What follows belongs to an exercise in optimizing a design on an open flow for small area, a short achievable clock period and few clock cycles; a production flow would make more cautious choices. At most, simulation tests tie the RTL to the original design; equivalence was not proved. Not every run is shown, and edits may drop behaviour that the tests do not exercise. The RTL of runs 6 to 11 was laid out without a check of its function.

## design/flow/flow/run.sh

```bash
#!/bin/bash
# The standard layout (standard.sh, unchanged synthesis and steps), with
# plain sky130_fd_sc_hd__buf_1 cells as the port buffers instead of the default.
set -euo pipefail
export BUFFER_PORTS_ARGS="-buffer_cell sky130_fd_sc_hd__buf_1"
bash standard.sh > standard_sh.log 2>&1
```

## design/flow/standard.sh

```bash
#!/bin/bash
# synth_recipe.tcl (not shown) runs the flow's synth.tcl, then flattens the netlist and writes it again
# the make line also repeats each setting of config.mk as NAME=value (left out here)
make -C /OpenROAD-flow-scripts/flow DESIGN_CONFIG=/design/flow/config.mk WORK_HOME=/design/flow/orfs CLKGATE_MAP_FILE= SYNTH_SCRIPT=/design/flow/synth_recipe.tcl "${@:-finish}"
```

## design/flow/config.mk

```make
export PLATFORM = sky130hd
export DESIGN_NAME = DivDebug
export DESIGN_NICKNAME = DivDebug
export VERILOG_FILES = /design/flow/design.v
export SDC_FILE = /design/flow/constraint.sdc
export NUM_CORES = 4
export LEC_CHECK = 0
export ABC_AREA = 1
export CAP_MARGIN = 20
export CORE_MARGIN = 2
export CORE_UTILIZATION = 40
export SETUP_SLACK_MARGIN = 3.3
export SLEW_MARGIN = 20
```

## design/flow/constraint.sdc

```tcl
create_clock -name core_clock -period 6.0 [get_ports {clock}]
set_input_delay 1.2000 -clock core_clock [delete_from_list [all_inputs] [get_ports {clock}]]
set_output_delay 1.2000 -clock core_clock [all_outputs]
set_load 0.01 [all_outputs]
```

## design/flow/design.v

```verilog
module DivDebug(
  input         clock,
                reset,
                io_v,
  input  [31:0] io_a,
                io_b,
  input  [1:0]  io_op,
  output [31:0] io_res,
  output        io_res_valid
);
  localparam [2:0] S_IDLE = 3'd0, S_BIAS = 3'd1, S_ALIGN = 3'd2, S_DIV = 3'd3,
                   S_FIX = 3'd4, S_DONE = 3'd5;
  reg [2:0]  state;
  reg [32:0] R;       
  reg [32:0] Dx;      
  reg [31:0] Q;       
  reg [5:0]  cnt;
  reg        sa;      
  reg        cin;     
  reg        rq;      
  reg        fix;     
  reg        nq;      
  reg        valid;
  wire signd = ~io_op[0];
  wire in_sa = signd & io_a[31];
  wire in_sb = signd & io_b[31];
  wire in_bz = ~|io_b;
  wire in_fix = io_op[1] ? in_sa : (in_sa ^ in_sb);
  wire [33:0] T1 = {R, 1'b1} + {Dx, cin};
  wire [32:0] T = T1[33:1];
  wire        acc = T[32] ~^ sa;
  wire        grow = acc & (Dx[32] ~^ Dx[31]);
  wire [7:0]  nzR, nzD;
  wire [7:0]  zDup;     
  genvar n;
  generate
    for (n = 0; n < 8; n = n + 1) begin : nib
      assign nzR[n] = R[4*n+3:4*n] != {4{R[32]}};
      assign nzD[n] = Dx[4*n+3:4*n] != {4{Dx[32]}};
      assign zDup[n] = ~|nzD[7:n];
    end
  endgenerate
  wire        big = |(nzR[7:1] & zDup[6:0]);
  wire        last = (state == S_DIV) ? (cnt == 6'd1) : (cnt == 6'd0);
  wire        step = (state == S_DIV) | ((state == S_ALIGN) & ~grow & ~big);
  wire [31:0] Qn = {Q[30:0], (acc & step) ^ nq};
  always @(posedge clock) begin
    if (reset) begin
      state <= S_IDLE;
      valid <= 1'b0;
    end else begin
      valid <= 1'b0;
      case (state)
        S_IDLE: if (io_v) begin
          state <= in_bz ? S_DONE : (in_sa ? S_BIAS : S_ALIGN);
          valid <= in_bz;
        end
        S_BIAS: state <= S_ALIGN;
        S_ALIGN, S_DIV: if (step & last) begin
          state <= fix ? S_FIX : S_DONE;
          valid <= ~fix;
        end else if (step) state <= S_DIV;
        S_FIX: begin state <= S_DONE; valid <= 1'b1; end
        default: state <= S_IDLE;
      endcase
    end
  end
  always @(posedge clock) begin
    Q <= Qn;
    case (state)
      S_IDLE: begin
        R   <= {in_sa & ~in_bz, io_a | {32{in_bz & ~io_op[1]}}};
        Dx  <= in_sa ? {33{1'b1}} : ({in_sb, io_b} ^ {33{~in_sb}});
        Q   <= {32{in_fix & ~io_op[1]}};
        cnt <= 6'd0;
        sa  <= in_sa;
        cin <= ~in_sa & ~in_sb;
        rq  <= io_op[1];
        fix <= in_fix;
        nq  <= in_fix & ~io_op[1];
      end
      S_BIAS: begin
        R   <= T;
        Dx  <= {in_sb, io_b} ^ {33{in_sb}};
        cin <= in_sb;
      end
      S_ALIGN, S_DIV: begin
        if (!step) begin
          if (big) begin
            Dx  <= {Dx[28:0], {4{cin}}};
            cnt <= cnt + 6'd4;
          end else begin
            Dx  <= {Dx[31:0], cin};
            cnt <= cnt + 6'd1;
          end
        end else begin
          if (state == S_DIV) cnt <= cnt - 6'd1;
          if (last) begin
            if (rq) begin if (acc) R <= T; end
            else R <= {1'b0, Qn};
            Dx  <= 33'd0;
            cin <= 1'b1;
          end else begin
            if (acc) R <= T;
            Dx <= {Dx[32], Dx[32:1]};
          end
        end
      end
      S_FIX: R <= T;
      default: ;
    endcase
  end
  assign io_res = R[31:0];
  assign io_res_valid = valid;
endmodule
```

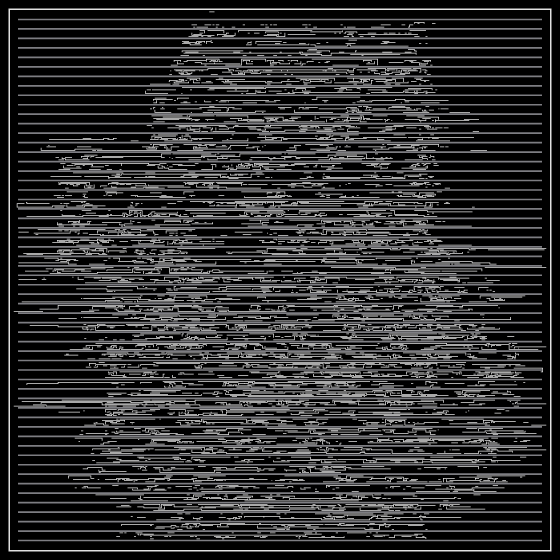
Run 1: metal 1
Supply wires on this layer in grey.
The layer carries 13600 µm of wire. 1419 nets have wire on it. The longest straight run is 89.7 µm. The layer holds 40% of the routed length.
met1 Use GR: 34.4%
Total Wirelength: 34.1 mm
via count: 9798

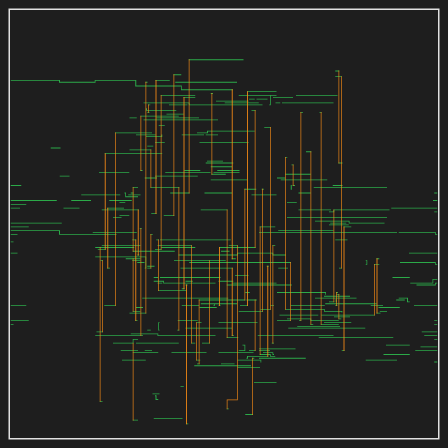
Run 1: wiring by layer
Only two layers are drawn.
Key: green = met3 [wire length 2370 µm]; orange = met4 [wire length 2190 µm]
Global Route Usage Sum: 27.5%
routed length per instance: 20.1 µm

==> flow_summary.json, run 1 <==
{
  "nets": 1513,
  "ant_nets": 0,
  "core_mm2": 0.0225,
  "clock_latency_ps": 370,
  "drtPass1Iterations": 5,
  "yosysUniqueCellTypes": 53,
  "place_hpwl_mm": 21.1,
  "yosysWarnings": 1,
  "postLayoutCoreUtil_pct": 53.3,
  "grt_max_degree": 34,
  "ys_top_cells_by_area": "edfxtp_1 25%, nand2_1 12%, dfxtp_1 7.7%",
  "syn_inst": 1228,
  "fin_ws_ps": 3170,
  "yosysMostFrequentCell": "nand2_1",
  "cp-end-kind": "flop",
  "synth_common_cells": "283 x nand2_1, 128 x o21ai_0, 104 x inv_1",
  "gp_congestion": 0.923,
  "die_area_mm2": 0.0240,
  "cts.sinks": 112,
  "fmax_mhz": 353,
  "grt_pass1_vias": 9157,
  "syn_area_mm2": 0.00913,
  "fin_skew_ps": 9.19,
  "pin_count": 102,
  "start_util_pct": 40.6,
  "cts_made_buffers": 9,
  "ys_seq_area_share_pct": 33.0,
  "grt_pass1_wl_mm": 50.9,
  "fin_crit_sh_pct": 47.2,
  "path_class": "flop to flop",
  "synth-async-reset-ratio_pct": 0,
  "worst_pin_slew_ps": 786,
  "outcome": "timing/DRC/antenna clean",
  "drv_slew": 0,
  "ctsLongestPathBuffers": 2,
  "cp.required_ps": 6080,
  "synth_edf_count": 77,
  "cts_tree": "built",
  "start_kind": "flop",
  "grt_overflow": 0,
  "rows": 55,
  "clock-root-buffer": "clkbuf_16",
  "postLayoutCellArea_mm2": 0.0120,
  "cts_htree_levels": 3,
  "place_ws_ps": 2120,
  "drive_gt1_share_pct": 24.5,
  "cp_max_fo": 32,
  "syn-num-nets": 1336,
  "antenna_cells": 0,
  "place_area_mm2": 0.00941,
  "ys.flop_type": "edfxtp_1",
  "worst_ep_arrival_time_ps": 2920,
  "relSlewSlack_pct": 47.5,
  "startpoint": "R[32]$_DFFE_PP_",
  "synth_top_area_cell": "edfxtp_1",
  "ys_ff_latch": 112,
  "hold_viol": 0,
  "area_growth_pct": 31.5,
  "setup_viol": 0,
  "avgSynthCellArea_um2": 7.43,
  "die_w_um": 155,
  "path_clk_slew_ps": 80,
  "hold_path_class": "flop to flop",
  "worstHoldStart": "Q[17]$_DFF_P_",
  "dieHeight_um": 155,
  "cap_violations": 0,
  "r2r-start": "R[32]$_DFFE_PP_",
  "port_buffers": 101,
  "antenna_found_initial": 0,
  "drt-initial-drc-count": 993,
  "rsz0062_at_grt": "yes",
  "via_per_inst": 5.78,
  "period_needed_ps": 2830,
  "route.detailed.drc": 0,
  "synth_top_area_share_pct": 25.3,
  "setup_tns_ps": 0
}
Testbench counts for the RTL of run 1, summed over its fixed seeds: cycles 35,474.
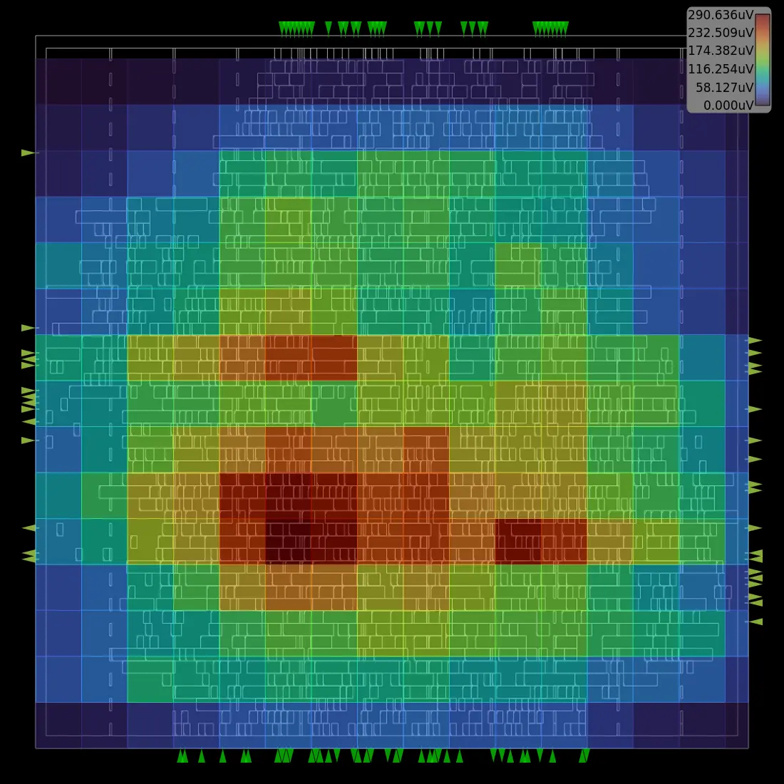
Run 1: IR drop map

[run 1: timing repair]
action                                  in CTS  in global routing
hold buffers                                 0                  0
endpoints found under the setup margin     148                126
resized for setup                          136                101
gates cloned                                11                  1
pin swaps                                   25                 35
buffers inserted                           113                 13
[run 1: kinds of logic (layout without fill, tap and decap cells)]
logic type	after synthesis	count (layout)	share of synthesized area (%)
AOI/OAI and AO/OA	301	302	19.7
xor gates and xnor gates	68	68	6.53
adders and majority gates	39	39	5.43
buffers and inverters	191	367	10.2
DFF	112	112	33.0
and+or+nand+nor	517	522	25.1
[run 1: stage by stage]
step	hold slack [ps]	cells
floorplan	419	1228
global placement	423	1541
detailed placement	431	1541
CTS	449	1681
global route	472	1695
finish	447	1695
[run 1: layout make-up]
type	instances	area, µm²
clock buffer	12	256
clock inverter	4	35.0
fill	2064	10500
inverter	114	526
multi-input combinational	931	6200
sequential	112	3020
tap	285	357
timing repair buffer	232	1560
timing repair inverter	5	42.5
[run 1: path summary, 6_finish.rpt]
path / to / slack, ps / depth (start not counted)
min: Q[18]$_DFF_P_ / 450 / 2
max reg2reg: R[11]$_DFFE_PP_ / 3170 / 13
min reg2reg: Q[18]$_DFF_P_ / 450 / 2
max: R[11]$_DFFE_PP_ / 3170 / 13
[run 1: sequential cells by signal, summed over array words and instances (netlist names)]
name and flops:
nq 1, Q 31, fix 1, state 3, sa 1, rq 1, Dx 33, cin 1
valid 1, R 33, cnt 6
[run 1: cells in the final DEF (no fill, tap or decap), types with 12 or more instances in the layout]
cell type | synthesis | routed
a21oi_1 | 71 | 46
a21oi_2 | 1 | 23
buf_1 | 4 | 100
buf_4 | 36 | 104
buf_6 | 7 | 16
dfxtp_1 | 35 | 34
edfxtp_1 | 77 | 77
ha_4 | 0 | 26
inv_1 | 104 | 95
nand2_1 | 283 | 249
nand2_2 | 4 | 24
nand2_4 | 5 | 12
nand3_1 | 46 | 40
nand3b_1 | 19 | 19
nand4_1 | 18 | 18
nor2_1 | 95 | 83
nor2_2 | 7 | 14
nor3_1 | 21 | 21
o211ai_1 | 30 | 30
o21ai_0 | 128 | 117
o21ai_2 | 1 | 14
xnor2_1 | 17 | 17
xor2_1 | 51 | 51
[run 1: routing by layer]
metal	vias to the layer above	share of wire (%)	track usage [%]
met5	-	0	0
met4	0	6.4	15.7
met3	123	6.9	3.54
met2	452	47	45.7
met1	4670	40	34.4
li1	4553	-	-
[run 1: critical path, cell delays in order, from the launching register on]
cell,delay [ps]
edfxtp_1,470
clkinvlp_4,150
buf_12,160
nor3_1,230
a31oi_1,160
nand3_1,150
nand2_1,100
nor2_4,220
nand2_8,100
inv_8,210
nand3_4,180
buf_6,180
nand3_4,80
buf_12,150
## Run 2: what changed since run 1
--- a/design/flow/config.mk
+++ b/design/flow/config.mk
@@ -10,4 +10,4 @@
 export CORE_MARGIN = 2
 export CORE_UTILIZATION = 40
-export SETUP_SLACK_MARGIN = 3.3
+export SETUP_SLACK_MARGIN = 3.8
 export SLEW_MARGIN = 20
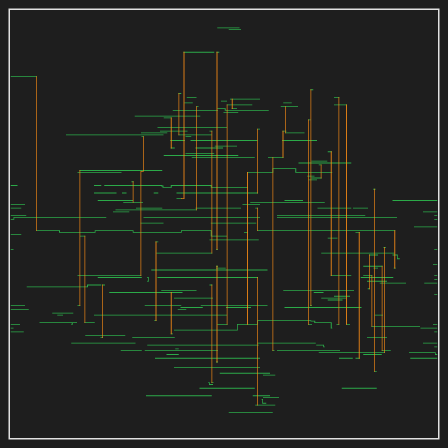
Run 2: wiring by layer
Only two layers are drawn.
Key: green = met3 [wire length 2170 µm]; orange = met4 [wire length 1450 µm]

==> run 2 against run 1 <==
- still clean
- final cell count increased by 1.2%
- synthesized area unchanged
- global-route usage fell by 0.12 points
- first-iteration DRC count is 31% lower
- synthesized cell count did not move
- final area grew 3.4%
- wire length is 1.2% lower
- clock skew rose by 3.2 ps
- critical endpoint is now R[6]$_DFFE_PP_
- highest routed layer unchanged
==> flow_summary.json, run 2 <==
{
  "die_area_mm2": 0.0240,
  "cts.sinks": 112,
  "vias": 9599,
  "path_class": "flop to flop",
  "hold_viol": 0,
  "cp.required_ps": 6070,
  "hold_buffers": 0,
  "antenna_cells": 0,
  "fin_skew_ps": 12.4,
  "yosysMostFrequentCell": "nand2_1",
  "worst_ep_arrival_time_ps": 2840,
  "worstHoldStart": "Q[5]$_DFF_P_",
  "place_hpwl_mm": 21.5,
  "synth_top_area_cell": "edfxtp_1",
  "avgSynthCellArea_um2": 7.43,
  "start_util_pct": 40.6,
  "clock_latency_ps": 370,
  "grt_pass1_wl_mm": 50.5,
  "period_needed_ps": 2770,
  "placed_cells": 1538,
  "grt.total_usage_pct": 27.3,
  "setup_tns_ps": 0,
  "syn_area_mm2": 0.00913,
  "cp-end-kind": "flop",
  "final_cell_mix": "246 x nand2_1, 109 x buf_4, 104 x o21ai_0",
  "worst_pin_slew_ps": 770,
  "gp_congestion": 0.933,
  "start_kind": "flop",
  "path_clk_slew_ps": 80,
  "synth_common_cells": "283 x nand2_1, 128 x o21ai_0, 104 x inv_1",
  "ctsLongestPathBuffers": 2,
  "cts_tree": "built",
  "rows": 55,
  "cp_cell_sequence": "ha_4 -> nand2_1 -> nand2_1 -> nand2_1 -> nand2_2 -> nand2_2 -> nand3_4 -> a21oi_4 -> nand2_4 -> nand2_4 -> nand3_4 -> nand3_4 -> nand3_4 -> buf_4 -> nand3_4 -> buf_12",
  "core_mm2": 0.0225,
  "dieHeight_um": 155,
  "ant_nets": 0,
  "die_w_um": 155,
  "outcome": "timing/DRC/antenna clean",
  "via_per_inst": 5.60,
  "synth_edf_count": 77,
  "nets": 1533,
  "fmax_mhz": 361,
  "port_buffers": 101,
  "fin_crit_sh_pct": 46.2,
  "cts_made_buffers": 9,
  "crit_path_frequent_cell": "nand3_4",
  "largest_registers": "Dx x33, R x33, Q x31",
  "worstRegToRegCells": 16,
  "hold_path_class": "flop to flop",
  "ys.flop_type": "edfxtp_1",
  "ys_ff_latch": 112,
  "route.detailed.drc": 0,
  "pin_count": 102,
  "grt_max_degree": 37,
  "holdPathStages": 2,
  "grt_overflow": 0,
  "cp_slowest_cell": "edfxtp_1",
  "drv_slew": 0,
  "fin_cells": 1715,
  "rsz0062_at_grt": "yes",
  "drtPass1Iterations": 5,
  "cap_violations": 0,
  "ys_seq_area_share_pct": 33.0,
  "synth-async-reset-ratio_pct": 0,
  "cp_slowest_stage_delay_ps": 520,
  "yosysWarnings": 1,
  "rrSetupSlack_ps": 3230,
  "wirelength_mm": 33.7,
  "syn-num-nets": 1336,
  "cp_max_fo": 17,
  "holdPathEnd": "Q[6]$_DFF_P_",
  "reg2reg_to": "R[6]$_DFFE_PP_",
  "antenna_found_initial": 0,
  "setup_viol": 0,
  "r2r-start": "Dx[17]$_DFFE_PP_",
  "drive_gt1_share_pct": 26.8,
  "cts_htree_levels": 3,
  "drt-initial-drc-count": 681,
  "clock-root-buffer": "clkbuf_16",
  "ys_top_cells_by_area": "edfxtp_1 25%, nand2_1 12%, dfxtp_1 7.7%",
  "area_growth_pct": 35.9,
  "grt_pass1_vias": 9020,
  "syn_inst": 1228,
  "wl_per_cell_um": 19.6,
  "yosysUniqueCellTypes": 53,
  "relSlewSlack_pct": 48.6,
  "final_common_cell": "nand2_1",
  "synth_top_area_share_pct": 25.3
}
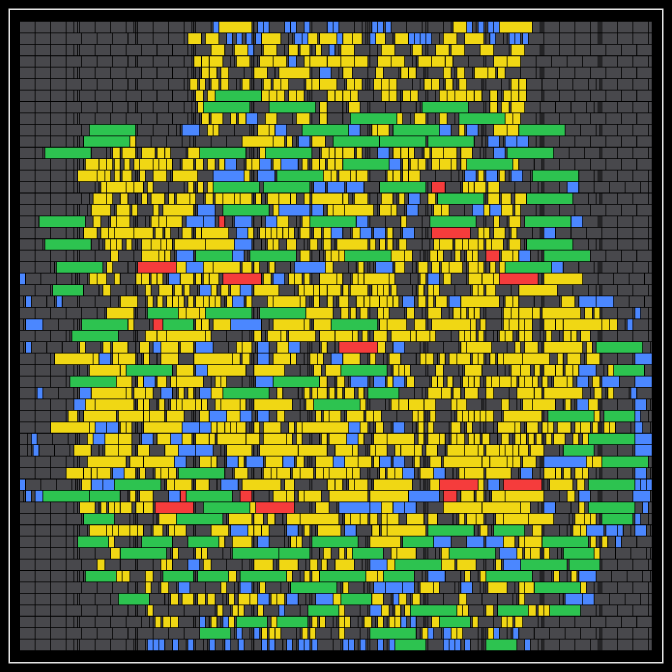
Run 2: cells coloured by class
Fill, decap, tap and diode cells in grey.
Key: yellow = all other logic [cells 1049, share of their area 58%]; green = flip-flops [cells 112, share of their area 25%]; red = clock drivers and dummy loads [cells 16, share of their area 2.3%]; blue = other buffers and delay cells [cells 253, share of their area 15%]

-- run 2: cell counts after synthesis --
No cell type changed its count.
-- run 2: kinds of logic (layout without fill, tap and decap cells) --
family,Yosys count,after routing,share of synthesized area (%)
AOI/OAI and AO/OA,301,302,19.7
and+or+nand+nor,517,521,25.1
adders and majority gates,39,39,5.43
DFF,112,112,33.0
buffers and inverters,191,388,10.2
xor gates and xnor gates,68,68,6.53
-- run 2: metal layers --
layer / vias to the layer above / share of wire, % / GRT usage [%]
met5: - / 0 / 0
met4: 0 / 4.3 / 10.9
met3: 80 / 6.4 / 4.43
met2: 341 / 48 / 46.1
met1: 4586 / 41 / 35.1
li1: 4592 / - / -
-- run 2: worst max path at each step --
| stage | to | slack [ps] | start |
|---|---|---|---|
| 4_1_cts | R[17]$_DFFE_PP_ | 3250 | Dx[1]$_DFFE_PP_ |
| 2_1_floorplan | Dx[2]$_DFFE_PP_ | 3540 | Dx[4]$_DFFE_PP_ |
| 3_5_place_dp | R[24]$_DFFE_PP_ | 2440 | state[2]$_SDFFE_PP0P_ |
| 5_1_grt | Dx[23]$_DFFE_PP_ | 3120 | Dx[3]$_DFFE_PP_ |
| 3_3_place_gp | Dx[23]$_DFFE_PP_ | 2550 | R[32]$_DFFE_PP_ |
| 6_report | R[6]$_DFFE_PP_ | 3230 | Dx[17]$_DFFE_PP_ |
-- run 2: cell type report --
| class | count | area (µm²) |
|---|---|---|
| Clock buffer | 10 | 229 |
| Clock inverter | 6 | 43.8 |
| Fill cell | 2040 | 10100 |
| Inverter | 114 | 548 |
| Multi-Input combinational cell | 930 | 6340 |
| Sequential cell | 112 | 3020 |
| Tap cell | 285 | 357 |
| Timing Repair Buffer | 253 | 1820 |
| Timing Repair inverter | 5 | 47.5 |
-- run 2: what timing repair did --
| action | in CTS | in global routing |
|---|---|---|
| endpoints found under the setup margin | 182 | 176 |
| cloned | 10 | 1 |
| resized for setup | 168 | 94 |
| pin swaps | 56 | 43 |
| setup buffers | 113 | 37 |
-- run 2: metrics by stage --
stage	setup slack (ps)	hold slack (ps)	cell area, µm²	utilization [%]
6_report	3230	450	12400	55.1
5_1_grt	3120	467	12400	55.1
4_1_cts	3250	451	11800	52.2
3_5_place_dp	2440	432	9720	43.2
3_3_place_gp	2550	426	9720	43.2
2_1_floorplan	3540	419	9560	-
-- run 2: worst max-delay path: cells and delay by family, from the launching register on --
family / cells / cell delay (ps)
flops: 1 / 520
compound gates: 1 / 230
simple gates: 12 / 1080
buf+inv: 2 / 370
fa+ha+maj: 1 / 290
## Run 3: what changed since run 2
--- a/design/flow/config.mk
+++ b/design/flow/config.mk
@@ -6,8 +6,7 @@
 export NUM_CORES = 4
 export LEC_CHECK = 0
-export ABC_AREA = 1
 export CAP_MARGIN = 20
 export CORE_MARGIN = 2
 export CORE_UTILIZATION = 40
-export SETUP_SLACK_MARGIN = 3.8
+export SETUP_SLACK_MARGIN = 3.0
 export SLEW_MARGIN = 20
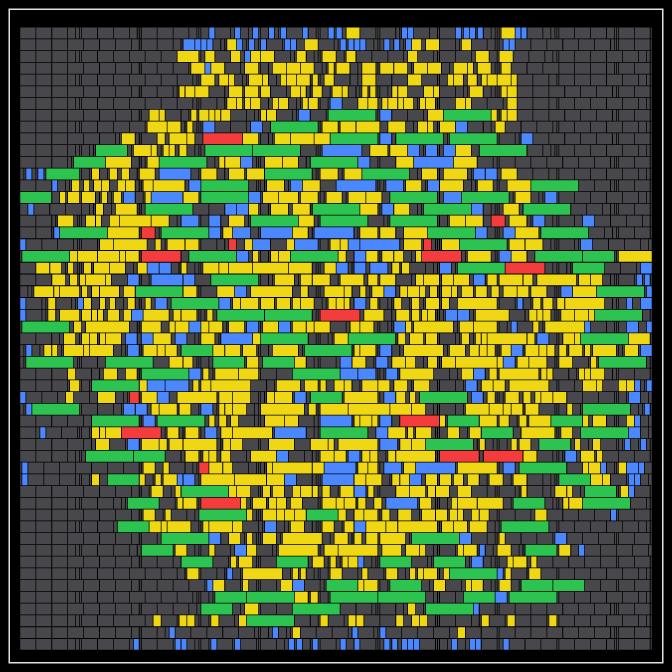
Run 3: cells coloured by class
Fill, decap, tap and diode cells in grey.
Key: red = clock drivers and dummy loads [cells 16, share of their area 2.6%]; blue = other buffers and delay cells [cells 238, share of their area 15%]; yellow = all other logic [cells 744, share of their area 55%]; green = flip-flops [cells 112, share of their area 27%]
fraction of area in registers: 26.4%
row count: 53

==> run 3 against run 2 <==
- wire length is 7.8% lower
- final cell count is 19% lower
- critical path type unchanged
- utilization is 1.0 points lower
- global-route usage is 1.4 points lower
- fmax is 17% lower
- still clean
==> flow_summary.json, run 3 <==
{
  "ctsLongestPathBuffers": 2,
  "period_needed_ps": 3350,
  "grt_overflow": 0,
  "r2r-start": "Dx[21]$_DFFE_PP_",
  "path_class": "flop to flop",
  "fin_cells": 1385,
  "worst_ep_arrival_time_ps": 3470,
  "synth_mux_area_share_pct": 5.51,
  "area_growth_pct": 32.2,
  "ys_ff_latch": 112,
  "dieHeight_um": 151,
  "start_util_pct": 40.9,
  "setup_viol": 0,
  "worst_pin_slew_ps": 990,
  "antenna_found_initial": 0,
  "final_common_cell": "buf_4",
  "cts.sinks": 112,
  "cts_made_buffers": 9,
  "grt_pass1_vias": 7903,
  "clock_latency_ps": 380,
  "cp-end-kind": "flop",
  "die_area_mm2": 0.0228,
  "via_per_inst": 6.18,
  "synth_top_area_cell": "edfxtp_1",
  "avgSynthCellArea_um2": 9.22,
  "drtPass1Iterations": 5,
  "synthAdderAreaFrac_pct": 5.74,
  "path_clk_slew_ps": 80,
  "grt.total_usage_pct": 26.0,
  "nets": 1213,
  "wl_per_cell_um": 22.4,
  "fmax_mhz": 299,
  "hold_viol": 0,
  "yosysWarnings": 1,
  "clock-root-buffer": "clkbuf_16",
  "place_hpwl_mm": 18.4,
  "cp_max_fo": 8,
  "synth_common_cells": "77 x edfxtp_1, 76 x nand2_1, 62 x o21ai_0",
  "syn_area_mm2": 0.00862,
  "rsz0062_at_grt": "yes",
  "fin_skew_ps": 13.1,
  "start_kind": "flop",
  "holdPathStages": 1,
  "holdWs_ps": 457,
  "antenna_cells": 0,
  "grt_pass1_wl_mm": 45.2,
  "synth_compound_area_share_pct": 25.9,
  "worstHoldStart": "Q[0]$_DFF_P_",
  "reg2reg_to": "Dx[9]$_DFFE_PP_",
  "grt_max_degree": 37,
  "worstRegToRegCells": 12,
  "setup_tns_ps": 0,
  "vias": 8554,
  "pin_count": 102,
  "gp_congestion": 0.843,
  "relSlewSlack_pct": 33.9,
  "ys.flop_type": "edfxtp_1",
  "hold_buffers": 0,
  "wirelength_mm": 31.1,
  "hold_path_class": "flop to flop",
  "drt-initial-drc-count": 821,
  "rrSetupSlack_ps": 2650,
  "outcome": "timing/DRC/antenna clean",
  "fin_crit_sh_pct": 55.8,
  "place_ws_ps": 1870,
  "final_cell_mix": "108 x buf_4, 101 x buf_1, 77 x edfxtp_1",
  "ant_nets": 0,
  "syn_inst": 935,
  "postLayoutCoreUtil_pct": 54.1,
  "yosysUniqueCellTypes": 69,
  "synth-simple-area-share_pct": 14.4,
  "route.detailed.drc": 0,
  "holdPathEnd": "Q[1]$_DFF_P_",
  "synth_top_area_share_pct": 26.8,
  "postLayoutCellArea_mm2": 0.0114
}
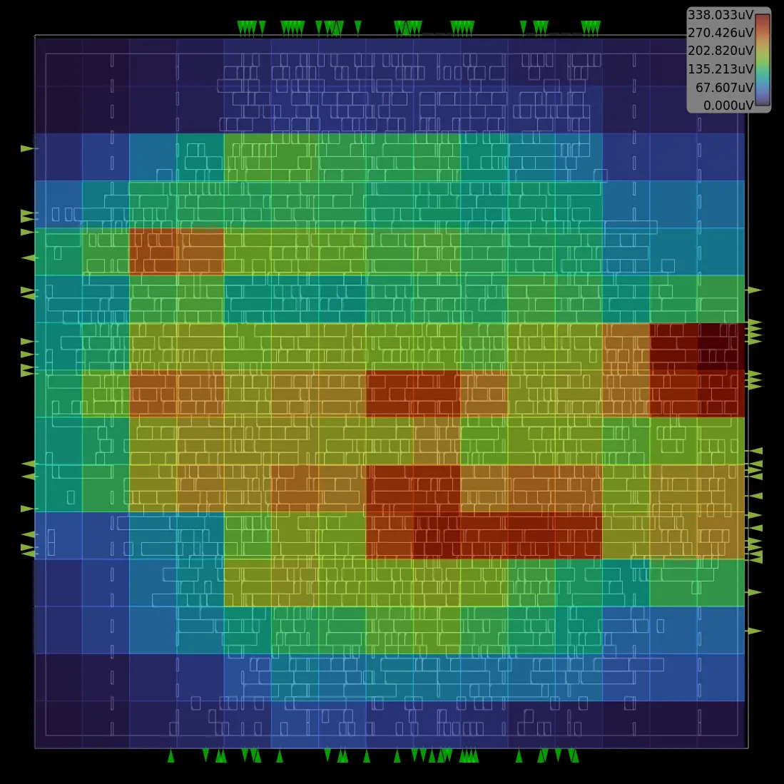
Run 3: IR drop map

## run 3: cell count changes after synthesis, moves of 32 or more
cell / delta
xor2_1: -36
o21ai_0: -66
a21o_1: +46
xnor2_1: +37
inv_1: -90
nand2_1: -207
nor2_1: -34
a221o_1: +32
## run 3: metal layers
layer	GRT usage (%)	vias to the layer above	wire (µm)
met1	34.5	4168	12900
met3	3.95	87	2120
met2	41.7	370	14400
li1	-	3929	-
met4	11.9	0	1620
met5	0	-	0
## run 3: what timing repair did
item,4_1_cts,5_1_grt
buffers inserted,90,25
gates resized for setup,98,65
endpoints found under the setup margin,147,116
pin swaps,42,40
cloned,12,8
hold endpoints to repair,0,0
## run 3: cell families after synthesis
family,after synthesis
AO/OA/AOI/OAI,316
AND/OR/NAND/NOR,252
flip-flops,112
buffers and inverters,103
XOR/XNOR,69
multiplexers,44
adder cells (fa/ha/maj),39
## run 3: how the worst max path moves through the flow
stage	from	endpoint	slack, ps
3_3_place_gp	Dx[32]$_DFFE_PP_	Dx[12]$_DFFE_PP_	1840
6_report	Dx[21]$_DFFE_PP_	Dx[9]$_DFFE_PP_	2650
3_5_place_dp	Dx[32]$_DFFE_PP_	Dx[12]$_DFFE_PP_	1870
4_1_cts	Dx[18]$_DFFE_PP_	Dx[10]$_DFFE_PP_	2770
5_1_grt	R[21]$_DFFE_PP_	Dx[11]$_DFFE_PP_	2590
2_1_floorplan	Dx[31]$_DFFE_PP_	Dx[10]$_DFFE_PP_	2830
## run 3: area by class of cell
cell class	count	area, µm²	area share, %
clock inverters	6	40.0	0.351
inverters	15	57.6	0.505
repair buffers	238	1690	14.9
clock buffers	10	250	2.19
multi-input cells	729	6000	52.6
flip-flops and latches	112	3010	26.4
well taps	275	344	3.02
## run 3: critical path: stages (launching register included)
cell and delay (ps):
edfxtp_1 520, ha_4 290, and4_4 210, a211o_1 270
o22ai_2 210, nand2b_4 180, o211ai_1 80, buf_4 160
o211ai_4 300, o21ai_4 150, buf_12 170, and3_4 210
a221o_1 350
## Run 4: what changed since run 3
==> design/flow/run.sh (new file) <==
#!/bin/bash
# synth_recipe.tcl (not shown) runs the flow's synth.tcl, then flattens the netlist and writes it again
# the make line also repeats each setting of config.mk as NAME=value (left out here)
make -C /OpenROAD-flow-scripts/flow DESIGN_CONFIG=/design/flow/config.mk WORK_HOME=/design/flow/orfs CLKGATE_MAP_FILE= SYNTH_SCRIPT=/design/flow/synth_recipe.tcl finish
removed: design/flow/flow/run.sh
removed: design/flow/standard.sh
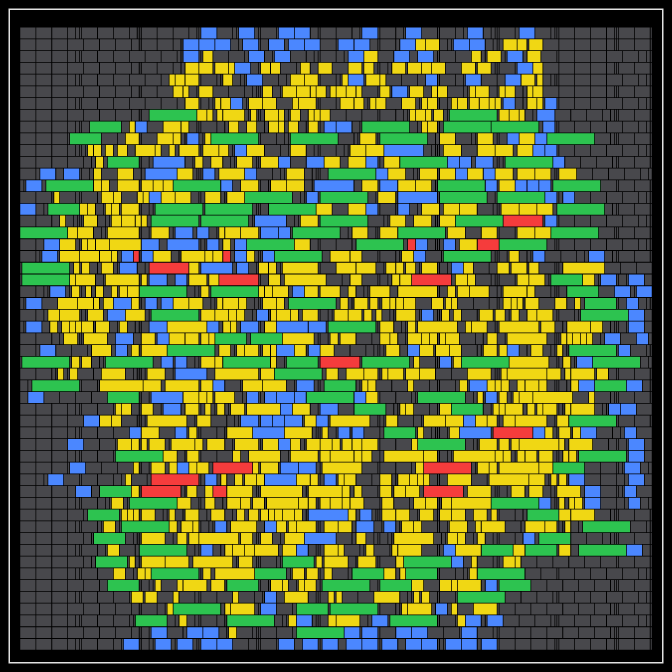
Run 4: cells coloured by class
Fill, decap, tap and diode cells in grey.
Key: yellow = all other logic [cells 743, share of their area 51%]; red = clock drivers and dummy loads [cells 16, share of their area 2.7%]; blue = other buffers and delay cells [cells 247, share of their area 20%]; green = flip-flops [cells 112, share of their area 25%]

==> run 4 against run 3 <==
- still clean
- critical endpoint is now Dx[29]$_DFFE_PP_
- non-clock buffer count grew 9
- die area did not move
- critical path depth unchanged
==> flow_summary.json, run 4 <==
{
  "path_class": "flop to flop",
  "pin_count": 102,
  "grt_pass1_vias": 8012,
  "area_growth_pct": 41.6,
  "cp-end-kind": "flop",
  "synth_top_area_share_pct": 26.8,
  "grt_overflow": 0,
  "synth_top_area_cell": "edfxtp_1",
  "crit_path_frequent_cell": "buf_4",
  "drtPass1Iterations": 6,
  "rrSetupSlack_ps": 2550,
  "rsz0062_at_grt": "yes",
  "synth_common_cells": "77 x edfxtp_1, 76 x nand2_1, 62 x o21ai_0",
  "ant_nets": 0,
  "ys_ff_latch": 112,
  "cp_slowest_cell": "edfxtp_1",
  "syn-num-nets": 1043,
  "cp_cell_sequence": "ha_4 -> and3_4 -> nand4_1 -> buf_4 -> a31o_4 -> o211ai_1 -> buf_4 -> o211ai_4 -> o21ai_4 -> nor2_4 -> clkbuf_16 -> a221o_1",
  "die_area_mm2": 0.0228,
  "route.detailed.drc": 0,
  "worst_pin_slew_ps": 982,
  "avgSynthCellArea_um2": 9.22,
  "relSlewSlack_pct": 34.4,
  "fin_skew_ps": 11.1,
  "grt_max_degree": 37,
  "gp_congestion": 0.869,
  "holdPathEnd": "Q[29]$_DFF_P_",
  "ys_top_cells_by_area": "edfxtp_1 27%, dfxtp_1 8.1%, ha_1 5.5%",
  "postLayoutCoreUtil_pct": 57.9,
  "place_hpwl_mm": 18.2,
  "fin_crit_sh_pct": 57.5,
  "nets": 1221,
  "antenna_found_initial": 0,
  "yosysUniqueCellTypes": 69,
  "rows": 53,
  "yosysMostFrequentCell": "edfxtp_1",
  "ctsLongestPathBuffers": 2,
  "outcome": "timing/DRC/antenna clean",
  "worstHoldStart": "Q[28]$_DFF_P_",
  "cts.sinks": 112,
  "clock-root-buffer": "clkbuf_16",
  "fillers": 1763,
  "period_needed_ps": 3450,
  "cts_made_buffers": 9,
  "path_clk_slew_ps": 80,
  "vias": 8677,
  "drt-initial-drc-count": 780,
  "ys.flop_type": "edfxtp_1",
  "wirelength_mm": 31.7,
  "worstRegToRegCells": 12,
  "ys_seq_area_share_pct": 34.9,
  "setup_viol": 0,
  "port_buffers": 101,
  "reg2reg_to": "Dx[29]$_DFFE_PP_",
  "cap_violations": 0,
  "r2r-start": "Dx[14]$_DFFE_PP_",
  "cp_max_fo": 7,
  "hold_path_class": "flop to flop",
  "grt_pass1_wl_mm": 46.0,
  "start_util_pct": 40.9,
  "start_kind": "flop",
  "drv_slew": 0,
  "hold_viol": 0,
  "fmax_mhz": 290,
  "cts_htree_levels": 3,
  "largest_registers": "Dx x33, R x33, Q x31",
  "place_area_mm2": 0.00967,
  "holdWs_ps": 453,
  "final_common_cell": "buf_4",
  "cts_tree": "built",
  "core_mm2": 0.0211,
  "worst_ep_arrival_time_ps": 3570,
  "syn_inst": 935,
  "syn_area_mm2": 0.00862,
  "postLayoutCellArea_mm2": 0.0122,
  "hold_buffers": 0,
  "synth-async-reset-ratio_pct": 0,
  "dieHeight_um": 151,
  "drive_gt1_share_pct": 28.2,
  "cp.required_ps": 6120,
  "clock_latency_ps": 370,
  "antenna_cells": 0,
  "holdPathStages": 1,
  "die_w_um": 151,
  "yosysWarnings": 1,
  "setup_tns_ps": 0,
  "via_per_inst": 6.23,
  "final_cell_mix": "104 x buf_4, 101 x clkdlybuf4s50_1, 77 x edfxtp_1",
  "synth_edf_count": 77
}
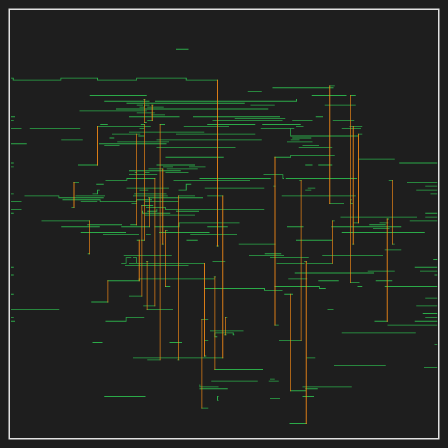
Run 4: wiring by layer
Only two layers are drawn.
Key: orange = met4 [wire length 1110 µm]; green = met3 [wire length 2450 µm]
Global Route Usage Sum: 26.6%
routed length per instance: 22.8 µm

## run 4: worst max-delay path, delay by kind of cell (launching register included)
kind / cells / cell delay, ps
AO/OA/AOI/OAI: 5 / 1060
adder cells (fa/ha/maj): 1 / 340
buffers and inverters: 3 / 650
flip-flops: 1 / 510
AND/OR/NAND/NOR: 3 / 640
## run 4: per-layer routing
layer / part of all wire, % / global-route usage [%] / vias to the layer above
met1: 41 / 35.4 / 4233
met4: 3.5 / 11.4 / 0
met2: 48 / 42.7 / 417
li1: - / - / 3950
met3: 7.7 / 4.40 / 77
met5: 0 / 0 / -
## run 4: timing repair
item / CTS / global route
gates resized for setup: 123 / 55
buffers inserted: 90 / 35
endpoints found under the setup margin: 119 / 117
hold endpoints to repair: 0 / 0
cloned: 12 / 6
pin swaps: 59 / 70
## run 4: cell type report
type                            instances  area (µm²)  area share (%)
Sequential cell                       112        3010            24.7
Timing Repair Buffer                  247        2420            19.9
Inverter                               15        57.6           0.471
Clock inverter                          5        78.8           0.646
Tap cell                              275         344            2.82
Clock buffer                           11         243            1.99
Multi-Input combinational cell        728        6050            49.5
## run 4: cells by family after synthesis
logic type,after synthesis,synth area share [%]
AO/OA/AOI/OAI,316,25.9
XOR/XNOR,69,7.01
AND/OR/NAND/NOR,252,14.4
multiplexers,44,5.51
flip-flops,112,34.9
adder cells (fa/ha/maj),39,5.75
buffers and inverters,103,6.51
## run 4: how the worst max path moves through the flow
| stage | from | to | slack [ps] | cells past startpoint |
|---|---|---|---|---|
| 6_report | Dx[14]$_DFFE_PP_ | Dx[29]$_DFFE_PP_ | 2550 | 12 |
| 2_1_floorplan | Dx[31]$_DFFE_PP_ | Dx[10]$_DFFE_PP_ | 2830 | 11 |
| 4_1_cts | Dx[25]$_DFFE_PP_ | Dx[0]$_DFFE_PP_ | 2760 | 13 |
| 3_3_place_gp | Dx[32]$_DFFE_PP_ | Dx[12]$_DFFE_PP_ | 1940 | 9 |
| 5_1_grt | Dx[27]$_DFFE_PP_ | Dx[24]$_DFFE_PP_ | 2490 | 13 |
| 3_5_place_dp | Dx[12]$_DFFE_PP_ | Dx[18]$_DFFE_PP_ | 1910 | 10 |
## run 4: metrics by stage
| step | setup WS [ps] | std cells |
|---|---|---|
| final | 2550 | 1393 |
| after global routing | 2490 | 1393 |
| after CTS | 2760 | 1352 |
| after detailed placement | 1910 | 1234 |
| after global placement | 1940 | 1234 |
| after floorplan | 2830 | 935 |
## Run 5: what changed since run 4
--- a/design/flow/config.mk
+++ b/design/flow/config.mk
@@ -6,4 +6,5 @@
 export NUM_CORES = 4
 export LEC_CHECK = 0
+export ABC_AREA = 1
 export CAP_MARGIN = 20
 export CORE_MARGIN = 2
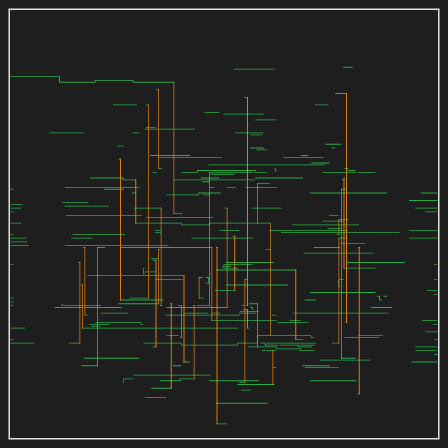
Run 5: wiring by layer
Only two layers are drawn.
Key: green = met3 [wire length 2080 µm]; orange = met4 [wire length 1210 µm]
routed length per instance: 19.5 µm
Global Route Usage Sum: 25.2%

==> run 5 against run 4 <==
- fmax is 16% higher
- critical path depth is 1 lower
- clock skew is 4.4 ps lower
- wire length is 3.3% higher
- via count is 8.4% higher
- die area is 5.7% higher
- setup slack better by 470 ps
- worst hold slack worse by 6.4 ps
- final area is 0.46% higher
- first-iteration DRC count is 6.7% higher
- critical endpoint is now Q[5]$_DFF_P_
==> flow_summary.json, run 5 <==
{
  "cts_tree": "built",
  "worst_ep_arrival_time_ps": 3220,
  "hold_viol": 0,
  "die_area_mm2": 0.0240,
  "grt_overflow": 0,
  "dieHeight_um": 155,
  "synth_common_cells": "283 x nand2_1, 128 x o21ai_0, 104 x inv_1",
  "worstRegToRegCells": 14,
  "core_mm2": 0.0225,
  "period_needed_ps": 2970,
  "yosysUniqueCellTypes": 53,
  "clock_latency_ps": 360,
  "syn-num-nets": 1336,
  "cts_htree_levels": 3,
  "grt_pass1_wl_mm": 46.8,
  "synth_top_area_cell": "edfxtp_1",
  "grt_use_met2_pct": 43.4,
  "crit_path_frequent_cell": "inv_1",
  "start_util_pct": 40.6,
  "place_hpwl_mm": 21.0,
  "top_usage_layer": "met2",
  "setup_viol": 0,
  "hold_buffers": 0,
  "antenna_cells": 0,
  "multi_input_area_mm2": 0.00592,
  "postLayoutCoreUtil_pct": 54.5,
  "yosysMostFrequentCell": "nand2_1",
  "fillers": 2074,
  "cp_max_fo": 17,
  "antenna_found_initial": 0,
  "place_area_mm2": 0.0100,
  "largest_registers": "Dx x33, R x33, Q x31",
  "synth_edf_count": 77,
  "drv_slew": 0,
  "fin_skew_ps": 6.74,
  "area_growth_pct": 34.4,
  "ant_nets": 0,
  "setup_tns_ps": 0,
  "path_class": "primary input to flop",
  "yosysWarnings": 1,
  "ys_seq_area_share_pct": 33.0,
  "drt-initial-drc-count": 832,
  "rsz0062_at_grt": "no",
  "route.detailed.drc": 0,
  "postLayoutCellArea_mm2": 0.0123,
  "cts_made_buffers": 9,
  "start_kind": "primary input",
  "cap_violations": 0,
  "drtPass1Iterations": 7,
  "rows": 55,
  "clock-root-buffer": "clkbuf_16",
  "grt_pass1_vias": 8424,
  "syn_inst": 1228,
  "seq_area_mm2": 0.00301,
  "ys_top_cells_by_area": "edfxtp_1 25%, nand2_1 12%, dfxtp_1 7.7%",
  "drive_gt1_share_pct": 19.7,
  "cp_slowest_cell": "clkdlybuf4s50_1",
  "cp_num_cells": 11,
  "outcome": "timing/DRC/antenna clean",
  "grt_use_met3_pct": 4.15,
  "worst_pin_slew_ps": 773,
  "final_cell_mix": "269 x nand2_1, 121 x o21ai_0, 109 x buf_4",
  "nets": 1502,
  "cp_slowest_stage_delay_ps": 450,
  "grt_max_degree": 37,
  "gp_congestion": 0.910,
  "fin_crit_sh_pct": 49.6,
  "synth-async-reset-ratio_pct": 0,
  "pin_count": 102,
  "syn_area_mm2": 0.00913,
  "synth_top_area_share_pct": 25.3,
  "hold_path_class": "flop to flop",
  "path_clk_slew_ps": 80,
  "holdPathStages": 2,
  "ys_ff_latch": 112,
  "cp_top_family": "buffers and inverters",
  "die_w_um": 155,
  "ctsLongestPathBuffers": 2,
  "cp_num_buf_inv": 6,
  "port_buffers": 101,
  "cp.required_ps": 6240,
  "final_common_cell": "nand2_1",
  "ys.flop_type": "edfxtp_1",
  "relSlewSlack_pct": 48.4,
  "cts.sinks": 112,
  "via_per_inst": 5.58,
  "avgSynthCellArea_um2": 7.43,
  "fmax_mhz": 336,
  "cp-end-kind": "flop",
  "cp_cell_sequence": "clkdlybuf4s50_1 -> inv_1 -> nor2_4 -> buf_8 -> inv_1 -> ha_1 -> nand2_2 -> clkinvlp_4 -> nand2_8 -> buf_4 -> o21ai_0"
}
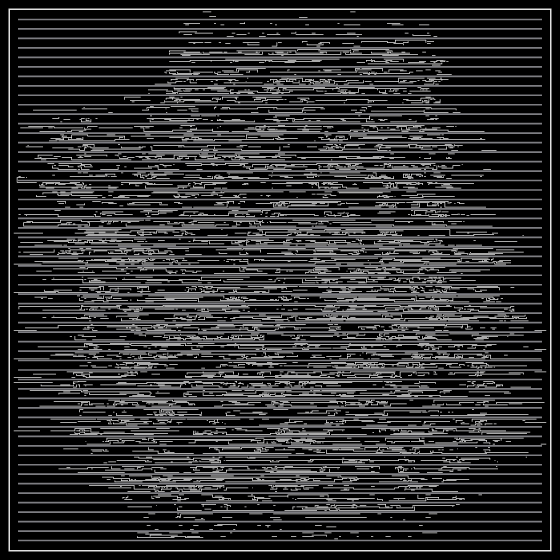
Run 5: metal 1
Supply wires on this layer in grey.
The layer holds 42% of the routed length. 1423 nets have wire on it. The layer carries 13700 µm of wire. The wires run mostly horizontal. The longest straight run is 48.8 µm.
met1 Use GR: 32.3%
via count: 9405
Total Wirelength: 32.8 mm

==> run 5: cell count changes in the layout (fill, tap and decap cells not counted), sizes merged, moves of 36 or more <==
cell | previous run | this run
a21o | 51 | 5
o21ai | 71 | 141
nand2 | 80 | 294
xor2 | 15 | 51
inv | 15 | 107
nor2 | 64 | 103
xnor2 | 54 | 17
==> run 5: kinds of logic (layout without fill, tap and decap cells) <==
kind of cell / after synthesis / in the layout / synth area share [%]
adder cells (fa/ha/maj): 39 / 39 / 5.43
buffers and inverters: 191 / 358 / 10.2
XOR/XNOR: 68 / 68 / 6.53
AND/OR/NAND/NOR: 517 / 520 / 25.1
flip-flops: 112 / 112 / 33.0
AO/OA/AOI/OAI: 301 / 302 / 19.7
==> run 5: worst paths after layout <==
path / start / to / slack [ps]
worst max-delay path: io_a[31] / Q[5]$_DFF_P_ / 3030
worst min-delay path: Q[12]$_DFF_P_ / Q[13]$_DFF_P_ / 450
worst max register to register: Dx[16]$_DFFE_PP_ / R[0]$_DFFE_PP_ / 3040
worst min register to register: Q[12]$_DFF_P_ / Q[13]$_DFF_P_ / 450
==> run 5: metal layers <==
metal,wire length (µm),vias to the layer above
li1,-,4530
met1,13700,4422
met2,15800,377
met3,2080,76
met4,1210,0
met5,0,-
==> run 5: layout make-up <==
cell class | instances | share of cell area (%)
inverter | 114 | 4.07
sequential | 112 | 24.6
multi-input combinational | 929 | 48.2
timing repair buffer | 225 | 17.5
timing repair inverter | 3 | 0.184
tap | 285 | 2.91
clock buffer | 11 | 2.24
clock inverter | 5 | 0.275
==> run 5: per-stage QoR <==
stage,std cells,hold WS (ps),setup slack [ps]
finish,1684,447,3030
global route,1684,468,2920
CTS,1627,450,2930
detailed placement,1541,433,1770
global placement,1541,431,1710
floorplan,1228,419,3220
==> run 5: worst min-delay path, stage by stage (launching register included) <==
cell and delay [ps]:
dfxtp_1 310, nand2_1 60, nand2_1 40
==> run 5: timing repair <==
action	CTS	global route
pin swaps	8	46
resized for setup	66	107
setup endpoints to repair	147	123
cloned	4	5
buffers inserted	66	52
## Run 6: what changed since run 5
--- a/design/flow/design.v
+++ b/design/flow/design.v
@@ -27,21 +27,9 @@
   wire in_bz = ~|io_b;
   wire in_fix = io_op[1] ? in_sa : (in_sa ^ in_sb);
-  wire [33:0] T1 = {R, 1'b1} + {Dx, cin};
-  wire [32:0] T = T1[33:1];
+  wire [32:0] T = R + Dx + {32'd0, cin};
   wire        acc = T[32] ~^ sa;
   wire        grow = acc & (Dx[32] ~^ Dx[31]);
-  wire [7:0]  nzR, nzD;
-  wire [7:0]  zDup;     
-  genvar n;
-  generate
-    for (n = 0; n < 8; n = n + 1) begin : nib
-      assign nzR[n] = R[4*n+3:4*n] != {4{R[32]}};
-      assign nzD[n] = Dx[4*n+3:4*n] != {4{Dx[32]}};
-      assign zDup[n] = ~|nzD[7:n];
-    end
-  endgenerate
-  wire        big = |(nzR[7:1] & zDup[6:0]);
-  wire        last = (state == S_DIV) ? (cnt == 6'd1) : (cnt == 6'd0);
-  wire        step = (state == S_DIV) | ((state == S_ALIGN) & ~grow & ~big);
+  wire        last = (cnt == 6'd0);
+  wire        step = (state == S_DIV) | ((state == S_ALIGN) & ~grow);
   wire [31:0] Qn = {Q[30:0], (acc & step) ^ nq};
   always @(posedge clock) begin
@@ -87,13 +75,8 @@
       S_ALIGN, S_DIV: begin
         if (!step) begin
-          if (big) begin
-            Dx  <= {Dx[28:0], {4{cin}}};
-            cnt <= cnt + 6'd4;
-          end else begin
-            Dx  <= {Dx[31:0], cin};
-            cnt <= cnt + 6'd1;
-          end
+          Dx  <= {Dx[31:0], cin};
+          cnt <= cnt + 6'd1;
         end else begin
-          if (state == S_DIV) cnt <= cnt - 6'd1;
+          cnt <= cnt - 6'd1;
           if (last) begin
             if (rq) begin if (acc) R <= T; end
--- a/design/flow/config.mk
+++ b/design/flow/config.mk
@@ -6,8 +6,6 @@
 export NUM_CORES = 4
 export LEC_CHECK = 0
-export ABC_AREA = 1
 export CAP_MARGIN = 20
 export CORE_MARGIN = 2
 export CORE_UTILIZATION = 40
-export SETUP_SLACK_MARGIN = 3.0
 export SLEW_MARGIN = 20
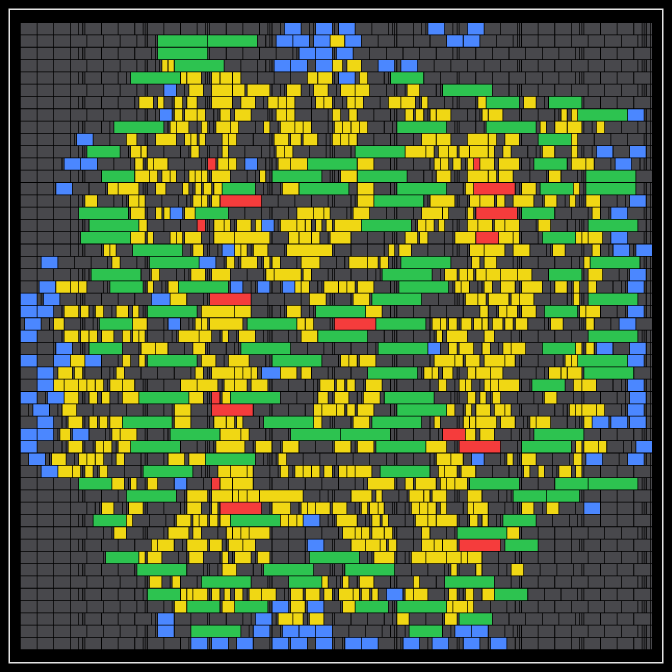
Run 6: cells coloured by class
Fill, decap, tap and diode cells in grey.
Key: blue = other buffers and delay cells [cells 116, share of their area 13%]; yellow = all other logic [cells 644, share of their area 50%]; red = clock drivers and dummy loads [cells 16, share of their area 3.1%]; green = flip-flops [cells 112, share of their area 34%]

==> run 6 against run 5 <==
- utilization shrank 7.3 points
- still clean on timing, DRC and antenna
- register-to-register slack lost 1400 ps
- highest routed layer unchanged
- clock skew is 2.4 ps higher
- global-route usage down 3.7 points
- final area decreased by 25%
- critical path depth rose by 2
- sequential cell count unchanged
- wire length decreased by 32%
- first-iteration DRC count fell by 17%
==> flow_summary.json, run 6 <==
{
  "outcome": "timing/DRC/antenna clean",
  "avgSynthCellArea_um2": 9.38,
  "synth_top_area_share_pct": 29.4,
  "relSlewSlack_pct": 34.0,
  "cp_slowest_stage_delay_ps": 850,
  "cp_num_buf_inv": 2,
  "yosysMostFrequentCell": "o21ai_0",
  "cap_violations": 0,
  "syn_inst": 839,
  "place_hpwl_mm": 16.4,
  "cts.sinks": 112,
  "cp_slowest_cell": "and2_1",
  "nets": 989,
  "grt_use_met2_pct": 34.8,
  "fillers": 1870,
  "syn_area_mm2": 0.00787,
  "path_clk_slew_ps": 70,
  "clock_latency_ps": 360,
  "drt-initial-drc-count": 690,
  "hold_buffers": 0,
  "fmax_mhz": 231,
  "drtPass1Iterations": 5,
  "cts_htree_levels": 3,
  "grt_max_degree": 41,
  "setup_viol": 0,
  "area_growth_pct": 16.4,
  "cp_max_fo": 26,
  "grt_pass1_vias": 6201,
  "gp_congestion": 0.870,
  "final_common_cell": "o21ai_0",
  "ys_ff_latch": 112,
  "vias": 6716,
  "cp.required_ps": 6240,
  "synth-async-reset-ratio_pct": 0,
  "synth_common_cells": "111 x o21ai_0, 91 x nand2_1, 77 x edfxtp_1",
  "grt_overflow": 0,
  "cts_resized": 0,
  "crit_path_frequent_cell": "fa_1",
  "via_per_inst": 5.82,
  "fin_crit_sh_pct": 72.1,
  "ant_nets": 0,
  "fin_skew_ps": 9.14,
  "grt_pass1_wl_mm": 34.1,
  "top_usage_layer": "met2",
  "wl_per_cell_um": 19.4,
  "dieHeight_um": 144,
  "cp_top_family": "compound AO/OA/AOI/OAI gates",
  "synth_edf_count": 77,
  "largest_registers": "Dx x33, R x33, Q x31",
  "cts_tree": "built",
  "period_needed_ps": 4330,
  "worst_pin_slew_ps": 990,
  "cts_setup_buffers": 0,
  "rrSetupSlack_ps": 1670,
  "grt_use_met3_pct": 2.32,
  "antenna_cells": 0,
  "port_buffers": 101,
  "route.detailed.drc": 0,
  "start_kind": "flop",
  "rsz0062_at_grt": "no",
  "drv_slew": 0,
  "drive_gt1_share_pct": 6.53,
  "core_mm2": 0.0194,
  "ys_top_cells_by_area": "edfxtp_1 29%, dfxtp_1 8.9%, o21ai_0 7.1%",
  "ctsLongestPathBuffers": 2,
  "hold_path_class": "flop to flop",
  "grt.total_usage_pct": 21.4,
  "die_area_mm2": 0.0208,
  "yosysUniqueCellTypes": 72,
  "cts_made_buffers": 9,
  "cp-end-kind": "flop",
  "final_cell_mix": "111 x o21ai_0, 101 x clkdlybuf4s50_1, 91 x nand2_1",
  "path_class": "flop to flop",
  "clock-root-buffer": "clkbuf_16",
  "rows": 51,
  "wirelength_mm": 22.4,
  "worst_ep_arrival_time_ps": 4570,
  "syn-num-nets": 945,
  "ys_seq_area_share_pct": 38.3,
  "start_util_pct": 40.6,
  "antenna_found_initial": 0,
  "met1_usage_pct": 30.7,
  "yosysWarnings": 1,
  "hold_viol": 0,
  "cp_cell_sequence": "fa_1 -> inv_1 -> fa_1 -> nor2b_4 -> o31a_4 -> a221oi_4 -> o21ai_4 -> a311o_1 -> a31oi_4 -> and2_1 -> buf_4 -> a2111o_1 -> a21oi_1",
  "setup_tns_ps": 0,
  "ys.flop_type": "edfxtp_1",
  "synth_top_area_cell": "edfxtp_1",
  "die_w_um": 144,
  "pin_count": 102
}
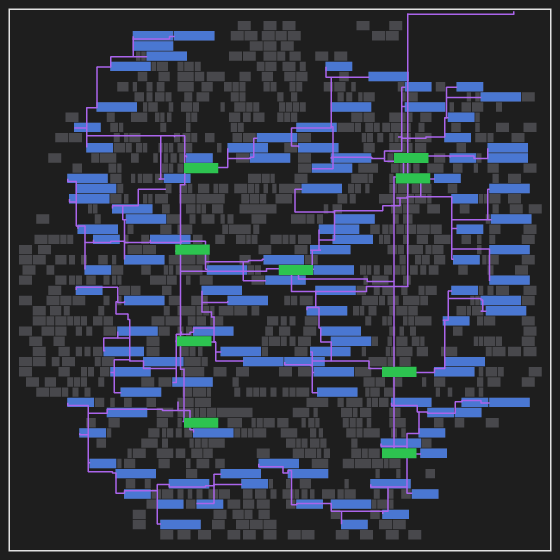
Run 6: clock distribution
Key: green = cells driving clock nets [count 9]; purple = clock wires [length 1510 µm]; blue = flip-flops [count 112]
There are 10 routed clock nets.

[run 6: cell types whose count changed after synthesis, moves of 19 or more]
cell       change
a21o_1        +35
nand3_1       -34
nand3b_1      -19
xnor2_1       +28
inv_1         -92
xor2_1        -32
nor2_1        -60
o2111ai_1     +22
a221o_1       +32
nand2_1      -192
a21oi_1       -32
clkbuf_1      +20
o211ai_1      -24
[run 6: logic make-up after synthesis]
family | share of synthesized area, %
adders and majority gates | 6.08
and+or+nand+nor | 12.1
xor gates and xnor gates | 7.89
muxes | 0.922
buffers and inverters | 6.71
DFF | 38.3
AOI/OAI and AO/OA | 28.0
[run 6: path summary, 6_finish.rpt]
check | start | endpoint | depth (start not counted)
worst max-delay path | R[0]$_DFFE_PP_ | state[0]$_SDFFE_PP0P_ | 13
worst max register to register | R[0]$_DFFE_PP_ | state[0]$_SDFFE_PP0P_ | 13
worst min-delay path | Q[4]$_DFF_P_ | Q[5]$_DFF_P_ | 1
worst min register to register | Q[4]$_DFF_P_ | Q[5]$_DFF_P_ | 1
[run 6: layout make-up]
class                   instances  area (µm²)  share of cell area (%)
multi-input cells             631        4360                    47.6
flip-flops and latches        112        3010                    32.9
repair buffers                116        1130                    12.4
well taps                     265         332                    3.62
clock buffers                  12         256                    2.80
inverters                      13        48.8                   0.533
clock inverters                 4        20.0                   0.219
[run 6: metrics by stage]
step	hold slack, ps	setup slack (ps)	instance area (µm²)	instances	utilization [%]
finish	451	1670	9160	1153	47.2
detailed placement	433	1560	8860	1136	45.7
CTS	454	1540	9140	1152	47.1
floorplan	426	1340	7870	839	-
global route	474	1470	9160	1153	47.2
global placement	439	1620	8850	1135	45.6
[run 6: per-layer routing]
metal / up-vias / part of all wire [%]
met5: - / 0
met1: 3216 / 47
met3: 17 / 6.0
met4: 0 / 1.1
li1: 3245 / -
met2: 238 / 46
## Run 7: what changed since run 6
--- a/design/flow/config.mk
+++ b/design/flow/config.mk
@@ -9,3 +9,4 @@
 export CORE_MARGIN = 2
 export CORE_UTILIZATION = 40
+export SETUP_SLACK_MARGIN = 3.0
 export SLEW_MARGIN = 20
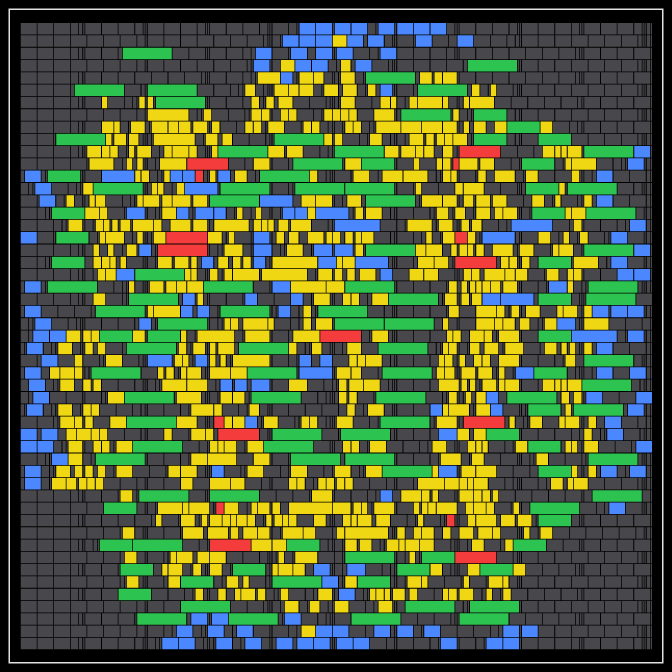
Run 7: cells coloured by class
Fill, decap, tap and diode cells in grey.
Key: red = clock drivers and dummy loads [cells 16, share of their area 3.0%]; green = flip-flops [cells 112, share of their area 31%]; yellow = all other logic [cells 646, share of their area 48%]; blue = other buffers and delay cells [cells 160, share of their area 17%]
core area: 0.0194 mm²
Util after Layout: 51.3%
final instance area: 0.00996 mm²

==> run 7 against run 6 <==
- critical path depth is 7 higher
- first-iteration DRC count fell by 11%
- register-to-register slack improved by 510 ps
- clock-buffer cell count shrank 2
- critical path type unchanged
- critical endpoint is now R[24]$_DFFE_PP_
- highest routed layer unchanged
==> flow_summary.json, run 7 <==
{
  "antenna_cells": 0,
  "cts_htree_levels": 3,
  "fmax_mhz": 262,
  "holdWs_ps": 449,
  "final_common_cell": "o21ai_0",
  "syn_inst": 839,
  "cp_max_fo": 6,
  "period_needed_ps": 3810,
  "hold_viol": 0,
  "synth_edf_count": 77,
  "cts_made_buffers": 9,
  "hold_path_class": "flop to flop",
  "fillers": 1841,
  "path_class": "flop to flop",
  "grt_pass1_vias": 6588,
  "route.detailed.drc": 0,
  "rrSetupSlack_ps": 2190,
  "vias": 6886,
  "dieHeight_um": 144,
  "worstHoldStart": "Q[23]$_DFF_P_",
  "grt_max_degree": 36,
  "multi_input_area_mm2": 0.00459,
  "antenna_found_initial": 0,
  "fin_crit_sh_pct": 63.5,
  "start_kind": "flop",
  "ys_seq_area_share_pct": 38.3,
  "drt-initial-drc-count": 614,
  "outcome": "timing/DRC/antenna clean",
  "wl_per_cell_um": 20.3,
  "nets": 1035,
  "grt_pass1_wl_mm": 37.5,
  "wirelength_mm": 24.3,
  "grt.total_usage_pct": 23.7,
  "ys_ff_latch": 112,
  "synth-async-reset-ratio_pct": 0,
  "largest_registers": "Dx x33, R x33, Q x31",
  "ys.flop_type": "edfxtp_1",
  "final_cell_mix": "111 x o21ai_0, 101 x clkdlybuf4s50_1, 88 x nand2_1",
  "relSlewSlack_pct": 34.6,
  "cp-end-kind": "flop",
  "die_w_um": 144,
  "clock-root-buffer": "clkbuf_16",
  "setup_viol": 0,
  "die_area_mm2": 0.0208,
  "cts_tree": "built",
  "grt_overflow": 0,
  "holdPathStages": 1,
  "ys_top_cells_by_area": "edfxtp_1 29%, dfxtp_1 8.9%, o21ai_0 7.1%",
  "yosysUniqueCellTypes": 72,
  "start_util_pct": 40.6,
  "place_hpwl_mm": 16.4,
  "avgSynthCellArea_um2": 9.38,
  "rsz0062_at_grt": "yes",
  "holdPathEnd": "Q[24]$_DFF_P_",
  "via_per_inst": 5.74,
  "synth_top_area_cell": "edfxtp_1",
  "yosysWarnings": 1,
  "clock_latency_ps": 370,
  "place_area_mm2": 0.00890,
  "port_buffers": 101,
  "worst_pin_slew_ps": 978,
  "cts.sinks": 112,
  "path_clk_slew_ps": 80,
  "synth_common_cells": "111 x o21ai_0, 91 x nand2_1, 77 x edfxtp_1",
  "fin_skew_ps": 9.43,
  "area_growth_pct": 26.6,
  "drtPass1Iterations": 4,
  "syn-num-nets": 945,
  "hold_buffers": 0,
  "worstRegToRegCells": 20,
  "syn_area_mm2": 0.00787,
  "drive_gt1_share_pct": 15.0,
  "r2r-start": "Dx[0]$_DFFE_PP_",
  "drv_slew": 0,
  "pin_count": 102,
  "seq_area_mm2": 0.00301,
  "reg2reg_to": "R[24]$_DFFE_PP_",
  "cp.required_ps": 6110,
  "ant_nets": 0,
  "setup_tns_ps": 0,
  "rows": 51,
  "worst_ep_arrival_time_ps": 3920,
  "gp_congestion": 0.873,
  "synth_top_area_share_pct": 29.4,
  "ctsLongestPathBuffers": 2,
  "yosysMostFrequentCell": "o21ai_0",
  "cap_violations": 0
}
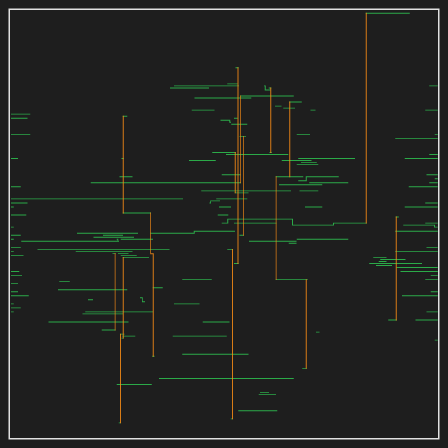
Run 7: wiring by layer
Only two layers are drawn.
Key: green = met3 [wire length 1290 µm]; orange = met4 [wire length 581 µm]

==> run 7: cell counts after synthesis <==
No cell type changed its count.
==> run 7: worst max path at each step <==
| stage | depth (start not counted) | endpoint | startpoint | slack [ps] |
|---|---|---|---|---|
| floorplan | 11 | R[0]$_DFFE_PP_ | cin$_DFFE_PP_ | 2250 |
| CTS | 17 | cnt[4]$_SDFFCE_PP0P_ | cin$_DFFE_PP_ | 2160 |
| finish | 20 | R[24]$_DFFE_PP_ | Dx[0]$_DFFE_PP_ | 2190 |
| detailed placement | 8 | R[30]$_DFFE_PP_ | io_b[15] | 1540 |
| global placement | 11 | R[14]$_DFFE_PP_ | cin$_DFFE_PP_ | 1640 |
| global route | 17 | cnt[4]$_SDFFCE_PP0P_ | Dx[0]$_DFFE_PP_ | 2010 |
==> run 7: critical path, stage by stage (launching register included) <==
cell and delay [ps]:
edfxtp_1 430, fa_2 430, inv_2 60, fa_2 230
nor2b_4 50, o31a_4 300, a221oi_4 340, o21ai_4 140
buf_4 150, buf_6 100, buf_6 120, a31oi_4 190
xnor2_4 170, xnor2_4 180, buf_6 130, buf_6 90
buf_12 100, nor2_4 50, buf_6 130, nand2_1 70
o2111ai_2 90
==> run 7: metal layers <==
metal	vias up	part of all wire, %	global-route usage (%)
met2	233	45	37.5
met5	-	0	0
li1	3330	-	-
met3	36	5.3	2.91
met4	0	2.4	7.36
met1	3287	47	33.9
==> run 7: timing repair <==
item | in CTS | in global routing
endpoints found under the setup margin | 141 | 145
setup buffers | 37 | 6
gates resized for setup | 37 | 27
gates cloned | 4 | 1
pin swaps | 19 | 13
==> run 7: metrics by stage <==
step | utilization [%] | std cells | worst slack [ps]
detailed placement | 45.9 | 1135 | 1540
CTS | 50.3 | 1192 | 2160
floorplan | - | 839 | 2250
finish | 51.3 | 1199 | 2190
global placement | 45.8 | 1134 | 1640
global route | 51.3 | 1199 | 2010
==> run 7: layout make-up <==
cell class	count	share of cell area [%]
Clock buffer	10	2.30
Sequential cell	112	30.3
Clock inverter	6	0.591
Timing Repair Buffer	160	16.9
Inverter	13	0.528
Tap cell	265	3.33
Multi-Input combinational cell	633	46.1
==> run 7: cell families after synthesis <==
| kind of cell | count (synthesis) | share of synthesized area [%] |
|---|---|---|
| multiplexers | 7 | 0.922 |
| AND/OR/NAND/NOR | 201 | 12.1 |
| XOR/XNOR | 67 | 7.89 |
| adder cells (fa/ha/maj) | 37 | 6.08 |
| buffers and inverters | 96 | 6.71 |
| AO/OA/AOI/OAI | 319 | 28.0 |
| flip-flops | 112 | 38.3 |
## Run 8: what changed since run 7
--- a/design/flow/design.v
+++ b/design/flow/design.v
@@ -27,5 +27,6 @@
   wire in_bz = ~|io_b;
   wire in_fix = io_op[1] ? in_sa : (in_sa ^ in_sb);
-  wire [32:0] T = R + Dx + {32'd0, cin};
+  wire [32:0] T;
+  PrefixAdd33 add_u (.a(R), .b(Dx), .ci(cin), .s(T));
   wire        acc = T[32] ~^ sa;
   wire        grow = acc & (Dx[32] ~^ Dx[31]);
@@ -97,2 +98,32 @@
   assign io_res_valid = valid;
 endmodule
+module PrefixAdd33(
+  input  [32:0] a,
+                b,
+  input         ci,
+  output [32:0] s
+);
+  localparam N = 34;    
+  wire [N-1:0] p0 = {a ^ b, 1'b0};
+  wire [N-1:0] g0 = {a & b, ci};
+  wire [N-1:0] g [0:6];
+  wire [N-1:0] p [0:6];
+  assign g[0] = g0;
+  assign p[0] = p0;
+  genvar l, i;
+  generate
+    for (l = 0; l < 6; l = l + 1) begin : lvl
+      for (i = 0; i < N; i = i + 1) begin : bit_
+        if ((i >> l) & 1) begin : op
+          localparam integer J = ((i >> l) << l) - 1;
+          assign g[l+1][i] = g[l][i] | (p[l][i] & g[l][J]);
+          assign p[l+1][i] = p[l][i] & p[l][J];
+        end else begin : pass
+          assign g[l+1][i] = g[l][i];
+          assign p[l+1][i] = p[l][i];
+        end
+      end
+    end
+  endgenerate
+  assign s = p0[N-1:1] ^ g[6][N-2:0];
+endmodule
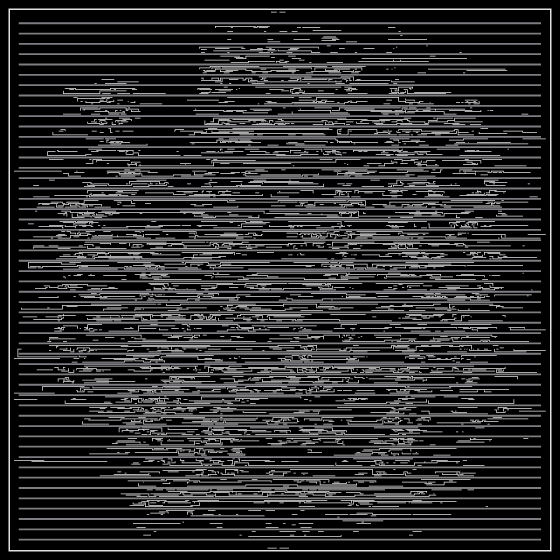
Run 8: metal 1
Supply wires on this layer in grey.
The layer holds 40% of the routed length. 1004 nets have wire on it. The layer carries 11500 µm of wire.
via count: 7558
Total Wirelength: 28.5 mm

==> run 8 against run 7 <==
- final area up 10%
- global-route usage rose by 2.3 points
- die area is 2.8% lower
- final cell count increased by 0.25%
- critical path depth down 1
- non-clock buffer count rose by 78
- sequential cell count unchanged
- critical endpoint is now cnt[4]$_SDFFCE_PN0P_
- largest cell class unchanged
==> flow_summary.json, run 8 <==
{
  "cp_cell_sequence": "ha_4 -> o211ai_1 -> o211ai_1 -> nand3_2 -> a21oi_4 -> nor2_4 -> o311ai_4 -> a21oi_2 -> fa_2 -> xnor3_1 -> mux2i_4 -> a21oi_4 -> xor2_2 -> ha_4 -> or2_4 -> a21oi_2 -> o21bai_1 -> xnor2_1 -> nor2_1",
  "fillers": 1521,
  "drtPass1Iterations": 7,
  "syn_inst": 794,
  "core_mm2": 0.0187,
  "syn-num-nets": 903,
  "cp_slowest_cell": "edfxtp_1",
  "ys_ff_latch": 112,
  "final_cell_mix": "101 x clkdlybuf4s50_1, 100 x o21ai_0, 77 x edfxtp_1",
  "synth_top_area_cell": "edfxtp_1",
  "yosysUniqueCellTypes": 70,
  "synth_edf_count": 77,
  "worst_ep_arrival_time_ps": 4590,
  "fin_crit_sh_pct": 75.0,
  "port_buffers": 101,
  "seq_area_mm2": 0.00301,
  "die_w_um": 142,
  "largest_registers": "Dx x33, R x33, Q x31",
  "place_hpwl_mm": 16.9,
  "synth-async-reset-ratio_pct": 0,
  "ys_top_cells_by_area": "edfxtp_1 30%, dfxtp_1 9.2%, o21ai_0 7.0%",
  "clock_latency_ps": 370,
  "cp-end-kind": "flop",
  "hold_path_class": "flop to flop",
  "area_growth_pct": 43.3,
  "start_util_pct": 40.8,
  "ctsLongestPathBuffers": 2,
  "period_needed_ps": 4500,
  "setup_viol": 0,
  "ys_seq_area_share_pct": 39.4,
  "path_class": "flop to flop",
  "avgSynthCellArea_um2": 9.62,
  "start_kind": "flop",
  "setup_tns_ps": 0,
  "grt_pass1_vias": 7173,
  "cp_slowest_stage_delay_ps": 440,
  "final_common_cell": "clkdlybuf4s50_1",
  "cts.sinks": 112,
  "via_per_inst": 6.29,
  "relSlewSlack_pct": 16.7,
  "yosysMostFrequentCell": "o21ai_0",
  "outcome": "timing/DRC/antenna clean",
  "cap_violations": 0,
  "cp_max_fo": 3,
  "route.detailed.drc": 0,
  "fmax_mhz": 222,
  "fin_skew_ps": 11.9,
  "die_area_mm2": 0.0202,
  "cts_tree": "built",
  "nets": 1072,
  "drv_slew": 0,
  "synth_common_cells": "107 x o21ai_0, 77 x edfxtp_1, 44 x xnor2_1",
  "grt_max_degree": 39,
  "path_clk_slew_ps": 80,
  "hold_viol": 0,
  "cp_num_buf_inv": 0,
  "syn_area_mm2": 0.00764,
  "multi_input_area_mm2": 0.00477,
  "cp_top_family": "compound AO/OA/AOI/OAI gates",
  "drt-initial-drc-count": 631,
  "cts_made_buffers": 9,
  "ys.flop_type": "edfxtp_1",
  "rows": 50,
  "clock-root-buffer": "clkbuf_16",
  "grt_overflow": 0,
  "fin_ws_ps": 1500,
  "drive_gt1_share_pct": 26.4,
  "rsz0062_at_grt": "yes",
  "worst_pin_slew_ps": 1240,
  "grt.total_usage_pct": 26.0,
  "cts_htree_levels": 3,
  "cp.required_ps": 6090,
  "dieHeight_um": 142,
  "pin_count": 102,
  "ant_nets": 0,
  "yosysWarnings": 2,
  "synth_top_area_share_pct": 30.3,
  "grt_pass1_wl_mm": 40.1,
  "wl_per_cell_um": 23.7,
  "antenna_cells": 0,
  "place_ws_ps": 981,
  "gp_congestion": 0.888,
  "antenna_found_initial": 0
}
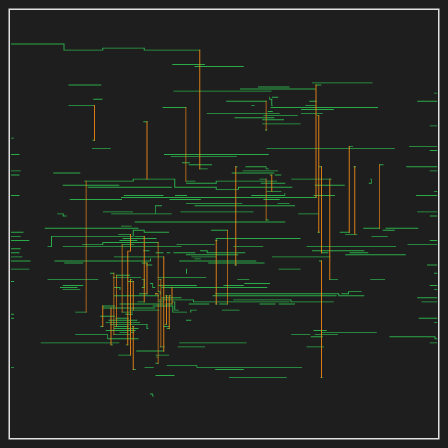
Run 8: wiring by layer
Only two layers are drawn.
Key: green = met3 [wire length 2450 µm]; orange = met4 [wire length 810 µm]

## run 8: area by class of cell
cell class | count | share of cell area (%)
clock buffers | 10 | 2.29
multi-input cells | 581 | 43.5
flip-flops and latches | 112 | 27.5
well taps | 234 | 2.67
inverters | 21 | 0.720
clock inverters | 6 | 0.446
repair buffers | 238 | 22.8
## run 8: per-stage QoR
| step | instances | utilization [%] | hold WS [ps] | cell area (µm²) |
|---|---|---|---|---|
| global placement | 1069 | 46.9 | 441 | 8780 |
| global route | 1202 | 58.5 | 485 | 10900 |
| detailed placement | 1069 | 46.9 | 442 | 8780 |
| floorplan | 794 | - | 426 | 7770 |
| CTS | 1170 | 54.5 | 464 | 10200 |
| finish | 1202 | 58.5 | 462 | 10900 |
## run 8: cells by family after synthesis
group | synth area share [%]
flip-flops | 39.4
AO/OA/AOI/OAI | 28.2
XOR/XNOR | 7.06
AND/OR/NAND/NOR | 9.91
buffers and inverters | 6.89
adder cells (fa/ha/maj) | 7.14
multiplexers | 1.34
## run 8: worst register-to-register path: cells and delay by family (launching register included)
family                   cells  cell delay (ps)
adder cells (fa/ha/maj)      3              840
XOR/XNOR                     3              680
AO/OA/AOI/OAI                8             1400
AND/OR/NAND/NOR              4              550
multiplexers                 1              300
flip-flops                   1              440
## run 8: metal layers
layer  wire (µm)  GRT usage (%)  vias to the layer above  share of wire (%)
li1            -              -                     3352                  -
met1       11500           34.2                     3693                 40
met2       13800           43.4                      432                 48
met3        2450           4.61                       81                8.6
met4         810           8.42                        0                2.8
met5           0              0                        -                  0
## run 8: final timing paths
path                    from              endpoint  slack (ps)  cells after the start
max          Dx[4]$_DFFE_PP_  cnt[4]$_SDFFCE_PN0P_        1500                     19
min             Q[4]$_DFF_P_          Q[5]$_DFF_P_         460                      1
max reg2reg  Dx[4]$_DFFE_PP_  cnt[4]$_SDFFCE_PN0P_        1500                     19
min reg2reg     Q[4]$_DFF_P_          Q[5]$_DFF_P_         460                      1
## run 8: timing repair
action                                  in CTS  in global routing
cloned                                       4                  8
setup buffers                               81                 24
endpoints found under the setup margin     144                141
hold buffers                                 0                  0
pin swaps                                   42                 41
resized for setup                           93                 78
## Run 9: what changed since run 8
--- a/design/flow/config.mk
+++ b/design/flow/config.mk
@@ -9,4 +9,6 @@
 export CORE_MARGIN = 2
 export CORE_UTILIZATION = 40
+export CTS_BUF_LIST = sky130_fd_sc_hd__clkbuf_4 sky130_fd_sc_hd__clkbuf_8
+export CTS_CLUSTER_SIZE = 30
 export SETUP_SLACK_MARGIN = 3.0
 export SLEW_MARGIN = 20
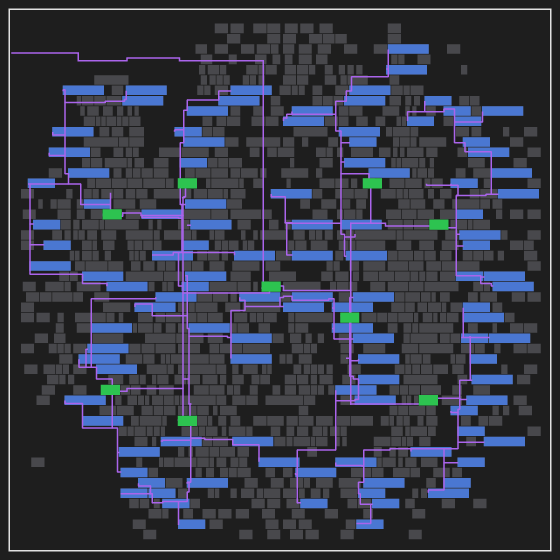
Run 9: clock distribution
Key: blue = flip-flops [count 112]; purple = clock wires [length 1460 µm]; green = cells driving clock nets [count 9]
There are 10 routed clock nets.

==> run 9 against run 8 <==
- fmax fell by 1.8%
- synthesized cell count did not move
- global-route usage rose by 0.26 points
- final cell count rose by 0.25%
- worst hold slack improved by 8.6 ps
- clock skew rose by 2.0 ps
- non-clock buffer count rose by 3
- critical path depth did not move
- wire length fell by 4.9%
==> flow_summary.json, run 9 <==
{
  "hold_viol": 0,
  "fillers": 1523,
  "drt-initial-drc-count": 613,
  "wl_per_cell_um": 22.5,
  "crit_path_frequent_cell": "buf_6",
  "start_kind": "flop",
  "outcome": "timing/DRC/antenna clean",
  "synth_edf_count": 77,
  "die_w_um": 142,
  "syn_inst": 794,
  "worstHoldStart": "Q[4]$_DFF_P_",
  "synth_top_area_share_pct": 30.3,
  "fin_skew_ps": 13.9,
  "cp_top_family": "compound AO/OA/AOI/OAI gates",
  "cp_slowest_stage_delay_ps": 460,
  "ys_top_cells_by_area": "edfxtp_1 30%, dfxtp_1 9.2%, o21ai_0 7.0%",
  "yosysUniqueCellTypes": 70,
  "ys_seq_area_share_pct": 39.4,
  "ys_ff_latch": 112,
  "grt_max_degree": 39,
  "ctsLongestPathBuffers": 2,
  "worst_pin_slew_ps": 1210,
  "ys.flop_type": "edfxtp_1",
  "cp_max_fo": 5,
  "seq_area_mm2": 0.00301,
  "cp.required_ps": 6160,
  "fin_crit_sh_pct": 76.4,
  "wirelength_mm": 27.1,
  "ant_nets": 0,
  "cts_tree": "built",
  "cp-end-kind": "flop",
  "synth_common_cells": "107 x o21ai_0, 77 x edfxtp_1, 44 x xnor2_1",
  "port_buffers": 101,
  "clock_latency_ps": 410,
  "path_clk_slew_ps": 120,
  "gp_congestion": 0.888,
  "final_cell_mix": "101 x clkdlybuf4s50_1, 100 x o21ai_0, 77 x edfxtp_1",
  "largest_registers": "Dx x33, R x33, Q x31",
  "grt.total_usage_pct": 26.2,
  "grt_pass1_vias": 7272,
  "syn_area_mm2": 0.00764,
  "fmax_mhz": 218,
  "cp_num_buf_inv": 5,
  "core_mm2": 0.0187,
  "cts_htree_levels": 3,
  "hold_buffers": 0,
  "hold_path_class": "flop to flop",
  "multi_input_area_mm2": 0.00476,
  "antenna_cells": 0,
  "via_per_inst": 6.19,
  "drtPass1Iterations": 6,
  "period_needed_ps": 4580,
  "nets": 1075,
  "cp_cell_sequence": "ha_4 -> o211ai_1 -> o211ai_1 -> nand3_2 -> a21oi_4 -> nor2_4 -> o311ai_4 -> a21oi_2 -> fa_2 -> xnor3_1 -> mux2i_4 -> buf_6 -> and2_4 -> buf_6 -> buf_6 -> nor3_4 -> buf_12 -> buf_12 -> a221o_1",
  "syn-num-nets": 903,
  "worst_ep_arrival_time_ps": 4740,
  "rsz0062_at_grt": "yes",
  "relSlewSlack_pct": 18.4,
  "r2r-start": "Dx[4]$_DFFE_PP_",
  "cap_violations": 0,
  "synth_top_area_cell": "edfxtp_1",
  "drv_slew": 0,
  "rows": 50,
  "route.detailed.drc": 0,
  "path_class": "flop to flop",
  "area_growth_pct": 42.3,
  "vias": 7463,
  "startpoint": "Dx[4]$_DFFE_PP_",
  "avgSynthCellArea_um2": 9.62,
  "grt_overflow": 0,
  "synth-async-reset-ratio_pct": 0,
  "top_usage_layer": "met2",
  "pin_count": 102,
  "dieHeight_um": 142,
  "met1_usage_pct": 34.4,
  "grt_use_met3_pct": 5.11,
  "place_hpwl_mm": 16.9,
  "start_util_pct": 40.8,
  "setup_viol": 0,
  "cts_made_buffers": 9,
  "grt_pass1_wl_mm": 40.4,
  "antenna_found_initial": 0,
  "cp_slowest_cell": "edfxtp_1",
  "cts.sinks": 112,
  "grt_use_met2_pct": 43.3,
  "die_area_mm2": 0.0202,
  "final_common_cell": "clkdlybuf4s50_1",
  "yosysWarnings": 2,
  "yosysMostFrequentCell": "o21ai_0",
  "drive_gt1_share_pct": 26.3,
  "setup_tns_ps": 0,
  "clock-root-buffer": "clkbuf_8"
}
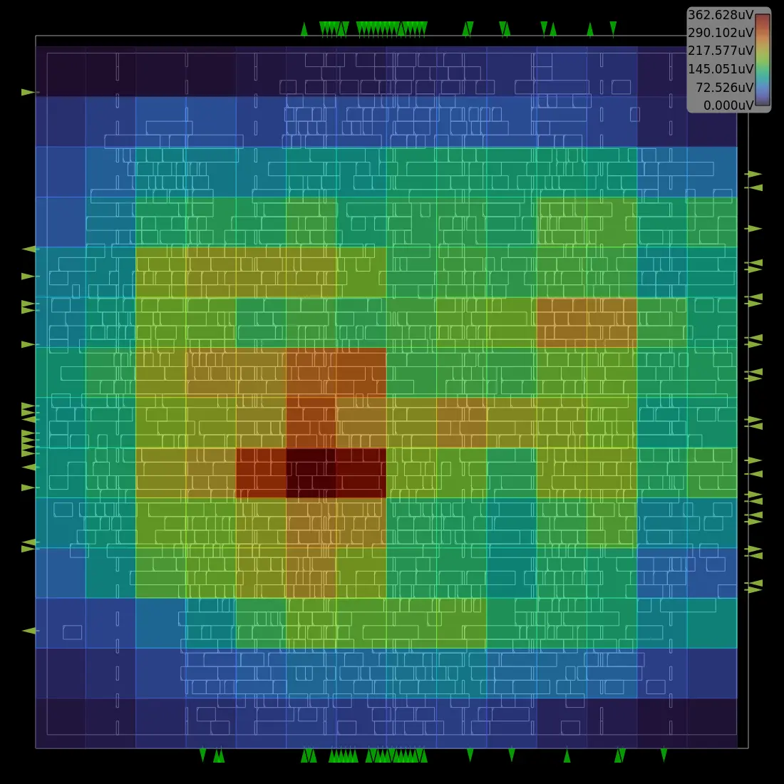
Run 9: IR drop map

[run 9: cell counts after synthesis]
Identical to the previous run, type by type.
[run 9: path summary, 6_finish.rpt]
kind	to	slack [ps]	cells past startpoint
max	Dx[29]$_DFFE_PP_	1420	19
min reg2reg	Q[5]$_DFF_P_	470	1
max reg2reg	Dx[29]$_DFFE_PP_	1420	19
min	Q[5]$_DFF_P_	470	1
[run 9: worst register-to-register path: cells and delay by family, from the launching register on]
| family | cells | cell delay (ps) |
|---|---|---|
| AOI/OAI and AO/OA | 6 | 1420 |
| adders and majority gates | 2 | 680 |
| buffers and inverters | 5 | 660 |
| and+or+nand+nor | 4 | 480 |
| DFF | 1 | 460 |
| muxes | 1 | 330 |
| xor gates and xnor gates | 1 | 300 |
[run 9: routing by layer]
layer  share of wire [%]  routed length [µm]
met3                 8.0                2170
met5                   0                   0
met1                  41               11000
met4                 3.0                 813
met2                  48               13100
[run 9: area by class of cell]
type	count	share of cell area, %
clock buffer	9	1.14
multi-input combinational	581	43.8
inverter	21	0.725
tap	234	2.69
clock inverter	7	0.725
timing repair buffer	241	23.3
sequential	112	27.7
[run 9: per-stage QoR]
step	cell area (µm²)	instances	setup slack (ps)	util, %	hold WS (ps)
2_1_floorplan	7770	794	1770	-	426
3_3_place_gp	8780	1069	1050	46.9	441
3_5_place_dp	8780	1069	981	46.9	442
4_1_cts	10300	1182	1550	55.2	462
5_1_grt	10900	1205	1320	58.1	494
6_report	10900	1205	1420	58.1	470
[run 9: repair_timing]
action	4_1_cts	5_1_grt
endpoints found under the hold margin	0	0
buffers inserted	90	23
endpoints found under the setup margin	144	141
pin swaps	53	38
gates cloned	7	0
resized for setup	104	75
[run 9: cells by family (layout without fill, tap and decap cells)]
family,Yosys count,count (layout),share of synthesized area (%)
AO/OA/AOI/OAI,320,321,28.2
adder cells (fa/ha/maj),40,40,7.14
XOR/XNOR,60,60,7.06
multiplexers,10,10,1.34
flip-flops,112,112,39.4
buffers and inverters,102,278,6.89
AND/OR/NAND/NOR,150,150,9.91
## Run 10: what changed since run 9
--- a/design/flow/design.v
+++ b/design/flow/design.v
@@ -31,6 +31,17 @@
   wire        acc = T[32] ~^ sa;
   wire        grow = acc & (Dx[32] ~^ Dx[31]);
-  wire        last = (cnt == 6'd0);
-  wire        step = (state == S_DIV) | ((state == S_ALIGN) & ~grow);
+  wire [7:0]  nzR, nzD;
+  wire [7:0]  zDup;     
+  genvar n;
+  generate
+    for (n = 0; n < 8; n = n + 1) begin : nib
+      assign nzR[n] = R[4*n+3:4*n] != {4{R[32]}};
+      assign nzD[n] = Dx[4*n+3:4*n] != {4{Dx[32]}};
+      assign zDup[n] = ~|nzD[7:n];
+    end
+  endgenerate
+  wire        big = |(nzR[7:1] & zDup[6:0]);
+  wire        last = (state == S_DIV) ? (cnt == 6'd1) : (cnt == 6'd0);
+  wire        step = (state == S_DIV) | ((state == S_ALIGN) & ~grow & ~big);
   wire [31:0] Qn = {Q[30:0], (acc & step) ^ nq};
   always @(posedge clock) begin
@@ -76,8 +87,13 @@
       S_ALIGN, S_DIV: begin
         if (!step) begin
-          Dx  <= {Dx[31:0], cin};
-          cnt <= cnt + 6'd1;
+          if (big) begin
+            Dx  <= {Dx[28:0], {4{cin}}};
+            cnt <= cnt + 6'd4;
+          end else begin
+            Dx  <= {Dx[31:0], cin};
+            cnt <= cnt + 6'd1;
+          end
         end else begin
-          cnt <= cnt - 6'd1;
+          if (state == S_DIV) cnt <= cnt - 6'd1;
           if (last) begin
             if (rq) begin if (acc) R <= T; end
--- a/design/flow/config.mk
+++ b/design/flow/config.mk
@@ -9,6 +9,4 @@
 export CORE_MARGIN = 2
 export CORE_UTILIZATION = 40
-export CTS_BUF_LIST = sky130_fd_sc_hd__clkbuf_4 sky130_fd_sc_hd__clkbuf_8
-export CTS_CLUSTER_SIZE = 30
 export SETUP_SLACK_MARGIN = 3.0
 export SLEW_MARGIN = 20
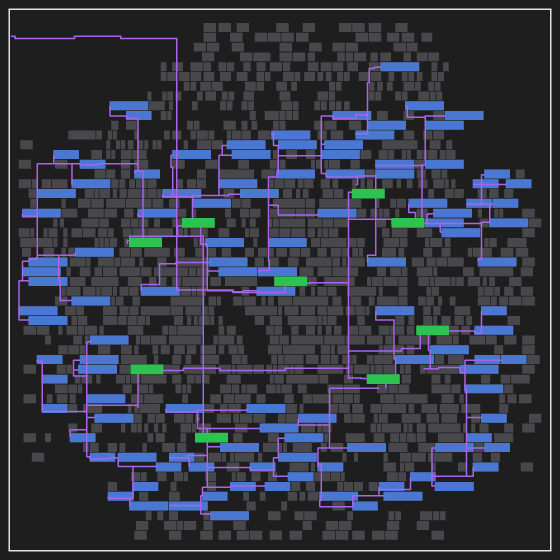
Run 10: clock distribution
Key: purple = clock wires [length 1600 µm]; blue = flip-flops [count 112]; green = cells driving clock nets [count 9]
There are 10 routed clock nets.
post-route clock skew: 11.9 ps
Clock Latency Late Sink: 370 ps

==> run 10 against run 9 <==
- global-route usage is 0.40 points higher
- setup slack improved by 89 ps
- final area grew 6.1%
- fmax rose by 2.0%
- via count increased by 12%
- non-clock buffer count fell by 28
- sequential cell count is the same
- synthesized area is 12% higher
- wire length increased by 12%
- critical endpoint is now Dx[21]$_DFFE_PP_
==> flow_summary.json, run 10 <==
{
  "grt_max_degree": 44,
  "wirelength_mm": 30.4,
  "hold_path_class": "flop to flop",
  "postLayoutCoreUtil_pct": 54.9,
  "drv_slew": 0,
  "final_common_cell": "clkdlybuf4s50_1",
  "syn-num-nets": 1077,
  "synth_common_cells": "104 x o21ai_0, 92 x nand2_1, 77 x edfxtp_1",
  "outcome": "timing/DRC/antenna clean",
  "ctsLongestPathBuffers": 2,
  "hold_viol": 0,
  "worst_ep_arrival_time_ps": 4610,
  "cts_tree": "built",
  "setup_viol": 0,
  "avgSynthCellArea_um2": 8.88,
  "cap_violations": 0,
  "gp_congestion": 0.893,
  "start_kind": "flop",
  "core_mm2": 0.0210,
  "cts.sinks": 112,
  "fin_crit_sh_pct": 74.9,
  "pin_count": 102,
  "die_area_mm2": 0.0226,
  "ys_seq_area_share_pct": 35.1,
  "drt-initial-drc-count": 752,
  "synth_top_area_cell": "edfxtp_1",
  "rsz0062_at_grt": "yes",
  "ant_nets": 0,
  "period_needed_ps": 4490,
  "syn_area_mm2": 0.00858,
  "ys.flop_type": "edfxtp_1",
  "synth_edf_count": 77,
  "clock-root-buffer": "clkbuf_16",
  "drtPass1Iterations": 6,
  "die_w_um": 150,
  "grt_pass1_vias": 7981,
  "relSlewSlack_pct": 28.9,
  "port_buffers": 101,
  "syn_inst": 966,
  "yosysWarnings": 2,
  "yosysUniqueCellTypes": 68,
  "hold_buffers": 0,
  "setup_tns_ps": 0,
  "grt_pass1_wl_mm": 45.9,
  "cts_htree_levels": 3,
  "wl_per_cell_um": 22.0,
  "fmax_mhz": 223,
  "start_util_pct": 40.8,
  "cp-end-kind": "flop",
  "nets": 1214,
  "area_growth_pct": 34.6,
  "path_class": "flop to flop",
  "ys_top_cells_by_area": "edfxtp_1 27%, dfxtp_1 8.2%, o21ai_0 6.1%"
}
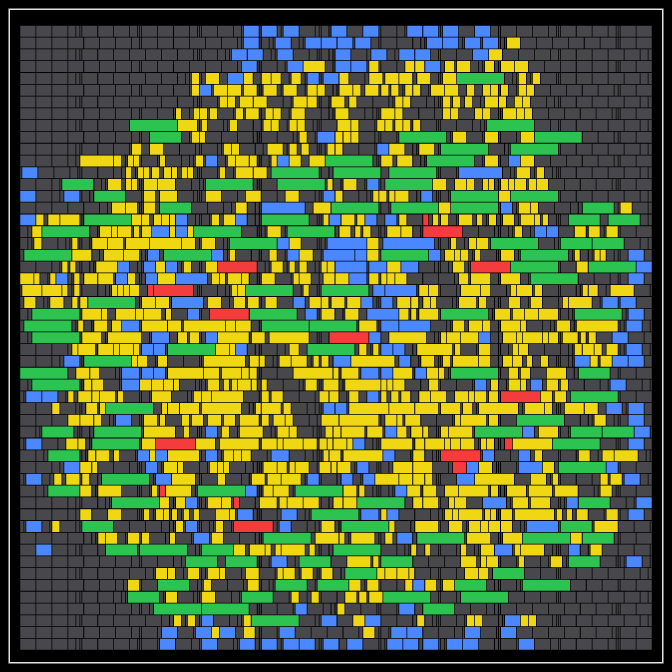
Run 10: cells coloured by class
Fill, decap, tap and diode cells in grey.
Key: red = clock drivers and dummy loads [cells 16, share of their area 2.5%]; yellow = all other logic [cells 767, share of their area 52%]; blue = other buffers and delay cells [cells 213, share of their area 19%]; green = flip-flops [cells 112, share of their area 27%]

## run 10: worst max-delay path, cell delays in order (launching register included)
cell and delay, ps:
edfxtp_1 470, ha_4 310, o211ai_1 120, o211ai_1 250, nand3b_1 160, a21bo_2 280
a21oi_4 180, nor2_4 50, a21oi_2 180, a21oi_2 80, fa_2 360, xnor3_2 290
xor2_4 190, buf_6 150, or2_4 240, o2111ai_4 100, and2_4 220, buf_12 110
nor2_4 40, clkbuf_16 210, a211o_1 250
## run 10: worst paths after layout
check | from | depth (start not counted) | endpoint | slack (ps)
max reg2reg | R[2]$_DFFE_PP_ | 20 | Dx[21]$_DFFE_PP_ | 1510
min reg2reg | Q[8]$_DFF_P_ | 1 | Q[9]$_DFF_P_ | 450
min | Q[8]$_DFF_P_ | 1 | Q[9]$_DFF_P_ | 450
max | R[2]$_DFFE_PP_ | 20 | Dx[21]$_DFFE_PP_ | 1510
## run 10: repair_timing
| item | 4_1_cts | 5_1_grt |
|---|---|---|
| pin swaps | 43 | 36 |
| gates cloned | 10 | 1 |
| resized for setup | 87 | 41 |
| buffers inserted | 72 | 21 |
| setup endpoints to repair | 148 | 148 |
## run 10: cell type report
class,instances,area (µm²)
fill,1885,9480
multi-input combinational,738,5690
sequential,112,3010
timing repair buffer,213,2110
tap,275,344
clock buffer,14,265
inverter,29,109
clock inverter,2,13.8
## run 10: kinds of logic (layout without fill, tap and decap cells)
kind of cell / Yosys count / in the layout / share of synthesized area (%)
buffers and inverters: 122 / 258 / 7.12
AOI/OAI and AO/OA: 349 / 354 / 26.7
xor gates and xnor gates: 56 / 56 / 5.88
DFF: 112 / 112 / 35.1
muxes: 21 / 21 / 2.60
and+or+nand+nor: 264 / 265 / 15.9
adders and majority gates: 42 / 42 / 6.65
## run 10: layer usage
metal	routed length (µm)	up-vias	track usage [%]
met3	1900	63	4.33
met5	0	-	0
met1	12600	4088	34.4
met2	15000	329	45.3
li1	-	3894	-
met4	897	0	8.96
## run 10: metrics by stage
step	area [µm²]	setup slack [ps]	hold WS, ps
after floorplan	8760	1800	426
after global placement	9700	960	433
after detailed placement	9700	877	438
after CTS	11200	1630	456
after global routing	11500	1340	473
final	11500	1510	455
## Run 11: what changed since run 10
--- a/design/flow/design.v
+++ b/design/flow/design.v
@@ -16,9 +16,5 @@
   reg [31:0] Q;       
   reg [5:0]  cnt;
-  reg        sa;      
   reg        cin;     
-  reg        rq;      
-  reg        fix;     
-  reg        nq;      
   reg        valid;
   wire signd = ~io_op[0];
@@ -27,6 +23,11 @@
   wire in_bz = ~|io_b;
   wire in_fix = io_op[1] ? in_sa : (in_sa ^ in_sb);
-  wire [32:0] T;
-  PrefixAdd33 add_u (.a(R), .b(Dx), .ci(cin), .s(T));
+  wire sa  = in_sa;                
+  wire rq  = io_op[1];             
+  wire fix = in_fix;               
+  wire nq  = in_fix & ~io_op[1];   
+  wire [32:0] Dld = {in_sb, io_b} ^ {33{in_sb ^ (state == S_IDLE)}};
+  wire [33:0] T1 = {R, 1'b1} + {Dx, cin};
+  wire [32:0] T = T1[33:1];
   wire        acc = T[32] ~^ sa;
   wire        grow = acc & (Dx[32] ~^ Dx[31]);
@@ -36,6 +37,6 @@
   generate
     for (n = 0; n < 8; n = n + 1) begin : nib
-      assign nzR[n] = R[4*n+3:4*n] != {4{R[32]}};
-      assign nzD[n] = Dx[4*n+3:4*n] != {4{Dx[32]}};
+      assign nzR[n] = R[32]  ? ~&R[4*n+3:4*n]  : |R[4*n+3:4*n];
+      assign nzD[n] = Dx[32] ? ~&Dx[4*n+3:4*n] : |Dx[4*n+3:4*n];
       assign zDup[n] = ~|nzD[7:n];
     end
@@ -71,16 +72,12 @@
       S_IDLE: begin
         R   <= {in_sa & ~in_bz, io_a | {32{in_bz & ~io_op[1]}}};
-        Dx  <= in_sa ? {33{1'b1}} : ({in_sb, io_b} ^ {33{~in_sb}});
+        Dx  <= Dld | {33{in_sa}};
         Q   <= {32{in_fix & ~io_op[1]}};
         cnt <= 6'd0;
-        sa  <= in_sa;
         cin <= ~in_sa & ~in_sb;
-        rq  <= io_op[1];
-        fix <= in_fix;
-        nq  <= in_fix & ~io_op[1];
       end
       S_BIAS: begin
         R   <= T;
-        Dx  <= {in_sb, io_b} ^ {33{in_sb}};
+        Dx  <= Dld;
         cin <= in_sb;
       end
@@ -107,6 +104,9 @@
         end
       end
-      S_FIX: R <= T;
-      default: ;
+      S_FIX: begin
+        R  <= T;
+        Dx <= Dld;
+      end
+      default: Dx <= Dld;
     endcase
   end
@@ -114,32 +114,2 @@
   assign io_res_valid = valid;
 endmodule
-module PrefixAdd33(
-  input  [32:0] a,
-                b,
-  input         ci,
-  output [32:0] s
-);
-  localparam N = 34;    
-  wire [N-1:0] p0 = {a ^ b, 1'b0};
-  wire [N-1:0] g0 = {a & b, ci};
-  wire [N-1:0] g [0:6];
-  wire [N-1:0] p [0:6];
-  assign g[0] = g0;
-  assign p[0] = p0;
-  genvar l, i;
-  generate
-    for (l = 0; l < 6; l = l + 1) begin : lvl
-      for (i = 0; i < N; i = i + 1) begin : bit_
-        if ((i >> l) & 1) begin : op
-          localparam integer J = ((i >> l) << l) - 1;
-          assign g[l+1][i] = g[l][i] | (p[l][i] & g[l][J]);
-          assign p[l+1][i] = p[l][i] & p[l][J];
-        end else begin : pass
-          assign g[l+1][i] = g[l][i];
-          assign p[l+1][i] = p[l][i];
-        end
-      end
-    end
-  endgenerate
-  assign s = p0[N-1:1] ^ g[6][N-2:0];
-endmodule
==> design/flow/flow/run.sh (new file) <==
#!/bin/bash
# The standard layout (standard.sh, unchanged synthesis and steps), with
# plain sky130_fd_sc_hd__buf_1 cells as the port buffers instead of the default.
set -euo pipefail
export BUFFER_PORTS_ARGS="-buffer_cell sky130_fd_sc_hd__buf_1"
bash standard.sh > standard_sh.log 2>&1
==> design/flow/standard.sh (new file) <==
#!/bin/bash
# synth_recipe.tcl (not shown) runs the flow's synth.tcl, then flattens the netlist and writes it again
# the make line also repeats each setting of config.mk as NAME=value (left out here)
make -C /OpenROAD-flow-scripts/flow DESIGN_CONFIG=/design/flow/config.mk WORK_HOME=/design/flow/orfs CLKGATE_MAP_FILE= SYNTH_SCRIPT=/design/flow/synth_recipe.tcl "${@:-finish}"
--- a/design/flow/config.mk
+++ b/design/flow/config.mk
@@ -6,7 +6,9 @@
 export NUM_CORES = 4
 export LEC_CHECK = 0
+export ABC_AREA = 1
 export CAP_MARGIN = 20
 export CORE_MARGIN = 2
 export CORE_UTILIZATION = 40
-export SETUP_SLACK_MARGIN = 3.0
+export CTS_BUF_LIST = sky130_fd_sc_hd__clkbuf_4 sky130_fd_sc_hd__clkbuf_8
+export SETUP_SLACK_MARGIN = 3.3
 export SLEW_MARGIN = 20
removed: design/flow/run.sh
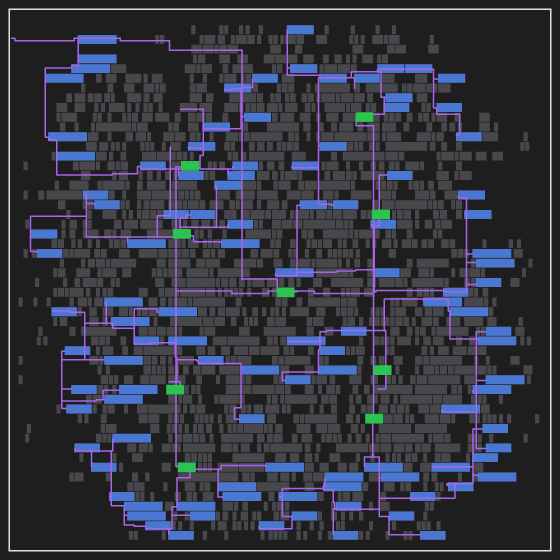
Run 11: clock distribution
Key: purple = clock wires [length 1680 µm]; green = cells driving clock nets [count 9]; blue = flip-flops [count 108]
Position of the flops: all over the die.
Clock Latency Late Sink: 410 ps

==> run 11 against run 10 <==
- worst hold slack worse by 14 ps
- critical path depth unchanged
- setup slack better by 1700 ps
- fmax up 60%
- synthesized cell count up 31%
- first-iteration DRC count up 22%
- sequential cell count down 4
- die area up 0.81%
- critical path type unchanged
- largest cell class unchanged
- highest routed layer unchanged
==> flow_summary.json, run 11 <==
{
  "wl_met1_mm": 14.2,
  "cp_top_family": "simple AND/OR/NAND/NOR gates",
  "wl_met2_mm": 15.5,
  "syn_area_mm2": 0.00865,
  "start_util_pct": 41.0,
  "synth_top_family_by_area": "simple AND/OR/NAND/NOR gates",
  "rows": 53,
  "synthAdderAreaFrac_pct": 5.73,
  "nets": 1514,
  "gp_congestion": 0.915,
  "synth_compound_area_share_pct": 19.0,
  "yosysWarnings": 1,
  "setup_tns_ps": 0,
  "drt-initial-drc-count": 915,
  "wirelength_mm": 33.6,
  "grt.total_usage_pct": 27.9,
  "start_kind": "flop",
  "drive_gt1_share_pct": 25.2,
  "grt_pass1_vias": 8771,
  "grt_max_degree": 35,
  "drtPass1Iterations": 5,
  "largest_registers": "Dx x33, R x33, Q x31",
  "period_needed_ps": 2810,
  "fin_skew_ps": 19.1,
  "postLayoutCoreUtil_pct": 55.5,
  "ys.flop_type": "dfxtp_1",
  "path_clk_slew_ps": 120,
  "met3_length_mm": 2.49,
  "cp_cell_sequence": "ha_4 -> nand2_4 -> inv_2 -> nand2_1 -> nand2_1 -> nand2_1 -> nand3_2 -> nand2_2 -> nand2_4 -> nand2_4 -> nand2_4 -> nand2_4 -> nand3_2 -> nand3_2 -> nand3_4 -> nand2_4 -> inv_8 -> buf_12 -> nand3_4 -> buf_12",
  "core_mm2": 0.0211,
  "synth_common_cells": "308 x nand2_1, 152 x o21ai_0, 106 x inv_1",
  "cp_slowest_stage_delay_ps": 480,
  "top_layer": "met4",
  "synth_top_area_share_pct": 15.5,
  "pin_count": 102,
  "die_area_mm2": 0.0228,
  "wl_per_cell_um": 19.9,
  "path_class": "flop to flop",
  "antenna_found_initial": 0,
  "yosysMostFrequentCell": "nand2_1",
  "outcome": "timing/DRC/antenna clean",
  "worst_ep_arrival_time_ps": 2920,
  "cts_tree": "built",
  "setup_viol": 0,
  "relSlewSlack_pct": 49.8,
  "avgSynthCellArea_um2": 6.85,
  "ant_nets": 0,
  "rsz0062_at_grt": "yes",
  "dieHeight_um": 151,
  "fin_crit_sh_pct": 46.8,
  "antenna_cells": 0,
  "cp_num_buf_inv": 4,
  "holdWs_ps": 440,
  "clock-root-buffer": "clkbuf_8",
  "grt_overflow": 0,
  "hold_path_class": "flop to flop",
  "worst_pin_slew_ps": 752,
  "syn-num-nets": 1371,
  "cap_violations": 0,
  "synth-simple-area-share_pct": 27.9,
  "cp_max_fo": 17,
  "cp_slowest_cell": "edfxtp_1",
  "final_cell_mix": "259 x nand2_1, 123 x o21ai_0, 101 x inv_1",
  "route.detailed.drc": 0,
  "cp-end-kind": "flop",
  "cp.required_ps": 6110,
  "crit_path_frequent_cell": "nand2_4",
  "postLayoutCellArea_mm2": 0.0117,
  "syn_inst": 1263,
  "place_hpwl_mm": 21.0,
  "grt_pass1_wl_mm": 48.5,
  "die_w_um": 151,
  "synth_edf_count": 41,
  "hold_viol": 0,
  "cts_htree_levels": 3,
  "area_growth_pct": 35.4,
  "drv_slew": 0,
  "yosys.area_share.xor_xnor_pct": 6.79,
  "cts_made_buffers": 9,
  "vias": 9691,
  "via_per_inst": 5.75,
  "fmax_mhz": 356,
  "hold_buffers": 0,
  "ys_ff_latch": 108,
  "cts.sinks": 108,
  "final_common_cell": "nand2_1",
  "port_buffers": 101,
  "synth_top_area_cell": "dfxtp_1",
  "ys_seq_area_share_pct": 29.7,
  "yosysUniqueCellTypes": 47,
  "place_area_mm2": 0.00911,
  "synth-async-reset-ratio_pct": 0,
  "synth_mux_area_share_pct": 0.116,
  "ys_top_cells_by_area": "dfxtp_1 16%, edfxtp_1 14%, nand2_1 13%",
  "ctsLongestPathBuffers": 2
}
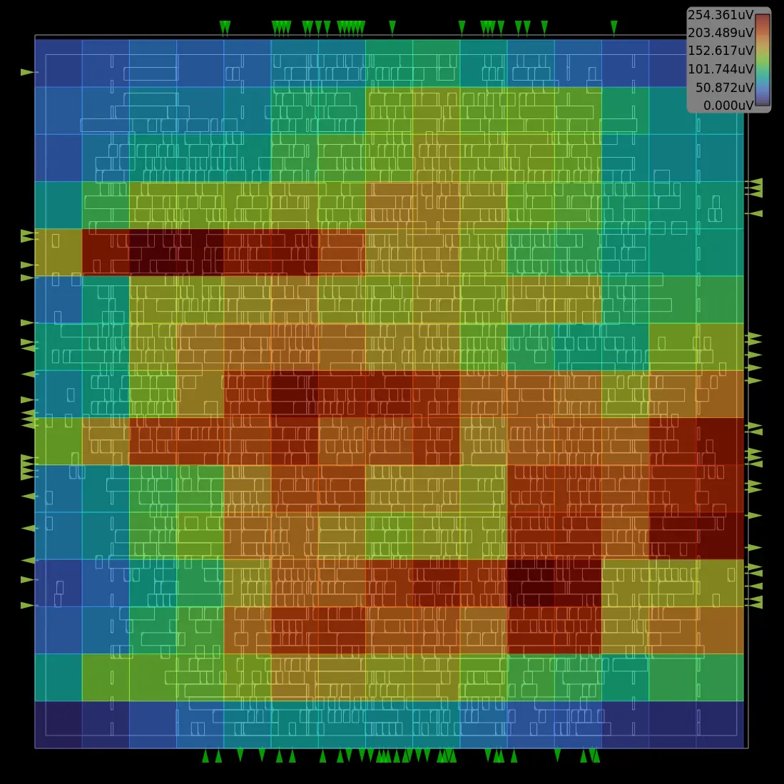
Run 11: IR drop map

## run 11: cell types whose count changed after synthesis, sizes merged, moves of 32 or more
cell    before  now
nor2        46   92
o21ai      105  153
a21o        43    5
nand2       92  314
edfxtp      77   41
xor2        13   55
nand3       11  103
inv         29  113
dfxtp       35   67
## run 11: worst min-delay path, stage by stage, from the launching register on
cell     delay [ps]
dfxtp_1         330
nand2_1          60
nand2_1          40
## run 11: path summary, 6_finish.rpt
path,endpoint,slack (ps),start,cells past startpoint
max,R[24]$_DFFE_PP_,3190,R[2]$_DFFE_PP_,20
min,Q[29]$_DFF_P_,440,Q[28]$_DFF_P_,2
max reg2reg,R[24]$_DFFE_PP_,3190,R[2]$_DFFE_PP_,20
min reg2reg,Q[29]$_DFF_P_,440,Q[28]$_DFF_P_,2
## run 11: routing by layer
metal / vias to the layer above / GRT usage [%]
li1: 4569 / -
met1: 4603 / 37.8
met2: 445 / 45.0
met3: 74 / 3.16
met4: 0 / 12.0
met5: - / 0
## run 11: stage by stage
step	instances	setup WS [ps]
after floorplan	1263	3330
final	1686	3190
after detailed placement	1570	1880
after global placement	1568	1730
after CTS	1663	3270
after global routing	1686	3040
## run 11: cell families (layout without fill, tap and decap cells)
kind of cell | after synthesis | count (layout)
AOI/OAI and AO/OA | 289 | 289
and+or+nand+nor | 562 | 565
xor gates and xnor gates | 67 | 67
muxes | 1 | 1
buffers and inverters | 197 | 342
DFF | 108 | 108
adders and majority gates | 39 | 39
## run 11: repair_timing
item                                    CTS  global route
endpoints found under the hold margin     0             0
gates resized for setup                  92           220
pin swaps                                30            36
buffers inserted                         70            15
cloned                                    7             8
endpoints found under the setup margin  147           136
## run 11: layout make-up
type                            count  area, µm²
Clock buffer                       11        151
Timing Repair Buffer              213       1680
Clock inverter                      5       82.6
Multi-Input combinational cell    961       6390
Tap cell                          275        344
Inverter                          113        458
Sequential cell                   108       2600
Fill cell                        1982       9380
## Run 12: what changed since run 11
--- a/design/flow/design.v
+++ b/design/flow/design.v
@@ -15,5 +15,5 @@
   reg [32:0] Dx;      
   reg [31:0] Q;       
-  reg [5:0]  cnt;
+  reg [4:0]  cnt;
   reg        cin;     
   reg        valid;
@@ -31,5 +31,5 @@
   wire [32:0] T = T1[33:1];
   wire        acc = T[32] ~^ sa;
-  wire        grow = acc & (Dx[32] ~^ Dx[31]);
+  wire        grow = acc & (Dx[32] ~^ Dx[31]) & (~(Dx[32] ^ cin) | (Dx[30] ^ cin));
   wire [7:0]  nzR, nzD;
   wire [7:0]  zDup;     
@@ -43,5 +43,5 @@
   endgenerate
   wire        big = |(nzR[7:1] & zDup[6:0]);
-  wire        last = (state == S_DIV) ? (cnt == 6'd1) : (cnt == 6'd0);
+  wire        last = (state == S_DIV) ? (cnt == 5'd1) : (cnt == 5'd0);
   wire        step = (state == S_DIV) | ((state == S_ALIGN) & ~grow & ~big);
   wire [31:0] Qn = {Q[30:0], (acc & step) ^ nq};
@@ -74,5 +74,5 @@
         Dx  <= Dld | {33{in_sa}};
         Q   <= {32{in_fix & ~io_op[1]}};
-        cnt <= 6'd0;
+        cnt <= 5'd0;
         cin <= ~in_sa & ~in_sb;
       end
@@ -86,11 +86,11 @@
           if (big) begin
             Dx  <= {Dx[28:0], {4{cin}}};
-            cnt <= cnt + 6'd4;
+            cnt <= cnt + 5'd4;
           end else begin
             Dx  <= {Dx[31:0], cin};
-            cnt <= cnt + 6'd1;
+            cnt <= cnt + 5'd1;
           end
         end else begin
-          if (state == S_DIV) cnt <= cnt - 6'd1;
+          if (state == S_DIV) cnt <= cnt - 5'd1;
           if (last) begin
             if (rq) begin if (acc) R <= T; end
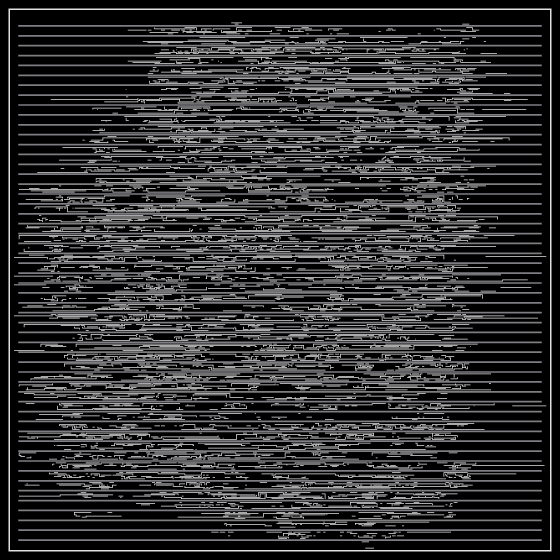
Run 12: metal 1
Supply wires on this layer in grey.
The layer carries 14100 µm of wire. The layer holds 43% of the routed length.

==> run 12 against run 11 <==
- first-iteration DRC count down 1.7%
- still clean
- clock skew increased by 0.87 ps
==> flow_summary.json, run 12 <==
{
  "final_cell_mix": "246 x nand2_1, 110 x o21ai_0, 101 x buf_1",
  "cp_num_buf_inv": 3,
  "ctsLongestPathBuffers": 2,
  "start_kind": "flop",
  "fillers": 1909,
  "rsz0062_at_grt": "yes",
  "path_clk_slew_ps": 120,
  "nets": 1456,
  "synth_top_area_cell": "dfxtp_1",
  "grt_overflow": 0,
  "clock-root-buffer": "clkbuf_8",
  "hold_path_class": "flop to flop",
  "wirelength_mm": 32.9,
  "drive_gt1_share_pct": 23.4,
  "clock_latency_ps": 410,
  "worst_pin_slew_ps": 775,
  "period_needed_ps": 2890,
  "gp_congestion": 0.909,
  "ys_seq_area_share_pct": 30.4,
  "grt_pass1_vias": 8681,
  "drv_slew": 0,
  "cap_violations": 0,
  "cp_cell_sequence": "ha_4 -> a21o_1 -> a21oi_2 -> nand2_2 -> a21oi_4 -> buf_6 -> nand3_4 -> nand3_4 -> nand2_8 -> buf_12 -> nand2_8 -> inv_12 -> nor2_8 -> a21oi_1 -> o21ai_1 -> nand2_1",
  "syn-num-nets": 1286,
  "largest_registers": "Dx x33, R x33, Q x31",
  "antenna_cells": 0,
  "vias": 9145,
  "synth-async-reset-ratio_pct": 0,
  "start_util_pct": 41.0,
  "setup_tns_ps": 0,
  "outcome": "timing/DRC/antenna clean",
  "path_class": "flop to flop",
  "synth_common_cells": "266 x nand2_1, 124 x o21ai_0, 104 x inv_1",
  "drtPass1Iterations": 7,
  "placed_cells": 1484,
  "cp.required_ps": 6150,
  "grt.total_usage_pct": 29.4,
  "seq_area_mm2": 0.00256,
  "cp_top_family": "compound AO/OA/AOI/OAI gates",
  "cts_made_buffers": 9,
  "worst_ep_arrival_time_ps": 3040,
  "synth_top_area_share_pct": 16.1,
  "area_growth_pct": 32.0,
  "syn_area_mm2": 0.00836,
  "die_area_mm2": 0.0221,
  "relSlewSlack_pct": 48.3,
  "hold_viol": 0,
  "fin_crit_sh_pct": 48.1,
  "die_w_um": 149,
  "multi_input_area_mm2": 0.00581,
  "cp-end-kind": "flop",
  "yosysUniqueCellTypes": 52,
  "avgSynthCellArea_um2": 7.09,
  "cp_max_fo": 6,
  "grt_max_degree": 35,
  "fin_ws_ps": 3110,
  "cts_htree_levels": 3,
  "cts.sinks": 107,
  "synth_edf_count": 40,
  "cts_tree": "built",
  "yosysMostFrequentCell": "nand2_1",
  "wl_per_cell_um": 20.3,
  "dieHeight_um": 149,
  "fmax_mhz": 346,
  "antenna_found_initial": 0,
  "route.detailed.drc": 0,
  "setup_viol": 0,
  "syn_inst": 1178,
  "ys.flop_type": "dfxtp_1",
  "ys_top_cells_by_area": "dfxtp_1 16%, edfxtp_1 14%, nand2_1 12%",
  "fin_skew_ps": 19.9,
  "drt-initial-drc-count": 899,
  "ys_ff_latch": 107,
  "via_per_inst": 5.63,
  "place_hpwl_mm": 21.3,
  "place_ws_ps": 2280,
  "port_buffers": 101,
  "pin_count": 102,
  "hold_buffers": 0,
  "ant_nets": 0,
  "cp_slowest_cell": "edfxtp_1",
  "cp_slowest_stage_delay_ps": 500,
  "fin_cells": 1623,
  "final_common_cell": "nand2_1",
  "grt_pass1_wl_mm": 49.7,
  "yosysWarnings": 1
}
Testbench counts for the RTL of run 12, summed over its fixed seeds: cycles 35,308.
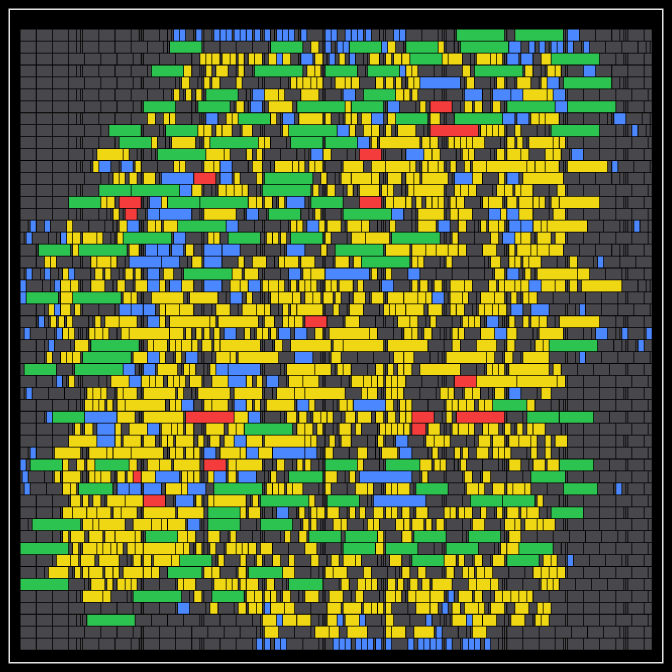
Run 12: cells coloured by class
Fill, decap, tap and diode cells in grey.
Key: green = flip-flops [cells 107, share of their area 24%]; yellow = all other logic [cells 1003, share of their area 59%]; red = clock drivers and dummy loads [cells 16, share of their area 2.3%]; blue = other buffers and delay cells [cells 227, share of their area 15%]
row count: 52
final instance area: 0.0110 mm²
core area: 0.0204 mm²
fraction of area in registers: 23.2%
Util after Layout: 54.2%

run 12: cells by family (layout without fill, tap and decap cells):
kind of cell,after synthesis,after routing,share of synthesized area (%)
compound gates,285,285,20.0
mux,2,2,0.240
simple gates,497,502,26.4
flops,107,107,30.4
buf+inv,189,359,10.9
fa+ha+maj,39,39,5.93
xor+xnor,59,59,6.18
run 12: worst paths after layout:
| check | from | slack, ps | cells past startpoint | to |
|---|---|---|---|---|
| worst max-delay path | R[21]$_DFFE_PP_ | 3110 | 16 | R[19]$_DFFE_PP_ |
| worst min-delay path | Q[8]$_DFF_P_ | 430 | 2 | Q[9]$_DFF_P_ |
| worst max register to register | R[21]$_DFFE_PP_ | 3110 | 16 | R[19]$_DFFE_PP_ |
| worst min register to register | Q[8]$_DFF_P_ | 430 | 2 | Q[9]$_DFF_P_ |
run 12: metal layers:
layer	wire length, µm	GRT usage (%)	vias to the layer above
li1	-	-	4334
met2	15200	47.4	377
met4	1410	11.7	0
met1	14100	39.7	4353
met5	0	0	-
met3	2180	4.51	81
run 12: worst register-to-register path: stages (launching register included):
cell,delay [ps]
edfxtp_1,500
ha_4,270
a21o_1,180
a21oi_2,190
nand2_2,110
a21oi_4,230
buf_6,140
nand3_4,80
nand3_4,110
nand2_8,70
buf_12,140
nand2_8,80
inv_12,50
nor2_8,190
a21oi_1,70
o21ai_1,150
nand2_1,90
run 12: final cells by class:
cell class / count / share of cell area, %
Clock buffer: 10 / 1.25
Clock inverter: 6 / 1.01
Inverter: 115 / 4.46
Multi-Input combinational cell: 887 / 52.6
Sequential cell: 107 / 23.2
Tap cell: 270 / 3.06
Timing Repair Buffer: 227 / 14.3
Timing Repair inverter: 1 / 0.0454
run 12: what timing repair did:
action                     4_1_cts  5_1_grt
resized for setup              106       82
pin swaps                       11       21
setup endpoints to repair      145      144
gates cloned                     9        1
buffers inserted               101       12
run 12: stage by stage:
stage | hold WS (ps) | utilization [%] | instance area (µm²)
4_1_cts | 443 | 52.2 | 10600
5_1_grt | 463 | 54.2 | 11000
3_3_place_gp | 425 | 44.2 | 8990
3_5_place_dp | 433 | 44.2 | 8990
2_1_floorplan | 419 | - | 8680
6_report | 435 | 54.2 | 11000

==> notes/layouts.md <==
Pictures saved along the way, in no particular order.

Metal 1.
Supply wires on this layer in grey.
(a)
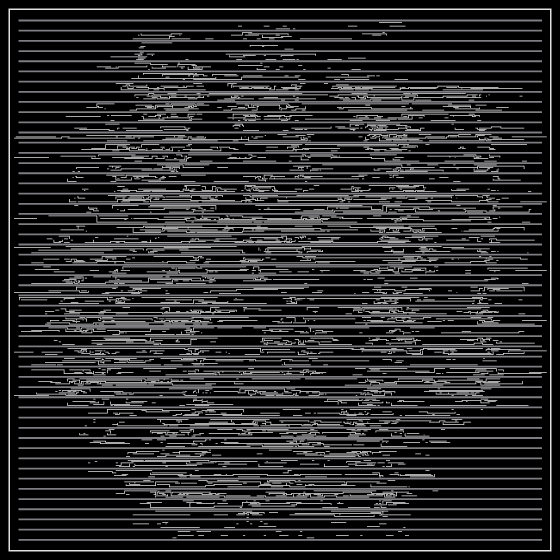
(b)
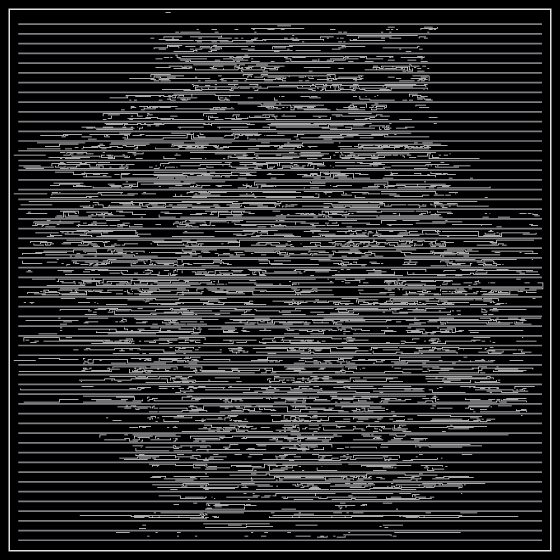
(c)
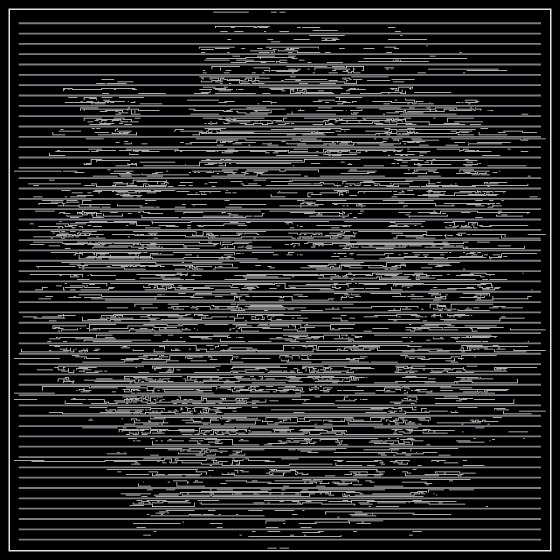
| from | picture |
|---|---|
| run 3 | (b) |
| run 6 | (a) |
| run 9 | (c) |


==> gallery <==
Clock distribution.
panel A
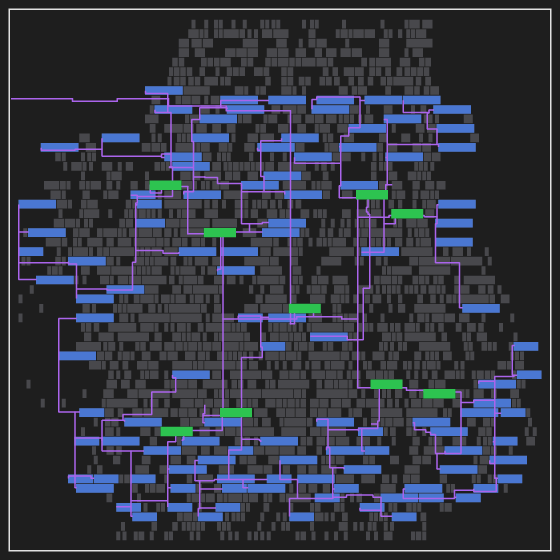
panel B
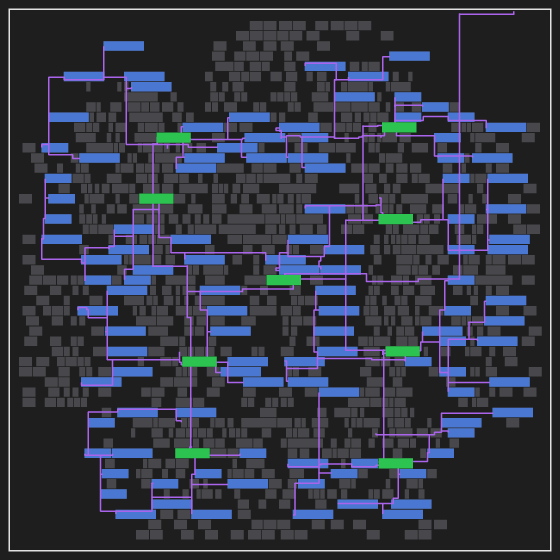
panel C
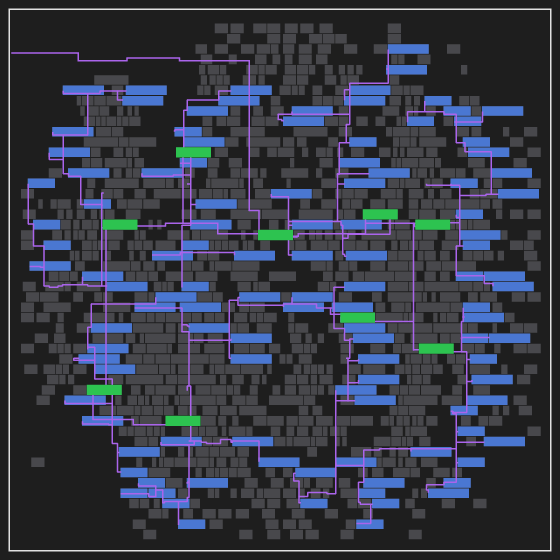
panel D
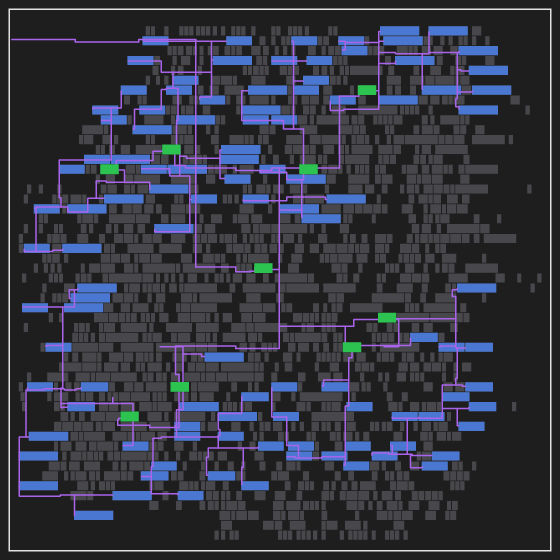
panel E
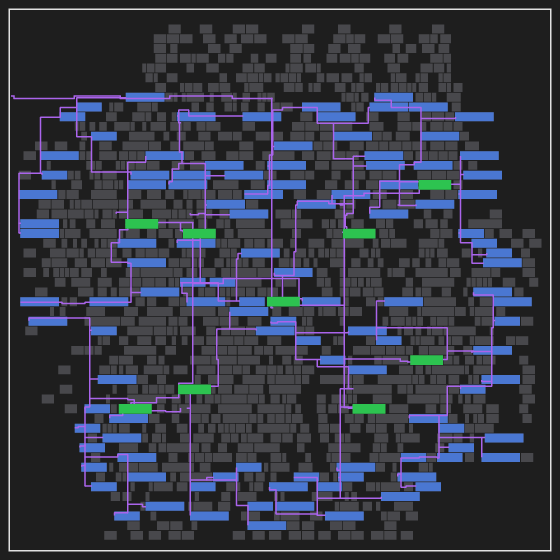
run 8: panel C
run 1: panel A
run 4: panel E
run 7: panel B
run 12: panel D

## port drivers added, routing unchanged
The flow's constraints put no driver on any port. The routed layouts listed below were extracted and timed again, unchanged, in two steps. Step 1 (the two cells are an assumption about what drives the block):
set clk [get_ports {clock}]
set_driving_cell -lib_cell sky130_fd_sc_hd__clkbuf_16 $clk
set_driving_cell -lib_cell sky130_fd_sc_hd__buf_2 [delete_from_list [all_inputs] $clk]
Step 2, shift: input delay + t, output delay - t, t = (earliest + latest rising clock arrival at the registers) / 2. This alone moves slack from input paths to output paths. Three values: no drivers, after step 1, after step 2; two values: the first two.
run	t (ns)	setup slack, ns	pins driven straight from the clock port
run 1	0.413	3.167 / 3.167 / 2.923	1
run 2	0.410	3.227 / 3.227 / 2.955	1
run 3	0.413	2.653 / 2.653 / 2.592	1
run 4	0.408	2.553 / 2.553 / 2.407	1
run 5	0.403	3.025 / 3.039 / 2.640	1
run 6	0.400	1.673 / 1.673 / 1.673	1
run 7	0.410	2.188 / 2.188 / 2.188	1
run 8	0.403	1.501 / 1.501 / 1.501	1
run 9	0.438	1.418 / 1.418 / 1.418	1
run 10	0.410	1.507 / 1.507 / 1.507	1
run 11	0.445	3.189 / 3.189 / 2.820	1
run 12	0.445	3.112 / 3.112 / 2.859	1
After both steps every run listed still meets setup and hold. The setup slack of run 5, which loses most, moves by +0.014 ns with the drivers and by -0.385 ns with both steps.
